What follows belongs to an exercise in optimizing a design on an open flow for small area; a production flow would make more cautious choices. Only simulation tests tie the RTL to the original design; equivalence was not proved. The series may have gaps, and a smaller design here may also do less where the tests do not look. The clock cells of runs 4 to 7 come from the design's own scripts or RTL, not from TritonCTS. No driver is modelled on the clock port, so clock power and skew are understated where the tree is cut down; a real chip needs a root buffer or a tree. Power figures rest on the tool's default switching activity, not on a simulated workload.

==> run_1/layer_met3.png <==
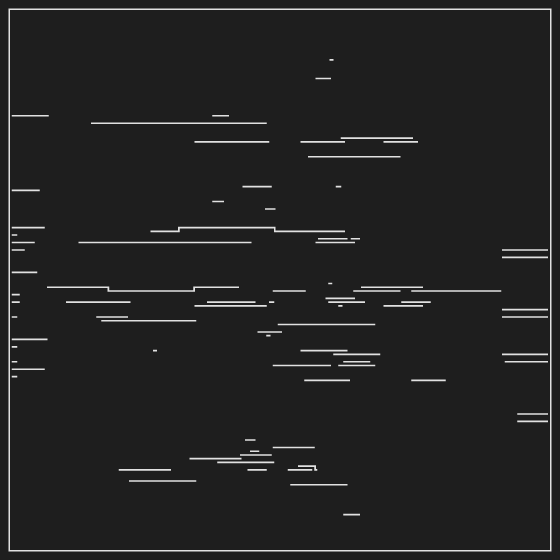
==> run_1/detail.png <==
Bar = 10 um. Window x 10 to 40, y 10 to 40 um. Cells in grey, sequential cells in the stronger grey; small squares are vias.
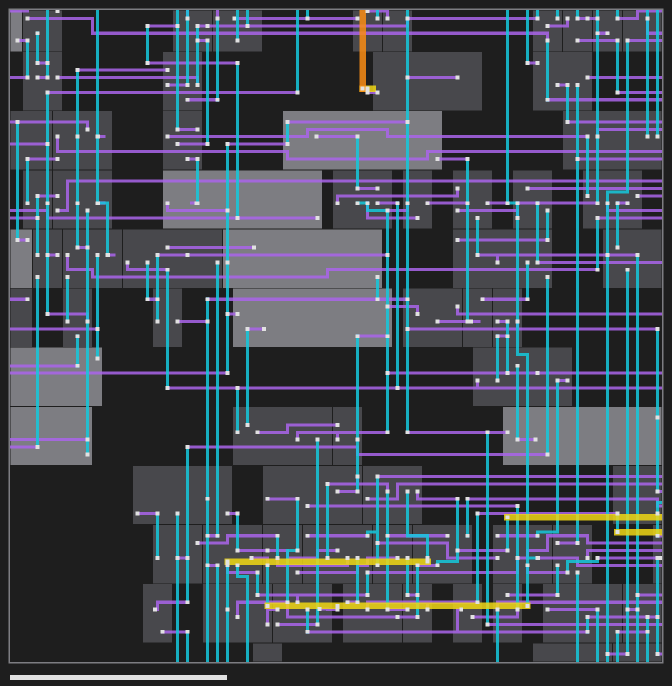
==> run_1/placement.png <==
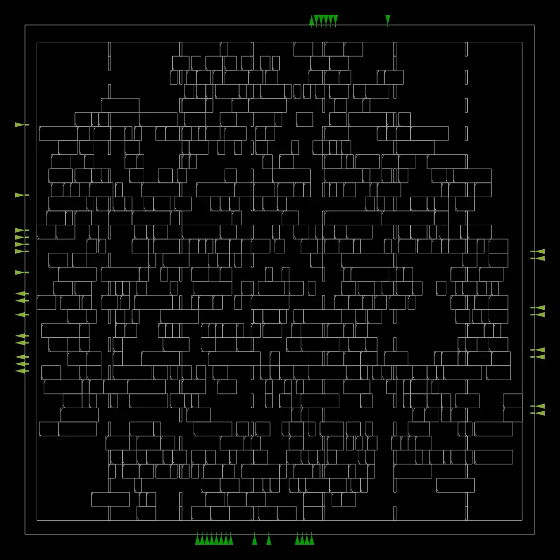
==> run_1/placement_by_type.png <==
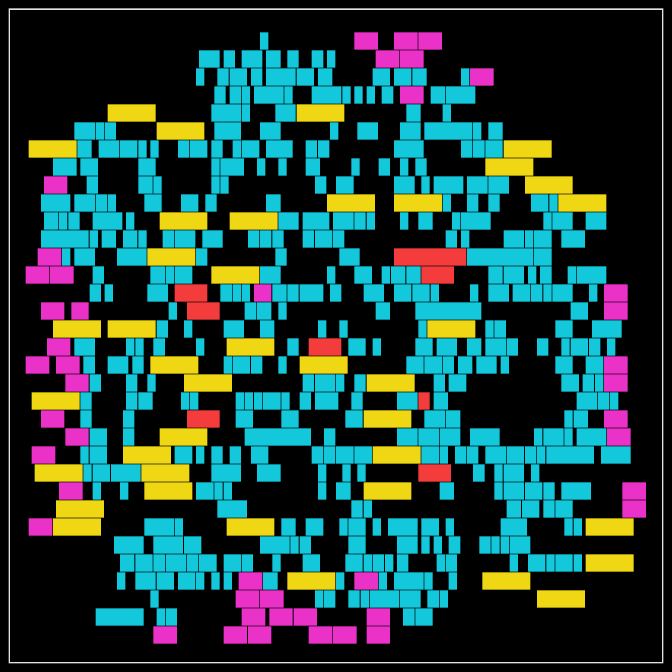
`flow/run.sh`:
```
#!/bin/bash
# synth_recipe.tcl (not shown) runs the flow's synth.tcl, then flattens the netlist and writes it again
# the make line also repeats each setting of config.mk as NAME=value (left out here)
make -C /OpenROAD-flow-scripts/flow DESIGN_CONFIG=/design/flow/config.mk WORK_HOME=/design/flow/orfs CLKGATE_MAP_FILE= SYNTH_SCRIPT=/design/flow/synth_recipe.tcl finish
```
`flow/config.mk`:
```
export PLATFORM = sky130hd
export DESIGN_NAME = VBEncoder
export DESIGN_NICKNAME = VBEncoder
export VERILOG_FILES = /design/flow/design.v
export SDC_FILE = /design/flow/constraint.sdc
export NUM_CORES = 4
export LEC_CHECK = 0
export CAP_MARGIN = 20
export CORE_MARGIN = 2
export CORE_UTILIZATION = 40
export SLEW_MARGIN = 20
```
`flow/constraint.sdc`:
```
create_clock -name core_clock -period 8.0 [get_ports {CLK}]
set_input_delay 1.6000 -clock core_clock [delete_from_list [all_inputs] [get_ports {CLK}]]
set_output_delay 1.6000 -clock core_clock [all_outputs]
set_load 0.01 [all_outputs]
```
`flow/design.v`:
```
`timescale 1ns / 1ps
module VBEncoder(input CLK,
            input rst,
			input [7:0] INT4,input [7:0] INT3, input [7:0] INT2, input [7:0] INT1,
            input START,
            output reg READY, 
			output reg [7:0] STREAM);
reg [31:0] G;
integer x, y, z3, z4, z5;
always @(posedge CLK) begin
		if(rst==1) begin
		STREAM[7:0] = 8'b00000000;
		READY = 1;
		G = 0;
		x=0;
		y=0;
		z3=0;
		z4=0;
		z5=0;
		end
		else if(x==0 && y==0 && START==0) begin
		STREAM[7:0] = 8'b00000000;
		READY = 1;		
		end
		else if(x==0 && START==1) begin
		G[31:24]=INT4[7:0];
		G[23:16]=INT3[7:0];
		G[15:8]=INT2[7:0];
		G[7:0]=INT1[7:0];
		READY = 0;
		y=1;
		end
		else if(G>=128*128*128*128 && READY==0) begin
			STREAM[3:0] = INT4[7:4];
			STREAM[7:4] = 4'b0000;
			G = G - STREAM[3:0]*128*128*128*128;
			x=1;
			z5=1;
		end
		else if(G<128*128*128*128 && G>=128*128*128 && READY==0 || z5==1 && INT3[7:5]==3'b000 && INT4[3:0]==4'b0000 && READY==0) begin
			STREAM[2:0] = INT3[7:5];
			STREAM[6:3] = INT4[3:0];
			STREAM[7] = 0;
			G = G - STREAM[6:0]*128*128*128;
			x=1;
			z5=0;
			z4=1;	
		end
		else if(G<128*128*128 && G>=128*128 && READY==0 || z4==1 && INT2[7:6]==2'b00 && INT3[4:0]==5'b00000 && READY==0) begin
			STREAM[1:0] = INT2[7:6];
			STREAM[6:2] = INT3[4:0];
			STREAM[7] = 0;
			G = G - STREAM[6:0]*128*128;
			x=1;
			z4=0;
			z3=1;
		end
		else if(G<128*128 && G>=128 && READY==0 || z3==1 && INT1[7]==0 && INT2[5:0]==6'b000000 && READY==0) begin
			STREAM[0] = INT1[7];
			STREAM[6:1] = INT2[5:0];
			STREAM[7] = 0;
			G = G - STREAM[6:0]*128;
			x=1;
			z3=0;	
		end
		else if(G<128 && READY==0) begin
			STREAM[6:0] = INT1[6:0];
			STREAM[7] = 1;
			x=0;
			y=0;
		end		 
	end			
endmodule
```
==> impl_metrics.yaml, run 1 <==
clock_network:
  clock_sinks: 39
  cts_setup_buffers: 0
  cts_max_level: 2
  root_buffer: "clkbuf_8"
  clock_latency_ns: 0.31
  ctsHoldBuffers: 0
finish:
  final_cell_mix: "nor2_1 (71), clkdlybuf4s50_1 (43), dfxtp_1 (39), a21oi_1 (39)"
  largest_reg_flops: 25
  area_growth_pct: 16.7
  final_common_cell: "nor2_1"
  multi_input_cells: 384
  regArea_sq_um: 781
  multi_input_area_share: 0.618
  clkbuf_count: 6
  bufAreaShareNonClock: 0.107
  largestClassByArea: "multi-input gates"
  clkCellAreaFrac: 0.0282
  postLayoutCellArea_sq_mm: 0.00417
sta:
  finalHoldViolations: 0
  finalSetupTns_ns: 0
  worstMarginPinSlew_ns: 0.828
  finalMaxSlewViolations: 0
place:
  dp_cells: 607
  portBuffers: 43
  dp_worst_setup_slack_ns: 3.25
  post_dp_cell_area_sq_mm: 0.00405
  hpwlAfterDp_um: 8610
floorplanning:
  tapCellCount: 108
  io_pins: 44
  die_h_um: 98.5
  die_w_um: 98.5
global_route:
  grt_overflow: 0
  use_met2: 0.390
  antenna_found_initial: 0
  grt_pass1_vias: 3613
  grt_pass1_wl_um: 18400
  track_usage: 0.235
logic_synthesis:
  synth_seq_cells: 39
  synth_edf_count: 0
  synthesis.area_sq_mm: 0.00357
  yosysSeqAreaShare: 0.218
  synth_xor_area_frac: 0.0417
  syn_inst: 476
  ys.flop_type: "dfxtp_1"
  synth_compound_area_frac: 0.357
  synth_top_family_by_area: "compound AO/OA/AOI/OAI gates"
  ys_top_cells_by_count: "nor2_1 (71), a21oi_1 (40), dfxtp_1 (39)"
  synth_area_leader_cell: "dfxtp_1"
  synthArstFlopShare: 0
  syn_avg_cell_area_sq_um: 7.51
  synth_area_leaders: "dfxtp_1 (22%), ha_1 (8.4%), nor2_1 (7.5%), a21oi_1 (5.6%), o21ai_0 (4.3%)"
critical_path:
  max_stage_delay_ns: 0.89
  cp_slowest_cell: "o41ai_4"
  r2r_end: "G[13]"
  r2r_start: "G[15]"
  required_ns: 8.22
  cp-start-kind: "input port"
  crit_family: "compound AO/OA/AOI/OAI gates"
  rrSetupSlack_ns: 4.25
  worstSetupPathDepth: 8
route:
  drcViolationCount: 0
  drt_wl_total_um: 11400
  vias: 3797
  via_per_inst: 6.17
pwr:
  clkPwrFrac: 0.226
  finalPower_mw: 0.791
  switching_share: 0.404
  p_leak_nw: 1.66
  comb_power_share: 0.464
flow_run:
  drv_cap: 0
hold_path:
  min_path_cells: 2
status:
  status: "complete, no violations"
## Picture notes: layer_met3.png
share of all routed wire: 5.3%
longest straight run: 31.7 um
main direction: horizontal
wire length on this layer: 599 um
nets with wire on the layer: 63

## Picture notes: detail.png
| colour | layer |
|---|---|
| purple | metal 1 |
| orange | metal 4 |
| cyan | metal 2 |
| yellow | metal 3 |
cells with their middle in the window: 63
netlist names of flops here include: `G` (4), `STREAM` (3)
sequential cells in the window: 7
most frequent: nor2_1 (9), dfxtp_1 (7), a22oi_1 (6)

## Picture notes: placement.png
Seq/total area: 0.187
Seq cells: 39
Filler cells: 887
Finished Core Util: 0.481
fin cells: 615

## Picture notes: placement_by_type.png
| colour | class | cells |
|---|---|---|
| yellow | flops | 39 |
| red | clock drivers and dummy loads | 8 |
| cyan | combinational and other logic | 415 |
| magenta | other buffers and delay cells | 45 |

==> run_1/layer_met1.png <==
Supply wires on this layer in grey.
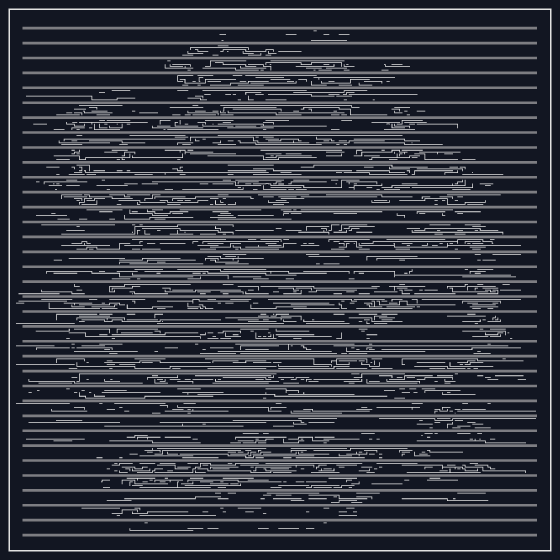

## Run 2: what changed since run 1
==> flow/design.v (replaced) <==
`timescale 1ns / 1ps
module VBEncoder(input CLK,
            input rst,
			input [7:0] INT4,input [7:0] INT3, input [7:0] INT2, input [7:0] INT1,
            input START,
            output READY,
			output [7:0] STREAM);
wire [31:0] v = {INT4, INT3, INT2, INT1};
wire [6:0] g4 = {3'b000, v[31:28]};
wire [6:0] g3 = v[27:21];
wire [6:0] g2 = v[20:14];
wire [6:0] g1 = v[13:7];
wire [6:0] g0 = v[6:0];
reg [2:0] c;
reg [6:0] data;
wire nz4 = |g4;
wire nz3 = |g3;
wire nz2 = |g2;
wire nz1 = |g1;
wire idle = c[2] & c[1] & c[0];
wire load = c[2] & c[1] & ~c[0];
wire at4  = c[2] & ~c[1];
wire at3  = ~c[2] & c[1] & c[0];
wire at2  = ~c[2] & c[1] & ~c[0];
wire at1  = ~c[2] & ~c[1] & c[0];
wire at0  = ~c[2] & ~c[1] & ~c[0];
wire s4 = ~rst & load & nz4;
wire s3 = ~rst & (at4 | load & ~nz4 & nz3);
wire s2 = ~rst & (at3 | load & ~nz4 & ~nz3 & nz2);
wire s1 = ~rst & (at2 | load & ~nz4 & ~nz3 & ~nz2 & nz1);
wire s0 = ~rst & (at1 | load & ~nz4 & ~nz3 & ~nz2 & ~nz1);
wire [2:0] n;
assign n[2] = rst | idle | at0 | s4;
assign n[1] = rst | idle | at0 | s3 | s2;
assign n[0] = rst | idle & ~START | at0 | s3 | s1;
always @(posedge CLK) begin
	c <= n;
	data <= ({7{s4}} & g4) | ({7{s3}} & g3) | ({7{s2}} & g2) | ({7{s1}} & g1) | ({7{s0}} & g0);
end
assign READY = idle;
assign STREAM = {at0, data};
endmodule
==> flow/flow/run.sh (new file) <==
#!/bin/bash
# Standard ORFS layout, with two changes:
#  - after the standard synthesis, its combinational logic is re-mapped by
#    ABC for area (flip-flops untouched: same instances, names and cells);
#  - the port buffers are buf_1 rather than the cell buffer_ports picks.
set -euo pipefail
HERE=$(pwd)
RES=$HERE/orfs/results/$FLOW_PLATFORM/VBEncoder/base
bash standard.sh $RES/1_2_yosys.v > make_synth.log 2>&1
cp $RES/1_2_yosys.v $HERE/yosys_standard.v
LIB=$FLOW_HOME/platforms/$FLOW_PLATFORM/lib/sky130_fd_sc_hd__tt_025C_1v80.lib \
NETLIST=$RES/1_2_yosys.v TOP=$FLOW_TOP ABCSCRIPT=$HERE/flow/remap.abc \
  yosys -c $HERE/flow/remap.tcl > remap.log 2>&1
bash standard.sh 'BUFFER_PORTS_ARGS=-buffer_cell sky130_fd_sc_hd__buf_1' finish > make_finish.log 2>&1
==> flow/flow/remap.abc (new file) <==
strash
&get -n
&deepsyn -T 20
&put
dch -f
map -a
==> flow/flow/remap.tcl (new file) <==
# Re-map the combinational logic of the standard synthesis for area.
# The flip-flops are kept as they are (same instances, names and cells).
yosys -import
set lib $::env(LIB)
set net $::env(NETLIST)
read_liberty -ignore_miss_func $lib
blackbox sky130_fd_sc_hd__dfxtp_1 sky130_fd_sc_hd__dfxtp_2 sky130_fd_sc_hd__dfxtp_4
read_verilog $net
hierarchy -top $::env(TOP)
flatten
opt -purge
abc -liberty $lib -dont_use *lpflow* -dont_use *probe* -script $::env(ABCSCRIPT)
opt_clean -purge
hilomap -singleton -hicell sky130_fd_sc_hd__conb_1 HI -locell sky130_fd_sc_hd__conb_1 LO
yosys rename -enumerate
yosys stat -liberty $lib
write_verilog -noattr -noexpr -nohex -nodec $net
==> flow/standard.sh (new file) <==
#!/bin/bash
# synth_recipe.tcl (not shown) runs the flow's synth.tcl, then flattens the netlist and writes it again
# the make line also repeats each setting of config.mk as NAME=value (left out here)
make -C /OpenROAD-flow-scripts/flow DESIGN_CONFIG=/design/flow/config.mk WORK_HOME=/design/flow/orfs CLKGATE_MAP_FILE= SYNTH_SCRIPT=/design/flow/synth_recipe.tcl "${@:-finish}"
--- a/flow/config.mk
+++ b/flow/config.mk
@@ -7,5 +7,6 @@
 export LEC_CHECK = 0
 export CAP_MARGIN = 20
-export CORE_MARGIN = 2
-export CORE_UTILIZATION = 40
+export CORE_AREA = 3 3 65 65
+export CTS_BUF_LIST = sky130_fd_sc_hd__clkbuf_2
+export DIE_AREA = 0 0 68 68
 export SLEW_MARGIN = 20
removed: flow/run.sh
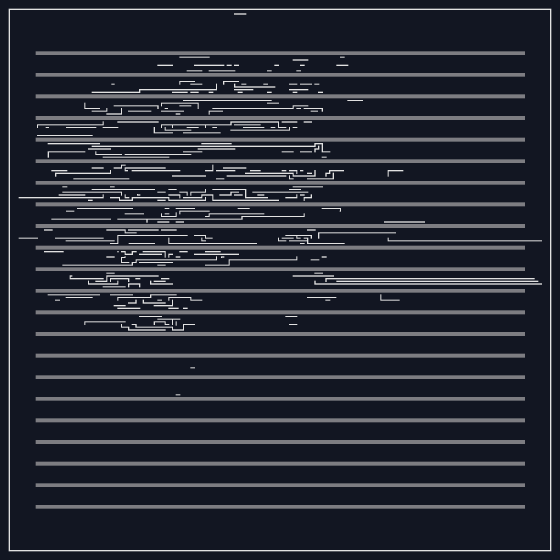
(run_2/layer_met1.png)
Supply wires on this layer in grey.
share of all routed wire: 40%
longest straight run: 28.5 um
Post-Route WL: 2190 um
met1 Resource Use GR: 0.125
via count: 790

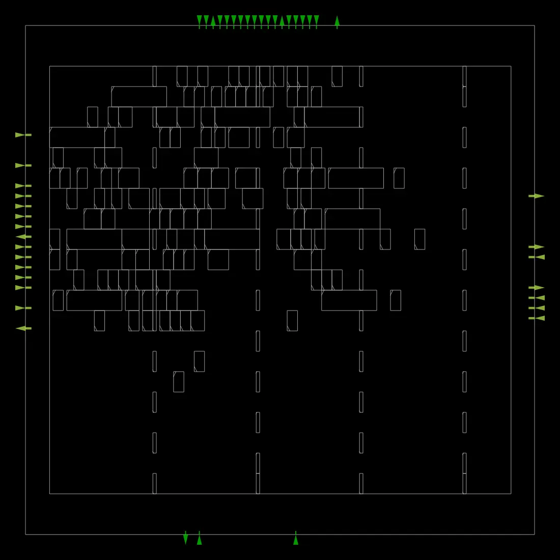
(run_2/placement.png)
number of tapcells: 46
Seq/total area: 0.252

==> run 2 against run 1 <==
Clock power fell by 83%; combinational power shrank 87%; count of clock-buffer cells in the layout down 3; sequential cell count is 29 lower; cell area shrank 81%; hold slack gained 0.14 ns; routed wire length shrank 81%; total power decreased by 82%; global-route usage is 14 points lower; sequential share of layout area up 6.5 points; register-to-register slack improved by 1.8 ns; non-clock buffer count fell by 2; critical path type unchanged.
==> impl_metrics.yaml, run 2 <==
status:
  status: "complete, no violations"
floorplanning:
  die_h_um: 68
  io_pins: 44
global_route:
  grt_overflow: 0
  track_usage: 0.0983
  use_met2: 0.156
  grt_max_degree: 8
  antenna_found_initial: 0
  use_met3: 0.0443
  grt_pass1_vias: 766
finish:
  regArea_sq_um: 200
  largestClassByArea: "multi-input gates"
  area_growth_pct: 42.7
  bufAreaShareNonClock: 0.203
  clkbuf_count: 3
  fin_cells: 175
  largest_reg_flops: 7
  num-fill-cells: 433
  multi_input_area_sq_um: 334
  seq_cells: 10
  multi_input_cells: 66
  clkCellAreaFrac: 0.0236
  multi_input_area_share: 0.420
  final_common_cell: "buf_1"
  postLayoutCellArea_sq_um: 795
  post-route-util: 0.226
logic_synthesis:
  synthesis.area_sq_um: 557
  syn_inst: 82
  syn_avg_cell_area_sq_um: 6.79
sta:
  worstMarginPinSlew_ns: 0.628
  finalClockSkew_ns: 0.0107
  finalHoldViolations: 0
  finalSetupTns_ns: 0
critical_path:
  max_stage_delay_ns: 0.65
  cp_slowest_cell: "or4_2"
  cp-start-kind: "input port"
  r2r_start: "c[1]"
  worstSetupPathDepth: 10
  r2r_end: "data[5]"
  required_ns: 8.20
  crit_family: "simple AND/OR/NAND/NOR gates"
  rrSetupSlack_ns: 6.09
clock_network:
  cts_max_level: 1
  clock_sinks: 10
  root_buffer: "clkbuf_2"
  cts_buffer_depth: 2
  cts_setup_buffers: 0
  ctsHoldBuffers: 0
pwr:
  switching_share: 0.383
  seqPwrFrac: 0.454
  finalPower_mw: 0.143
  powerComb_mw: 0.0481
  clkPwrFrac: 0.210
  p_leak_nw: 0.267
  comb_power_share: 0.335
route:
  via_per_inst: 4.51
  wl_met1_um: 877
hold_path:
  min_path_type: "flip-flop to flip-flop"
  min_path_cells: 3
place:
  portBuffers: 43
  post_dp_cell_area_sq_um: 776
  dp_cells: 171
  dp_worst_setup_slack_ns: 4.29
  hpwlAfterDp_um: 1830
flow_run:
  drv_cap: 0
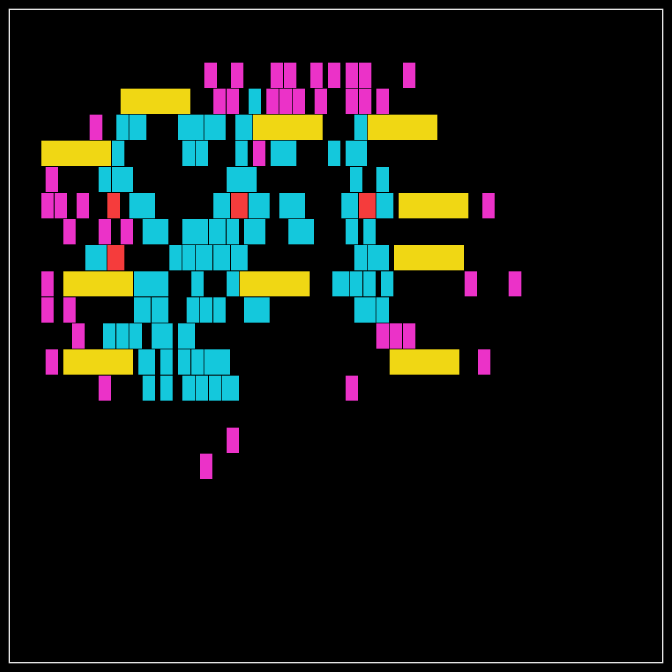
(run_2/placement_by_type.png)
| colour | class | cells |
|---|---|---|
| red | clock drivers and dummy loads | 4 |
| yellow | flops | 10 |
| magenta | other buffers and delay cells | 43 |
| cyan | combinational and other logic | 72 |

==> run_2/layer_met3.png <==
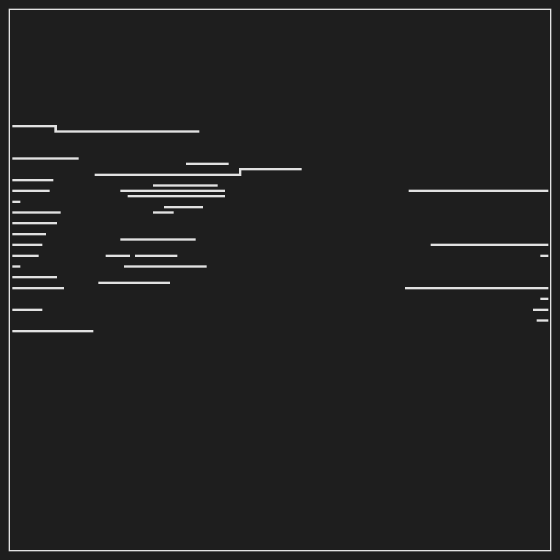

## Run 3: files that changed since run 2, shown whole
removed: flow/flow/remap.abc
removed: flow/flow/remap.tcl
==> flow/design.v <==
`timescale 1ns / 1ps
module VBEncoder(input CLK,
            input rst,
			input [7:0] INT4,input [7:0] INT3, input [7:0] INT2, input [7:0] INT1,
            input START,
            output READY,
			output [7:0] STREAM);
wire [31:0] v = {INT4, INT3, INT2, INT1};
wire [6:0] g4 = {3'b000, v[31:28]};
wire [6:0] g3 = v[27:21];
wire [6:0] g2 = v[20:14];
wire [6:0] g1 = v[13:7];
wire [6:0] g0 = v[6:0];
reg [2:0] c;
reg [6:0] data;
wire idle  =  c[2] & ~c[1] & ~c[0];
wire load  = ~c[1] &  c[0];
wire sent4 = ~c[2] & ~c[1];
wire sent3 = ~c[2] &  c[1] & ~c[0];
wire sent2 = ~c[2] &  c[0];
wire sent1 =  c[2] &  c[1] &  c[0];
wire sent0 =  c[2] &  c[1] & ~c[0];
wire lr = load & ~rst;
wire t3 = lr & ~|g4;
wire t2 = t3 & ~|g3;
wire t1 = t2 & ~|g2;
wire t0 = t1 & ~|g1;
wire s4 = lr;
wire s3 = ~rst & sent4 | t3;
wire s2 = ~rst & sent3 | t2;
wire s1 = ~rst & sent2 | t1;
wire s0 = ~rst & sent1 | t0;
wire [2:0] n;
assign n[2] = s0 | s1 | rst | c[2] & ~c[0];
assign n[1] = s0 | s1 | s2 | s3;
assign n[0] = (s1 | s2) & ~s0 | idle & START & ~rst;
always @(posedge CLK) begin
	c <= n;
	data <= ({7{s4}} & g4) | ({7{s3}} & g3) | ({7{s2}} & g2) | ({7{s1}} & g1) | ({7{s0}} & g0);
end
assign READY = idle;
assign STREAM = {sent0, data};
endmodule
==> flow/flow/run.sh <==
#!/bin/bash
# Layout flow: the standard ORFS layout with these changes:
#  - synthesis: the standard synthesis script, except that the ABC call that
#    maps the combinational logic tries the area scripts in flow/abc/ and keeps
#    the smallest result (area_synth.tcl). The flip-flops must come out exactly
#    as in the standard synthesis (names and cells); if not, the standard
#    netlist is used.
#  - the port buffers are buf_1 rather than the cell buffer_ports picks.
set -euo pipefail
HERE=$(pwd)
RES=$HERE/orfs/results/$FLOW_PLATFORM/VBEncoder/base
bash standard.sh synth > make_synth_standard.log 2>&1
cp $RES/1_2_yosys.v $HERE/yosys_standard.v
rm -f $RES/1_*
mkdir -p $HERE/area_synth
AREA_SYNTH_DIR=$HERE/flow/abc AREA_SYNTH_OUT=$HERE/area_synth \
  bash standard.sh SYNTH_SCRIPT=$HERE/flow/area_synth.tcl synth > make_synth_area.log 2>&1
flops() { grep -oE 'sky130_fd_sc_hd__[a-z]*df[a-z0-9_]* +[^ ]+' "$1" | sort; }
if ! diff <(flops $HERE/yosys_standard.v) <(flops $RES/1_2_yosys.v) > flops_diff.log; then
  echo "flip-flops differ from the standard synthesis; using the standard netlist" | tee -a flops_diff.log
  rm -f $RES/1_*
  bash standard.sh synth > make_synth_standard2.log 2>&1
fi
flops $RES/1_2_yosys.v > flops.log
bash standard.sh 'BUFFER_PORTS_ARGS=-buffer_cell sky130_fd_sc_hd__buf_1' finish > make_finish.log 2>&1
==> flow/flow/abc/a.abc <==
strash
dch -f
map -a
==> flow/flow/abc/b.abc <==
strash
&get -n
&dch -f
&nf -R 1000
&put
==> flow/flow/abc/c.abc <==
strash
&get -n
&st
&syn2
&dch -f
&nf -R 1000
&put
==> flow/flow/abc/d.abc <==
strash
balance
rewrite
rewrite -z
balance
rewrite -z
balance
dch -f
map -a
==> flow/flow/abc/e.abc <==
strash
&get -n
&deepsyn -T 10
&put
&get -n
&nf -R 1000
&put
==> flow/flow/area_synth.tcl <==
# The standard synthesis (synth_recipe.tcl), except that the one ABC call
# that maps the combinational logic tries several area-oriented ABC scripts and
# keeps the smallest result. Everything else, flip-flops included, is as in the
# standard synthesis.
proc synth {args} { yosys synth -nofsm -noshare {*}$args }
proc abc {args} {
  set i [lsearch -exact $args -script]
  if { $i < 0 } { yosys abc {*}$args; return }
  set args [lreplace $args $i [expr {$i + 1}]]
  set j [lsearch -exact $args -D]
  if { $j >= 0 } { set args [lreplace $args $j [expr {$j + 1}]] }
  set li [lsearch -exact $args -liberty]
  set lib [lindex $args [expr {$li + 1}]]
  set dir $::env(AREA_SYNTH_DIR)
  yosys design -save before_abc
  set best ""
  set best_area 1e9
  set k 0
  foreach s [lsort [glob $::env(AREA_SYNTH_DIR)/*.abc]] {
    incr k
    yosys design -load before_abc
    if { [catch { yosys abc {*}$args -script $s } err] } {
      puts "AREA_SYNTH: [file tail $s] failed: $err"
      continue
    }
    yosys opt_clean
    yosys tee -q -o $::env(AREA_SYNTH_OUT)/area.txt stat -liberty $lib
    set f [open $::env(AREA_SYNTH_OUT)/area.txt]; set txt [read $f]; close $f
    regexp {Chip area for module '[^']*': ([0-9.]+)} $txt -> a
    puts "AREA_SYNTH: [file tail $s] -> $a"
    yosys design -save after_abc_$k
    if { $a < $best_area } { set best_area $a; set best $k }
  }
  puts "AREA_SYNTH: keeping result $best ($best_area)"
  yosys design -load after_abc_$best
}
source $::env(SCRIPTS_DIR)/synth.tcl
# left out here: clear keep_hierarchy, flatten, clean up, hide names made inside functions, write 1_2_yosys.v
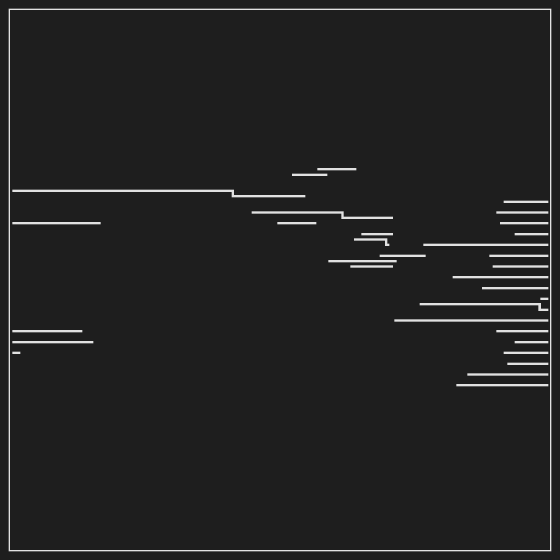
(run_3/layer_met3.png)
GR Util met3: 0.0493
via count: 707
Post-Route WL: 2030 um

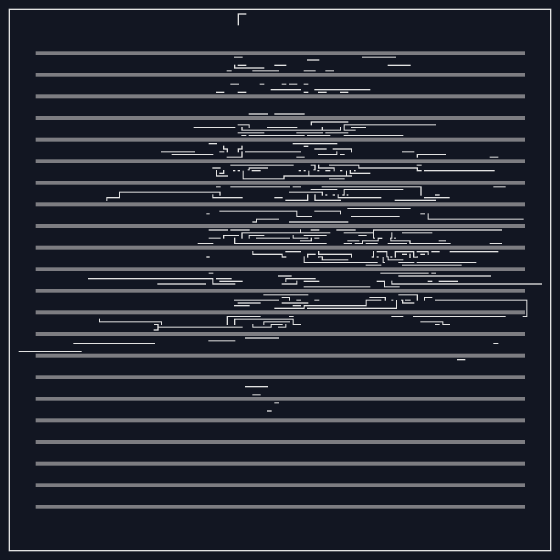
(run_3/layer_met1.png)
Supply wires on this layer in grey.
nets with wire on the layer: 111
share of all routed wire: 38%
main direction: horizontal
wire length on this layer: 779 um
longest straight run: 18.9 um
met1 Resource Use GR: 0.103

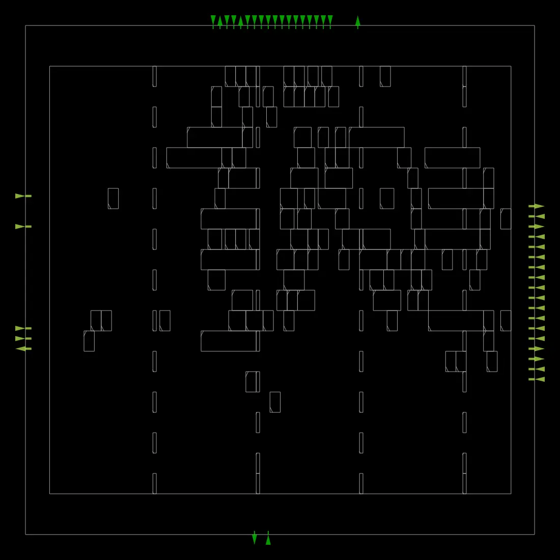
(run_3/placement.png)
Finished Core Util: 0.207
row cnt: 21
Seq/total area: 0.275

==> run 3 against run 2 <==
Still clean; fmax up 7.7%; count of clock-buffer cells in the layout did not move; routed wire length is 7.4% lower; clock power fell by 14%; sequential cell count stayed put; first-iteration DRC count grew to 3.4 times the previous value; die area unchanged; sequential share of layout area increased by 2.3 points; largest cell class unchanged; highest routed layer unchanged.
==> impl_metrics.yaml, run 3 <==
floorplanning:
  die_w_um: 68
  tapCellCount: 46
  io_pins: 44
  die_h_um: 68
clock_network:
  ctsHoldBuffers: 0
  cts_buffer_depth: 2
  cts_setup_buffers: 0
  root_buffer: "clkbuf_2"
  cts_max_level: 1
critical_path:
  rrSetupSlack_ns: 5.96
  crit_family: "simple AND/OR/NAND/NOR gates"
  r2r_start: "c[0]"
  r2r_end: "c[0]"
  required_ns: 8.11
  cp-start-kind: "input port"
  max_stage_delay_ns: 0.61
  cp_slowest_cell: "o22ai_1"
sta:
  worstMarginPinSlew_ns: 0.991
  finalHoldViolations: 0
  finalClockSkew_ns: 0.00817
  finalSetupTns_ns: 0
global_route:
  antenna_found_initial: 0
  grt_overflow: 0
  grt_pass1_wl_um: 3030
  track_usage: 0.0869
  grt_max_degree: 11
  grt_pass1_vias: 699
place:
  portBuffers: 43
  hpwlAfterDp_um: 1710
  dp_worst_setup_slack_ns: 4.52
  post_dp_cell_area_sq_um: 713
logic_synthesis:
  syn_avg_cell_area_sq_um: 7.60
  yosysSeqAreaShare: 0.399
  ys.flop_type: "dfxtp_1"
  synth_compound_area_frac: 0.202
  ys_top_cells_by_count: "nand2_1 (21), dfxtp_1 (10), a222oi_1 (7)"
  synth_top_family_by_area: "simple AND/OR/NAND/NOR gates"
  syn_inst: 66
  synth_edf_count: 0
  synth_seq_cells: 10
  synthArstFlopShare: 0
  synth_area_leader_cell: "dfxtp_1"
  synth_area_leaders: "dfxtp_1 (40%), nand2_1 (16%), a222oi_1 (14%), nand3_1 (5.0%), nor4_1 (5.0%)"
flow_run:
  drv_cap: 0
finish:
  largestClassByArea: "multi-input gates"
  area_growth_pct: 45.1
  final_common_cell: "buf_1"
  regArea_sq_um: 200
  seq_cells: 10
  postLayoutCellArea_sq_um: 728
  bufAreaShareNonClock: 0.222
  largest_reg_flops: 7
  multi_input_area_share: 0.404
  num-fill-cells: 431
  clkCellAreaFrac: 0.0206
  multi_input_area_sq_um: 294
  clkbuf_count: 3
  fin_cells: 157
route:
  drcViolationCount: 0
  wl_met1_um: 778
  via_per_inst: 4.50
status:
  status: "complete, no violations"
pwr:
  switching_share: 0.313
  finalPower_mw: 0.112
  comb_power_share: 0.250
  clkPwrFrac: 0.232
  powerComb_mw: 0.0279
hold_path:
  min_path_cells: 2
  min_path_type: "flip-flop to flip-flop"
==> run_3/detail.png <==
Bar = 10 um. Window x 2 to 32, y 2 to 32 um. Cells in grey, sequential cells in the stronger grey; small squares are vias.
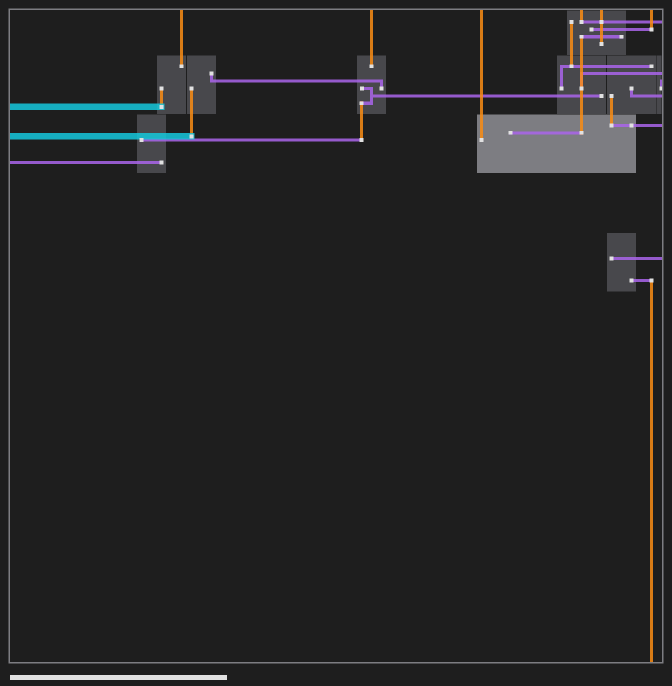

## Run 4: what changed since run 3
--- a/flow/flow/run.sh
+++ b/flow/flow/run.sh
@@ -7,4 +7,5 @@
 #    netlist is used.
 #  - the port buffers are buf_1 rather than the cell buffer_ports picks.
+#  - the clock tree is a single buffer (post_cts.tcl, run after CTS).
 set -euo pipefail
 HERE=$(pwd)
@@ -23,3 +24,3 @@
 fi
 flops $RES/1_2_yosys.v > flops.log
-bash standard.sh 'BUFFER_PORTS_ARGS=-buffer_cell sky130_fd_sc_hd__buf_1' finish > make_finish.log 2>&1
+ONE_CLKBUF=sky130_fd_sc_hd__clkbuf_4 bash standard.sh 'BUFFER_PORTS_ARGS=-buffer_cell sky130_fd_sc_hd__buf_1' "POST_CTS_TCL=$HERE/flow/post_cts.tcl" finish > make_finish.log 2>&1
==> flow/flow/post_cts.tcl (new file) <==
# POST_CTS_TCL hook: the design has 10 flip-flops, so one clock buffer can
# drive them all. Replace the tree that CTS built (a root buffer and leaf
# buffers) by its root buffer alone, driving every clock sink, placed at the
# sinks' centre. Every flip-flop is then one buffer from the clock port.
set block [ord::get_db_block]
set db [ord::get_db]
set root [$block findInst clkbuf_0_CLK]
if { $root == "NULL" } { error "post_cts.tcl: no root clock buffer clkbuf_0_CLK" }
set rootnet [[$root findITerm X] getNet]
foreach inst [$block getInsts] {
  set name [$inst getName]
  if { $inst == $root } { continue }
  if { ![string match clkbuf_* $name] && ![string match clkload* $name] } { continue }
  set out [$inst findITerm X]
  if { $out == "NULL" } { set out [$inst findITerm Y] }
  set net [$out getNet]
  puts "post_cts.tcl: removing $name ([[$inst getMaster] getName])"
  if { $net != "NULL" } {
    foreach it [$net getITerms] {
      if { [$it getInst] == $inst } { continue }
      $it disconnect
      $it connect $rootnet
    }
  }
  odb::dbInst_destroy $inst
  if { $net != "NULL" } { odb::dbNet_destroy $net }
}
$root swapMaster [$db findMaster $::env(ONE_CLKBUF)]
# centre of the sinks
set n 0; set sx 0; set sy 0
foreach it [$rootnet getITerms] {
  if { [$it getInst] == $root } { continue }
  set b [[$it getInst] getBBox]
  set sx [expr {$sx + ([$b xMin] + [$b xMax]) / 2}]
  set sy [expr {$sy + ([$b yMin] + [$b yMax]) / 2}]
  incr n
}
puts "post_cts.tcl: $n clock sinks on [$rootnet getName]"
$root setLocation [expr {$sx / $n}] [expr {$sy / $n}]
$root setPlacementStatus PLACED
global_connect
detailed_placement
check_placement -verbose
estimate_parasitics -placement
report_clock_min_period
report_check_types -max_slew -max_capacitance
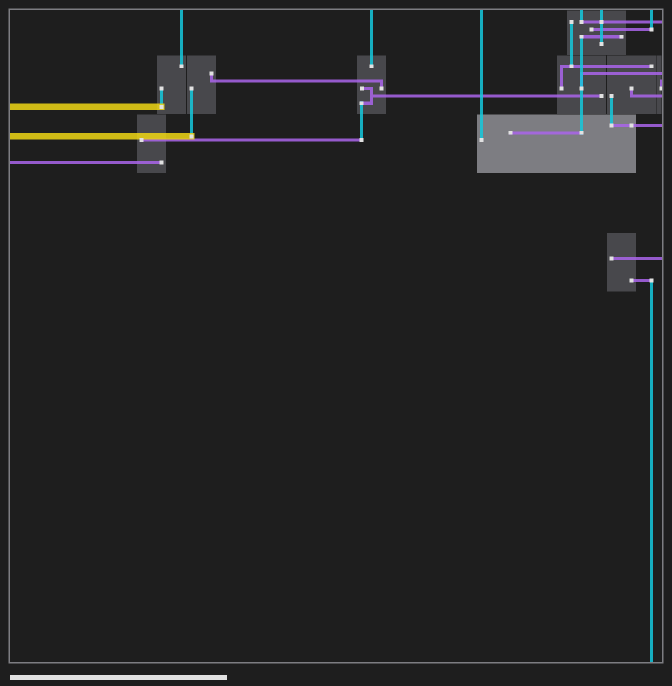
(run_4/detail.png)
Bar = 10 um. Window x 2 to 32, y 2 to 32 um. Cells in grey, sequential cells in the stronger grey; small squares are vias.
| colour | layer |
|---|---|
| yellow | metal 3 |
| cyan | metal 2 |
| purple | metal 1 |
cells with their middle in the window: 9
netlist names of flops here include: `c` (1)
sequential cells in the window: 1
most frequent: buf_1 (4), nor2b_1 (2)

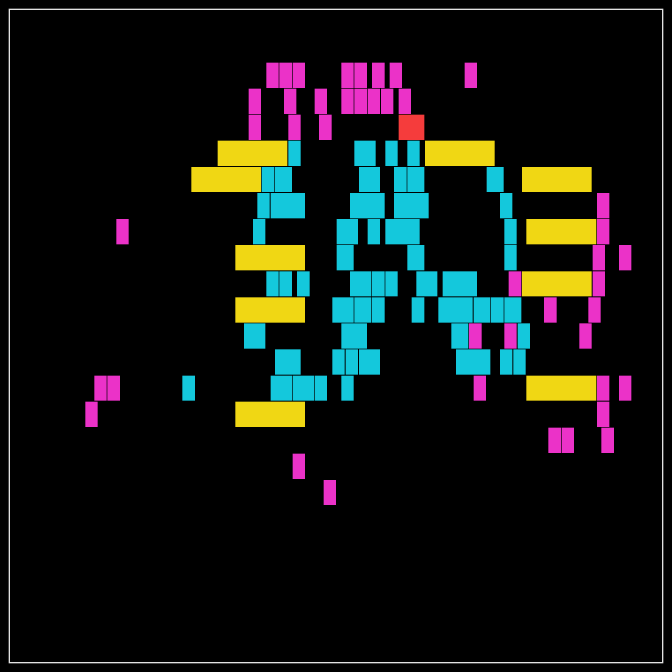
(run_4/placement_by_type.png)
| colour | class | cells |
|---|---|---|
| magenta | other buffers and delay cells | 43 |
| yellow | flops | 10 |
| red | clock drivers | 1 |
| cyan | combinational and other logic | 55 |
Finished Core Util: 0.205
core region area: 0.00352 sq mm
Seq/total area: 0.278

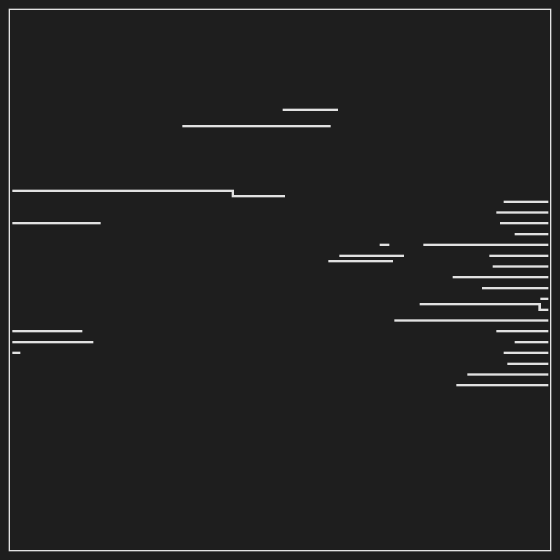
(run_4/layer_met3.png)
wire length on this layer: 254 um
nets with wire on the layer: 27
longest straight run: 27.6 um
main direction: horizontal

==> run 4 against run 3 <==
Routed wire length is 0.15% higher; global-route usage is 0.71 points higher; cell area down 1.0%; first-iteration DRC count down 27%; sequential share of layout area grew 0.29 points; via count fell by 2.4%; area after synthesis stayed put; final cell count is 1.3% lower; synthesized cell count stayed put; clock skew fell by 0.0076 ns; total power is 6.4% lower; critical path type unchanged; critical endpoint unchanged; largest cell class unchanged; largest power group unchanged; highest routed layer is now met4.
==> impl_metrics.yaml, run 4 <==
status:
  status: "complete, no violations"
logic_synthesis:
  synth_edf_count: 0
  synth_seq_cells: 10
  ys.flop_type: "dfxtp_1"
  synthesis.area_sq_um: 502
  yosysWarnings: 1
  synthArstFlopShare: 0
  synth_xor_area_frac: 0
  syn_inst: 66
  synth_area_leaders: "dfxtp_1 (40%), nand2_1 (16%), a222oi_1 (14%), nand3_1 (5.0%), nor4_1 (5.0%)"
  yosysSeqAreaShare: 0.399
  synth_compound_area_frac: 0.202
  yosys.area_share.simple: 0.384
  synth_area_leader_cell: "dfxtp_1"
  synth_nets: 101
  synth_mux_area_frac: 0
  syn_avg_cell_area_sq_um: 7.60
  ys_top_cells_by_count: "nand2_1 (21), dfxtp_1 (10), a222oi_1 (7)"
  synth_top_family_by_area: "simple AND/OR/NAND/NOR gates"
  synth_cell_types: 14
finish:
  postLayoutCellArea_sq_um: 721
  area_growth_pct: 43.6
  clkCellAreaFrac: 0.0104
  clkbuf_count: 1
  antennaDiodeCount: 0
  multi_input_area_sq_um: 294
  seq_cells: 10
  fin_cells: 155
  largestClassByArea: "multi-input gates"
  largest_reg_flops: 7
  final_cell_mix: "buf_1 (43), nand2_1 (21), dfxtp_1 (10), a222oi_1 (7), nor2_1 (6)"
  multi_input_cells: 55
  regArea_sq_um: 200
  drive_above_1_share: 0.00917
  multi_input_area_share: 0.408
  num-fill-cells: 429
  final_common_cell: "buf_1"
  bufAreaShareNonClock: 0.224
floorplanning:
  start_util: 0.143
  std_cell_rows: 21
  io_pins: 44
  die_h_um: 68
  tapCellCount: 46
  die_w_um: 68
route:
  drcViolationCount: 0
  wl_met1_um: 799
  drt_wl_total_um: 2030
  vias: 690
  via_per_inst: 4.45
critical_path:
  max_stage_delay_ns: 0.62
  rrSetupSlack_ns: 5.96
  worstSetupPathDepth: 8
  crit_family: "simple AND/OR/NAND/NOR gates"
  r2r_start: "c[0]"
  r2r_end: "c[0]"
  required_ns: 8.04
  critPathMaxFanout: 10
  cp-start-kind: "input port"
  cp_slowest_cell: "o22ai_1"
clock_network:
  clock_latency_ns: 0.16
  clock_sinks: 10
pwr:
  comb_power_share: 0.268
  p_switching_mw: 0.0321
  ir_drop_uv: 30.7
  powerComb_mw: 0.0280
  seqPwrFrac: 0.554
  p_leak_nw: 0.239
  seq_cell_power_mw: 0.0579
  clkPwrFrac: 0.178
  finalPower_mw: 0.105
  switching_share: 0.307
global_route:
  grt_pass1_vias: 686
  track_usage: 0.0941
  use_met2: 0.159
  met1_usage: 0.115
  grt_max_degree: 11
  use_met3: 0.0345
  grt_pass1_wl_um: 3030
  grt_overflow: 0
  antenna_found_initial: 0
place:
  portBuffers: 43
  post_dp_cell_area_sq_um: 713
  dp_worst_setup_slack_ns: 4.52
  hpwlAfterDp_um: 1710
sta:
  worstMarginPinSlew_ns: 0.996
  finalSetupTns_ns: 0
  finalHoldViolations: 0
  finalClockSkew_ns: 0.000599
  finalMaxSlewViolations: 0
hold_path:
  hp-start: "c[0]"
  min_path_type: "flip-flop to flip-flop"
  min_path_cells: 2
flow_run:
  drv_cap: 0
==> run_4/placement.png <==
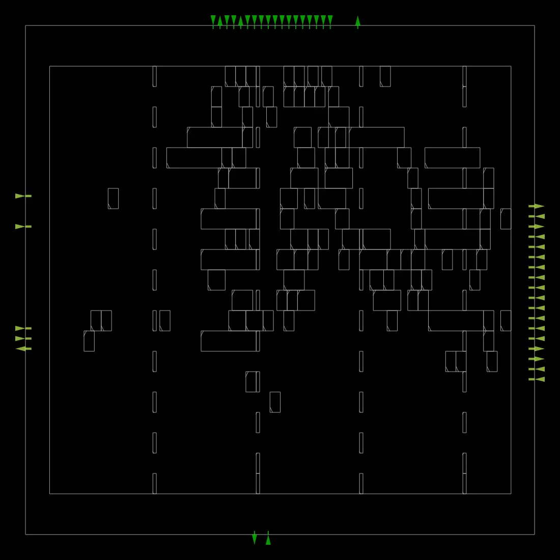

## Run 5: what changed since run 4
--- a/flow/design.v
+++ b/flow/design.v
@@ -14,11 +14,11 @@
 reg [2:0] c;
 reg [6:0] data;
-wire idle  =  c[2] & ~c[1] & ~c[0];
-wire load  = ~c[1] &  c[0];
-wire sent4 = ~c[2] & ~c[1];
-wire sent3 = ~c[2] &  c[1] & ~c[0];
-wire sent2 = ~c[2] &  c[0];
-wire sent1 =  c[2] &  c[1] &  c[0];
-wire sent0 =  c[2] &  c[1] & ~c[0];
+wire idle  = ~c[1] & ~c[0];
+wire load  = ~c[2] & ~c[1] &  c[0];
+wire sent4 = ~c[2] &  c[1] & ~c[0];
+wire sent3 =  c[2] & ~c[0];
+wire sent2 =  c[2] &  c[1] &  c[0];
+wire sent1 =  c[2] & ~c[1];
+wire sent0 = ~c[2] &  c[1] &  c[0];
 wire lr = load & ~rst;
 wire t3 = lr & ~|g4;
@@ -31,8 +31,6 @@
 wire s1 = ~rst & sent2 | t1;
 wire s0 = ~rst & sent1 | t0;
-wire [2:0] n;
-assign n[2] = s0 | s1 | rst | c[2] & ~c[0];
-assign n[1] = s0 | s1 | s2 | s3;
-assign n[0] = (s1 | s2) & ~s0 | idle & START & ~rst;
+wire [2:0] n = rst ? 3'b000 : s0 ? 3'b011 : s1 ? 3'b101 : s2 ? 3'b111 : s3 ? 3'b110 :
+               s4 ? 3'b010 : (idle & START) ? 3'b001 : 3'b000;
 always @(posedge CLK) begin
 	c <= n;
--- a/flow/config.mk
+++ b/flow/config.mk
@@ -6,7 +6,8 @@
 export NUM_CORES = 4
 export LEC_CHECK = 0
-export CAP_MARGIN = 20
+export CAP_MARGIN = 0
 export CORE_AREA = 3 3 65 65
 export CTS_BUF_LIST = sky130_fd_sc_hd__clkbuf_2
 export DIE_AREA = 0 0 68 68
-export SLEW_MARGIN = 20
+export PLACE_DENSITY = 0.8
+export SLEW_MARGIN = 0
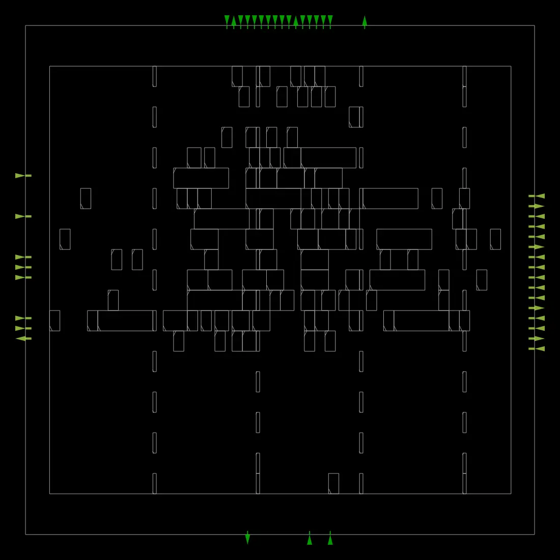
(run_5/placement.png)
fin cells: 152
Seq cells: 10
Finished Core Util: 0.204
Seq/total area: 0.279

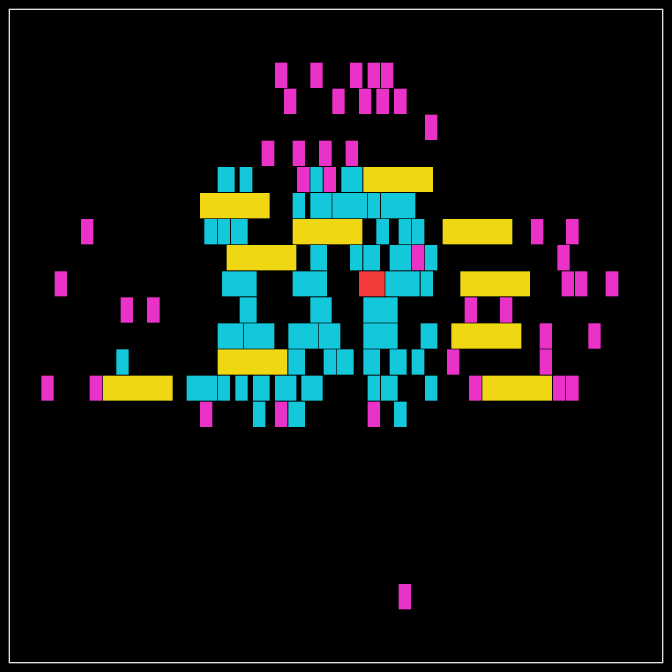
(run_5/placement_by_type.png)
| colour | class | cells |
|---|---|---|
| yellow | flops | 10 |
| magenta | other buffers and delay cells | 43 |
| cyan | combinational and other logic | 52 |
| red | clock drivers | 1 |
final instance area: 718 sq um

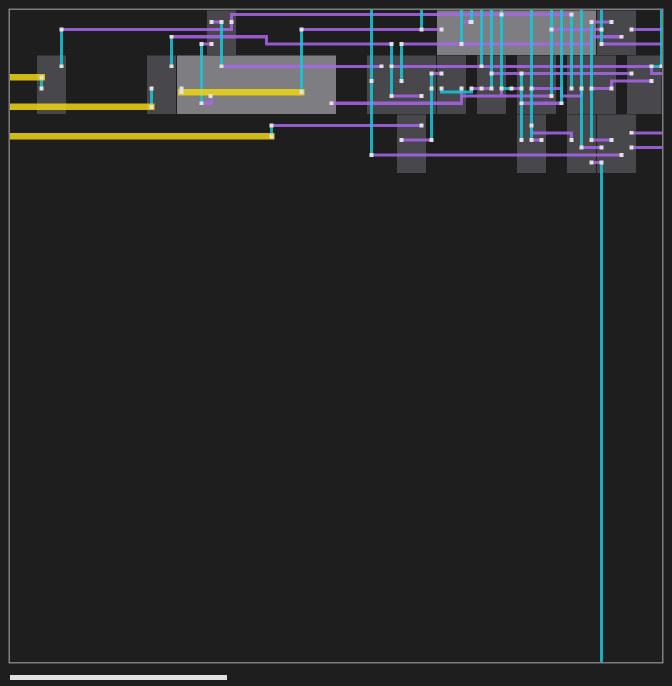
(run_5/detail.png)
Bar = 10 um. Window x 2 to 32, y 2 to 32 um. Cells in grey, sequential cells in the stronger grey; small squares are vias.

==> run 5 against run 4 <==
Sequential cell count is the same; worst setup slack worse by 0.45 ns; first-iteration DRC count up 41%; final cell count fell by 1.9%; critical path depth fell by 2; via count grew 3.8%; non-clock buffer count did not move; area after synthesis is 0.50% lower; total power is 50% higher; die area stayed put; critical path type unchanged; largest power group unchanged; highest routed layer unchanged.
==> impl_metrics.yaml, run 5 <==
route:
  wl_met1_um: 897
  via_per_inst: 4.71
  drcViolationCount: 0
  drt_wl_total_um: 2170
  vias: 716
sta:
  finalHoldViolations: 0
  worstMarginPinSlew_ns: 1.09
  finalSetupTns_ns: 0
  finalMaxSlewViolations: 0
  finalClockSkew_ns: 0.000290
logic_synthesis:
  synth_mux_area_frac: 0
  syn_inst: 63
  synthArstFlopShare: 0
  synthesis.area_sq_um: 499
  ys.flop_type: "dfxtp_1"
  synth_xor_area_frac: 0
  synth_cell_types: 16
  yosys.area_share.simple: 0.361
  synth_nets: 98
  synth_area_leader_cell: "dfxtp_1"
  synth_top_family_by_area: "simple AND/OR/NAND/NOR gates"
  ys_top_cells_by_count: "nand2_1 (16), dfxtp_1 (10), a222oi_1 (7)"
  syn_avg_cell_area_sq_um: 7.92
  yosysSeqAreaShare: 0.401
  synth_edf_count: 0
  synth_seq_cells: 10
  synth_area_leaders: "dfxtp_1 (40%), a222oi_1 (14%), nand2_1 (12%), nor3_1 (6.0%), nand3_1 (5.0%)"
clock_network:
  clock_latency_ns: 0.17
  clock_sinks: 10
finish:
  drive_above_1_share: 0.00943
  final_common_cell: "buf_1"
  multi_input_area_share: 0.406
  clkbuf_count: 1
  bufAreaShareNonClock: 0.225
  multi_input_area_sq_um: 292
  final_cell_mix: "buf_1 (43), nand2_1 (16), dfxtp_1 (10), a222oi_1 (7), nor3_1 (6)"
  multi_input_cells: 52
  clkCellAreaFrac: 0.0105
  largest_reg_flops: 7
  antennaDiodeCount: 0
  area_growth_pct: 43.9
  largestClassByArea: "multi-input gates"
pwr:
  powerComb_mw: 0.0624
  ir_drop_uv: 57.7
  p_leak_nw: 0.233
  seqPwrFrac: 0.479
  clkPwrFrac: 0.123
  p_switching_mw: 0.0600
  switching_share: 0.383
  comb_power_share: 0.398
  seq_cell_power_mw: 0.0751
floorplanning:
  io_pins: 44
  die_w_um: 68
  tapCellCount: 46
  start_util: 0.142
place:
  hpwlAfterDp_um: 1770
  dp_worst_setup_slack_ns: 4.10
  portBuffers: 43
  post_dp_cell_area_sq_um: 711
critical_path:
  rrSetupSlack_ns: 5.39
  worstSetupPathDepth: 6
  r2r_start: "c[1]"
  r2r_end: "data[4]"
  cp_slowest_cell: "nor4b_1"
  cp-start-kind: "input port"
  crit_family: "simple AND/OR/NAND/NOR gates"
  max_stage_delay_ns: 0.80
  critPathMaxFanout: 10
  required_ns: 8.12
global_route:
  grt_overflow: 0
  use_met2: 0.141
  use_met3: 0.0361
  grt_max_degree: 11
  grt_pass1_wl_um: 3060
  grt_pass1_vias: 636
  met1_usage: 0.143
hold_path:
  min_path_type: "flip-flop to flip-flop"
  hp-start: "c[1]"
  min_path_cells: 3
status:
  status: "complete, no violations"
flow_run:
  drv_cap: 0
==> run_5/layer_met1.png <==
Supply wires on this layer in grey.
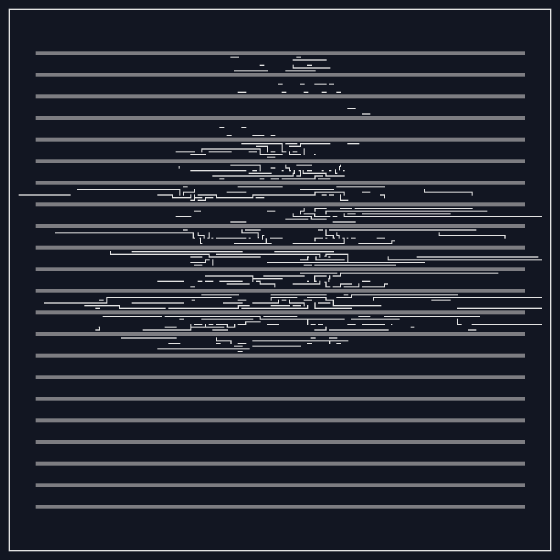

## Run 6: what changed since run 5
--- a/flow/flow/run.sh
+++ b/flow/flow/run.sh
@@ -6,4 +6,6 @@
 #    as in the standard synthesis (names and cells); if not, the standard
 #    netlist is used.
+#  - a peephole rewrite of the synthesized netlist (peephole.py), kept only
+#    if Yosys proves it equivalent to the netlist before it.
 #  - the port buffers are buf_1 rather than the cell buffer_ports picks.
 #  - the clock tree is a single buffer (post_cts.tcl, run after CTS).
@@ -24,3 +26,15 @@
 fi
 flops $RES/1_2_yosys.v > flops.log
+cp $RES/1_2_yosys.v $HERE/yosys_area.v
+sed 's/^module '$FLOW_TOP'(/module gold(/' $HERE/yosys_area.v > $HERE/peep_gold.v
+cp $HERE/yosys_area.v $HERE/peep.v
+python3 $HERE/flow/peephole.py $HERE/peep.v > peephole.log 2>&1 || cp $HERE/yosys_area.v $HERE/peep.v
+sed -i 's/^module '$FLOW_TOP'(/module gate(/' $HERE/peep.v
+if LIB=$FLOW_HOME/platforms/$FLOW_PLATFORM/lib/sky130_fd_sc_hd__tt_025C_1v80.lib GOLD=$HERE/peep_gold.v GATE=$HERE/peep.v \
+     yosys -c $HERE/flow/equiv.ys.tcl >> peephole.log 2>&1; then
+  sed 's/^module gate(/module '$FLOW_TOP'(/' $HERE/peep.v > $RES/1_2_yosys.v
+  echo "peephole kept" >> peephole.log
+else
+  echo "peephole not proven; netlist left as synthesized" >> peephole.log
+fi
 ONE_CLKBUF=sky130_fd_sc_hd__clkbuf_4 bash standard.sh 'BUFFER_PORTS_ARGS=-buffer_cell sky130_fd_sc_hd__buf_1' "POST_CTS_TCL=$HERE/flow/post_cts.tcl" finish > make_finish.log 2>&1
==> flow/flow/equiv.ys.tcl (new file) <==
# Prove the peephole's netlist equivalent to the one before it.
yosys read_liberty -ignore_miss_func $::env(LIB)
yosys read_verilog $::env(GOLD)
yosys read_verilog $::env(GATE)
yosys hierarchy -check
yosys flatten gold gate
yosys proc
yosys opt_clean
yosys equiv_make gold gate eq
yosys hierarchy -top eq
yosys equiv_simple -seq 2
yosys equiv_induct
yosys equiv_status -assert
==> flow/flow/peephole.py (new file) <==
#!/usr/bin/env python3
"""Area peephole on the synthesized netlist (write_verilog -noattr form).

nand3(nand2(a, b), nand2(c, d), x) -> nand2(a22oi(a, b, c, d), x)
when the two nand2 outputs feed nothing else. Same function:
~(~(ab) & ~(cd) & x) = ~(~(ab | cd) & x). a22oi + nand2 is 11.26 um2 against
12.51 um2 for nand2 + nand2 + nand3. Flip-flops are not touched.
usage: peephole.py netlist.v (rewritten in place)"""
import re, sys

path = sys.argv[1]
src = open(path).read()
P = 'sky130_fd_sc_hd__'
inst_re = re.compile(r'  (' + P + r'\w+) (\\\S+ |\S+) \((.*?)\);\n', re.S)
pin_re = re.compile(r'\.(\w+)\(([^()]*?(?:\([^()]*\))?[^()]*?)\)')

insts = []
for m in inst_re.finditer(src):
    pins = {p: n.strip() for p, n in pin_re.findall(m.group(3))}
    insts.append({'cell': m.group(1), 'name': m.group(2), 'pins': pins, 'span': m.span()})

def outpin(cell):
    return 'X' if re.search(r'__(buf|clkbuf|and|or|a\d+o|o\d+a|mux2_|dly|xor|xnor|maj|a2bb2o|o2bb2a|ha|fa)', cell) and not re.search(r'__(nand|nor|a\d+oi|o\d+ai|xnor2)', cell) else 'Y'

# count every appearance of a net name in the whole text outside instance output pins
def uses(net):
    pat = re.compile(r'(?<![\w\\$])' + re.escape(net) + (r'(?![\w\[])' if not net.startswith('\\') else ''))
    return len(pat.findall(src))

drv = {}
for it in insts:
    for p, n in it['pins'].items():
        if p in ('Y', 'X', 'Q'):
            drv[n] = it

done = []
used = set()
k = 0
for it in insts:
    if it['cell'] != P + 'nand3_1' or it['name'] in used:
        continue
    ins = [it['pins'][p] for p in ('A', 'B', 'C')]
    n2 = [n for n in ins if n in drv and drv[n]['cell'] == P + 'nand2_1' and drv[n]['name'] not in used]
    if len(n2) < 2:
        continue
    a, b = n2[0], n2[1]
    x = [n for n in ins if n not in (a, b)]
    if len(x) != 1:
        continue
    # each nand2 output: declared as wire, used once as driver and once here
    # (write_verilog lists "wire n;" once), so 3 appearances in all
    if uses(a) != 3 or uses(b) != 3:
        continue
    da, db = drv[a], drv[b]
    used.update([it['name'], da['name'], db['name']])
    done.append((it, da, db, x[0], k))
    k += 1

if not done:
    print('peephole: nothing to do'); sys.exit(0)

drop = set()
for it, da, db, x, k in done:
    drop.update([id(it), id(da), id(db)])
out = []
pos = 0
for it in insts:
    s, e = it['span']
    out.append(src[pos:s])
    if id(it) in drop:
        for jt, da, db, x, k in done:
            if jt is it:
                t = f'_peep{k}_'
                out.append(f'  {P}a22oi_1 _peep{k}a_ (\n    .A1({da["pins"]["A"]}),\n    .A2({da["pins"]["B"]}),\n'
                           f'    .B1({db["pins"]["A"]}),\n    .B2({db["pins"]["B"]}),\n    .Y({t})\n  );\n')
                out.append(f'  {P}nand2_1 _peep{k}b_ (\n    .A({t}),\n    .B({x}),\n    .Y({it["pins"]["Y"]})\n  );\n')
    else:
        out.append(src[s:e])
    pos = e
out.append(src[pos:])
res = ''.join(out)
# declare the new wires after the module header's first wire declaration
decl = ''.join(f'  wire _peep{k}_;\n' for *_, k in done)
i = res.index('  wire ')
res = res[:i] + decl + res[i:]
# drop the declarations of the removed nets
for it, da, db, x, k in done:
    for n in (da['pins']['Y'], db['pins']['Y']):
        res = res.replace(f'  wire {n};\n', '', 1)
open(path, 'w').write(res)
print(f'peephole: rewrote {len(done)} nand3 trees')
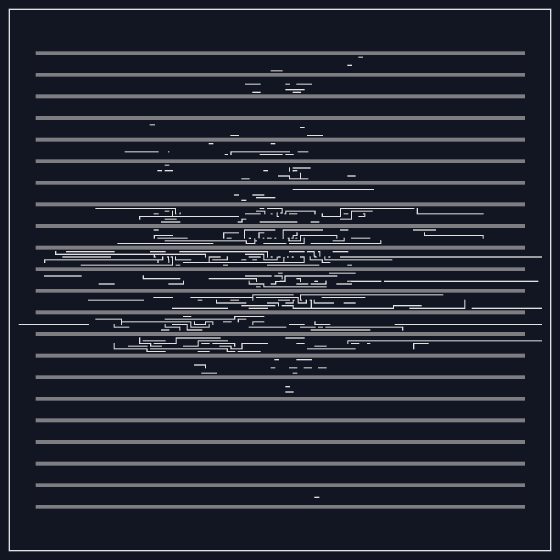
(run_6/layer_met1.png)
Supply wires on this layer in grey.
via count: 679
Post-Route WL: 2130 um
met1 Resource Use GR: 0.113

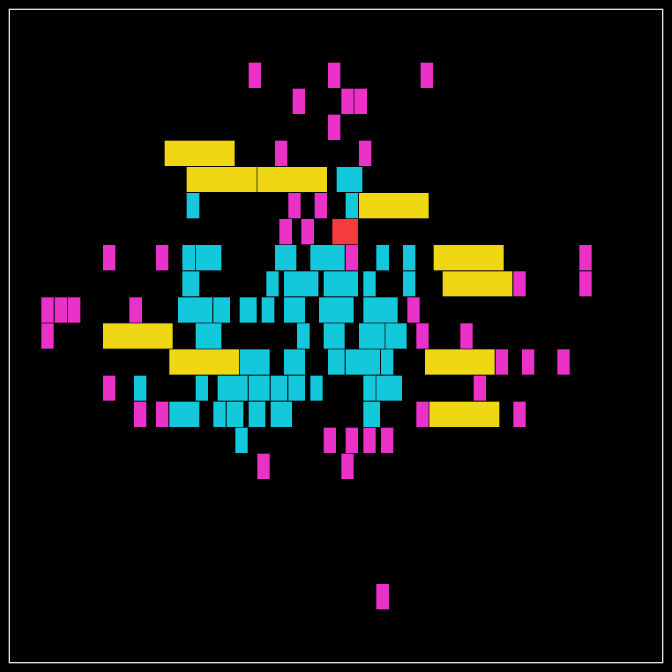
(run_6/placement_by_type.png)
final instance area: 713 sq um
Finished Core Util: 0.203
Seq/total area: 0.281

==> run 6 against run 5 <==
Area after synthesis fell by 1.0%; fmax fell by 1.7%; register-to-register slack got worse by 0.07 ns; sequential share of layout area rose by 0.20 points; count of clock-buffer cells in the layout did not move; via count fell by 5.2%; critical path depth did not move; hold slack improved by 0.010 ns.
==> impl_metrics.yaml, run 6 <==
finish:
  multi_input_area_sq_um: 287
  final_cell_mix: "buf_1 (43), nand2_1 (12), dfxtp_1 (10), a222oi_1 (7), nor3_1 (6)"
  multi_input_cells: 48
  clkCellAreaFrac: 0.0105
  largest_reg_flops: 7
  fin_cells: 148
  clkbuf_count: 1
  largestClassByArea: "multi-input gates"
  drive_above_1_share: 0.00980
  seq_cells: 10
  antennaDiodeCount: 0
  regArea_sq_um: 200
  final_common_cell: "buf_1"
  num-fill-cells: 430
  area_growth_pct: 44.3
  bufAreaShareNonClock: 0.226
  multi_input_area_share: 0.402
pwr:
  p_leak_nw: 0.235
  p_clk_mw: 0.0189
  power_leader: "registers"
  finalPower_mw: 0.156
  switching_share: 0.378
  seqPwrFrac: 0.479
  comb_power_share: 0.400
  p_switching_mw: 0.0589
  clkPwrFrac: 0.121
  ir_drop_uv: 46.3
  seq_cell_power_mw: 0.0746
  powerComb_mw: 0.0623
logic_synthesis:
  syn_avg_cell_area_sq_um: 8.38
  syn_inst: 59
  yosysWarnings: 1
  synth_nets: 94
  synthesis.area_sq_um: 494
place:
  dp_cells: 147
  hpwlAfterDp_um: 1810
  post_dp_cell_area_sq_um: 706
  place_congestion: 0.835
  dp_worst_setup_slack_ns: 4.08
  portBuffers: 43
floorplanning:
  die_h_um: 68
  tapCellCount: 46
  core_sq_mm: 0.00352
  io_pins: 44
  start_util: 0.140
  std_cell_rows: 21
  die_w_um: 68
  die_area_sq_mm: 0.00462
route:
  wl_met1_um: 784
  drt-initial-drc-count: 69
  ant_nets: 0
  via_per_inst: 4.59
  drcViolationCount: 0
global_route:
  use_met2: 0.171
  grt_max_degree: 11
  antenna_found_initial: 0
  track_usage: 0.0961
  grt_pass1_wl_um: 3040
  grt_overflow: 0
  grt_pass1_vias: 678
  use_met3: 0.0378
  busiest_layer: "met2"
sta:
  finalClockSkew_ns: 0.000647
  rsz0062_at_grt: "false"
  finalHoldViolations: 0
  worstMarginPinSlew_ns: 1.10
  finalSetupTns_ns: 0
  finalMaxSlewViolations: 0
  maxSlewHeadroom: 0.260
  clock.fmax_ghz: 0.262
  final_min_period_over_clock_period: 0.477
clock_network:
  path_clk_slew_ns: 0.11
  clock_sinks: 10
  clock_latency_ns: 0.16
hold_path:
  hp-start: "c[1]"
  min_to: "c[0]"
  min_path_type: "flip-flop to flip-flop"
  min_path_cells: 3
critical_path:
  worstSetupPathDepth: 6
  crit_start: "rst"
  crit_buf_inv: 1
  cp_data_arrival_time_ns: 3.93
  r2r_start: "c[1]"
  cp_cell_sequence: "buf_1 > nor4b_1 > nand4_1 > o22ai_1 > a222oi_1 > nand2_1"
  cp-start-kind: "input port"
  required_ns: 8.11
  crit_family: "simple AND/OR/NAND/NOR gates"
  cp-end-kind: "flip-flop"
  cp_slowest_cell: "nor4b_1"
  critPathMaxFanout: 10
  max_stage_delay_ns: 0.88
  r2r_end: "data[4]"
  rrSetupSlack_ns: 5.32
flow_run:
  drv_cap: 0
status:
  status: "complete, no violations"
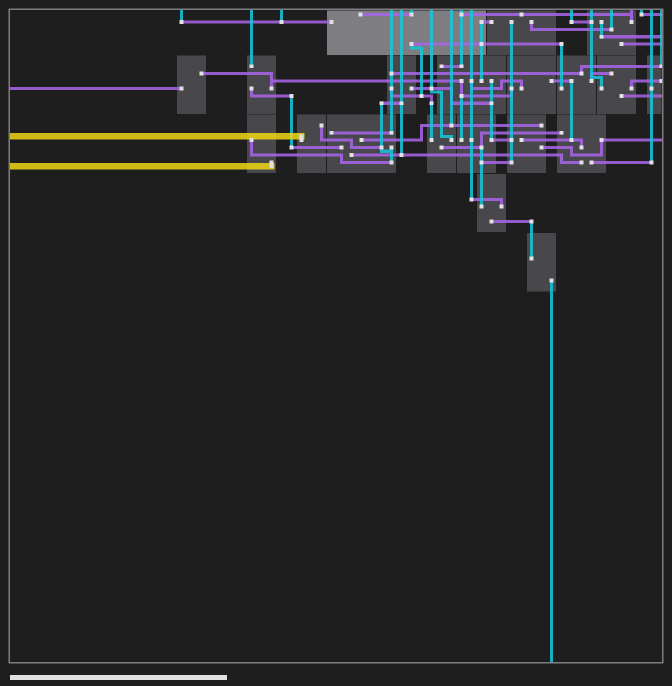
(run_6/detail.png)
Bar = 10 um. Window x 2 to 32, y 2 to 32 um. Cells in grey, sequential cells in the stronger grey; small squares are vias.
| colour | layer |
|---|---|
| cyan | metal 2 |
| purple | metal 1 |
| yellow | metal 3 |
netlist names of flops here include: `c` (1)
most frequent: nor2_1 (4), buf_1 (4), o21ai_0 (2)
sequential cells in the window: 1
cells with their middle in the window: 20

==> run_6/placement.png <==
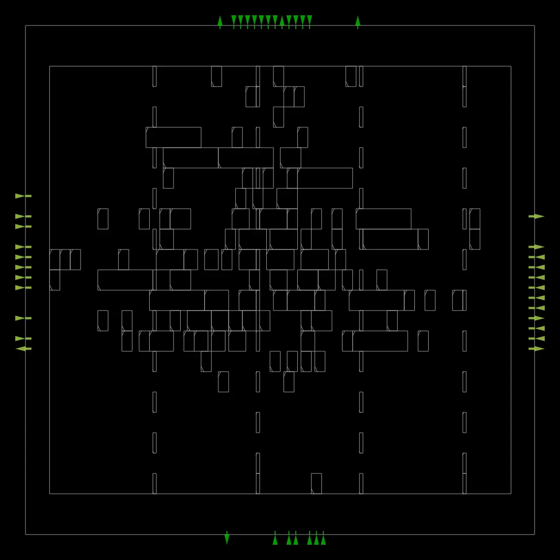

## Run 7: what changed since run 6
--- a/flow/design.v
+++ b/flow/design.v
@@ -15,10 +15,10 @@
 reg [6:0] data;
 wire idle  = ~c[1] & ~c[0];
-wire load  = ~c[2] & ~c[1] &  c[0];
-wire sent4 = ~c[2] &  c[1] & ~c[0];
-wire sent3 =  c[2] & ~c[0];
+wire load  = ~c[2] &  c[1] &  c[0];
+wire sent4 = ~c[2] & ~c[1] &  c[0];
+wire sent3 =  c[2] & ~c[1];
 wire sent2 =  c[2] &  c[1] &  c[0];
-wire sent1 =  c[2] & ~c[1];
-wire sent0 = ~c[2] &  c[1] &  c[0];
+wire sent1 =  c[2] & ~c[0];
+wire sent0 = ~c[2] &  c[1] & ~c[0];
 wire lr = load & ~rst;
 wire t3 = lr & ~|g4;
@@ -31,6 +31,6 @@
 wire s1 = ~rst & sent2 | t1;
 wire s0 = ~rst & sent1 | t0;
-wire [2:0] n = rst ? 3'b000 : s0 ? 3'b011 : s1 ? 3'b101 : s2 ? 3'b111 : s3 ? 3'b110 :
-               s4 ? 3'b010 : (idle & START) ? 3'b001 : 3'b000;
+wire [2:0] n = rst ? 3'b000 : s0 ? 3'b010 : s1 ? 3'b110 : s2 ? 3'b111 : s3 ? 3'b101 :
+               s4 ? 3'b001 : (idle & START) ? 3'b011 : 3'b000;
 always @(posedge CLK) begin
 	c <= n;
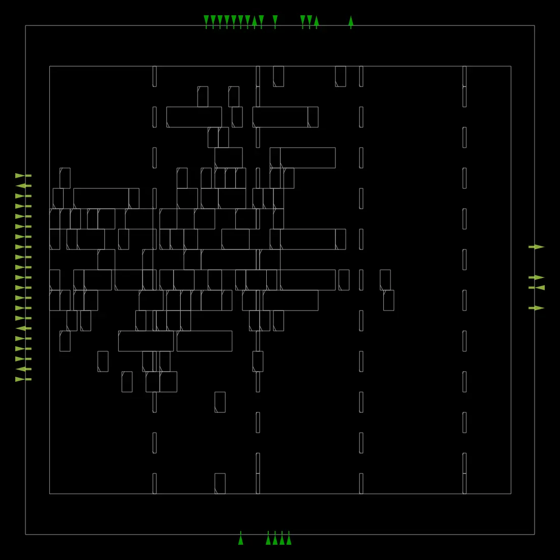
(run_7/placement.png)
Finished Core Util: 0.202
Seq/total area: 0.281
fin cells: 150
Filler cells: 430

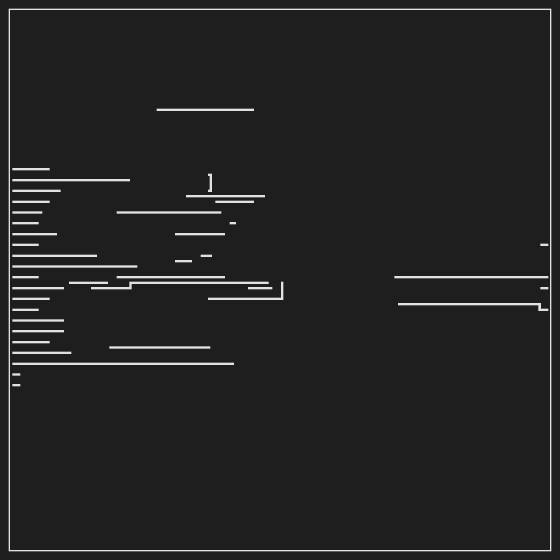
(run_7/layer_met3.png)
via count: 698
GR Util met3: 0.0328
Post-Route WL: 2020 um

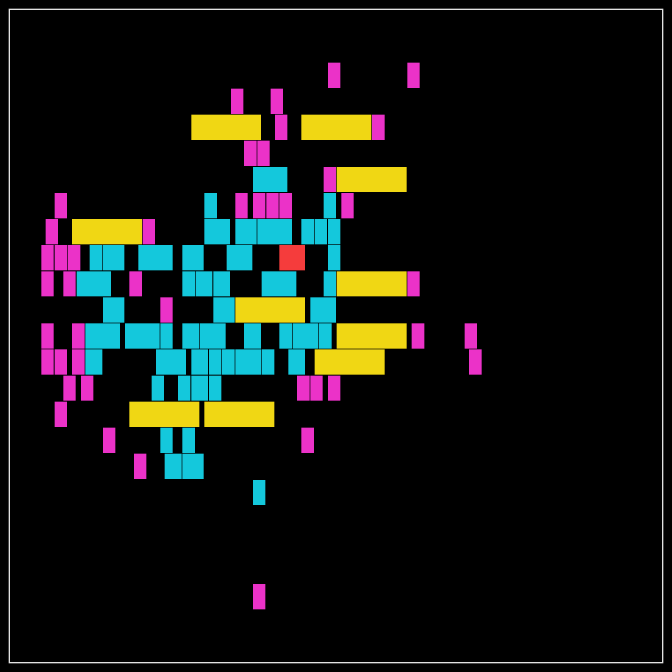
(run_7/placement_by_type.png)
| colour | class | cells |
|---|---|---|
| yellow | flops | 10 |
| cyan | combinational and other logic | 50 |
| magenta | other buffers and delay cells | 43 |
| red | clock drivers | 1 |
final instance area: 712 sq um

==> run 7 against run 6 <==
Final cell count increased by 1.4%; sequential share of layout area about the same; core utilization about the same; fmax increased by 20%; sequential cell count unchanged; sequential power decreased by 12%.
==> impl_metrics.yaml, run 7 <==
finish:
  final_common_cell: "buf_1"
  largestClassByArea: "multi-input gates"
  multi_input_cells: 48
  largest_reg_flops: 7
  area_growth_pct: 44.4
  multi_input_area_sq_um: 278
  final_cell_mix: "buf_1 (43), nand2_1 (15), dfxtp_1 (10), a222oi_1 (7)"
  multi_input_area_share: 0.390
  regArea_sq_um: 200
  clkbuf_count: 1
sta:
  worstMarginPinSlew_ns: 0.868
  maxSlewHeadroom: 0.415
  final_min_period_over_clock_period: 0.398
  rsz0062_at_grt: "false"
  finalSetupTns_ns: 0
  clock.fmax_ghz: 0.314
global_route:
  grt_pass1_vias: 679
  grt_pass1_wl_um: 3080
  use_met2: 0.158
  track_usage: 0.0999
  antenna_found_initial: 0
  met1_usage: 0.127
critical_path:
  rrSetupSlack_ns: 5.96
  crit_family: "compound AO/OA/AOI/OAI gates"
  crit_buf_inv: 2
  required_ns: 8.06
  r2r_end: "data[2]"
  cp_data_arrival_time_ns: 3.25
  critPathMaxFanout: 8
  cp-start-kind: "input port"
logic_synthesis:
  yosysWarnings: 1
  syn_avg_cell_area_sq_um: 8.08
  synthesis.area_sq_um: 493
  synth_nets: 96
pwr:
  clkPwrFrac: 0.161
  p_switching_mw: 0.0462
  p_leak_nw: 0.243
  seq_cell_power_mw: 0.0656
  p_clk_mw: 0.0206
  comb_power_share: 0.327
  ir_drop_uv: 50.1
  seqPwrFrac: 0.512
floorplanning:
  die_w_um: 68
  start_util: 0.140
  io_pins: 44
  core_sq_mm: 0.00352
  std_cell_rows: 21
  tapCellCount: 46
  die_h_um: 68
hold_path:
  min_path_type: "flip-flop to flip-flop"
route:
  via_per_inst: 4.65
  ant_nets: 0
  drcViolationCount: 0
  wl_met1_um: 758
flow_run:
  drv_cap: 0
place:
  portBuffers: 43
  dp_worst_setup_slack_ns: 4.69
  post_dp_cell_area_sq_um: 704
  hpwlAfterDp_um: 1670
status:
  status: "complete, no violations"
clock_network:
  path_clk_slew_ns: 0.12

[re-timing with driven ports]
The results above use ideal ports. As a check the final layouts listed here were re-extracted and re-timed, cells and wires unchanged.
Step 1 assumes that a clkbuf_16 drives the clock port and a buf_2 every other input.
Step 2, shift: input delay + t, output delay - t, t = (earliest + latest rising clock arrival at the registers) / 2. This alone moves slack from input paths to output paths.
Three values: ideal, step 1, step 2; two values: the first two.
| run | t, ns | setup WS [ns] | worst hold slack (ns) |
|---|---|---|---|
| run 1 | 0.333 | 3.493 / 3.499 / 3.166 | 0.484 / 0.484 / 0.484 |
| run 2 | 0.280 | 4.527 / 4.519 / 4.239 | 0.623 / 0.623 / 0.623 |
| run 3 | 0.265 | 4.775 / 4.772 / 4.507 | 0.612 / 0.612 / 0.612 |
| run 4 | 0.185 | 4.698 / 4.698 / 4.512 | 0.618 / 0.618 / 0.618 |
| run 5 | 0.188 | 4.248 / 4.250 / 4.062 | 0.713 / 0.713 / 0.713 |
| run 6 | 0.183 | 4.185 / 4.181 / 3.998 | 0.723 / 0.723 / 0.723 |
| run 7 | 0.195 | 4.818 / 4.816 / 4.621 | 0.573 / 0.573 / 0.573 |
After both steps setup and hold are still met in every run listed. The setup slack of run 1, which loses most, moves by +0.006 ns with the drivers and by -0.327 ns with both steps.
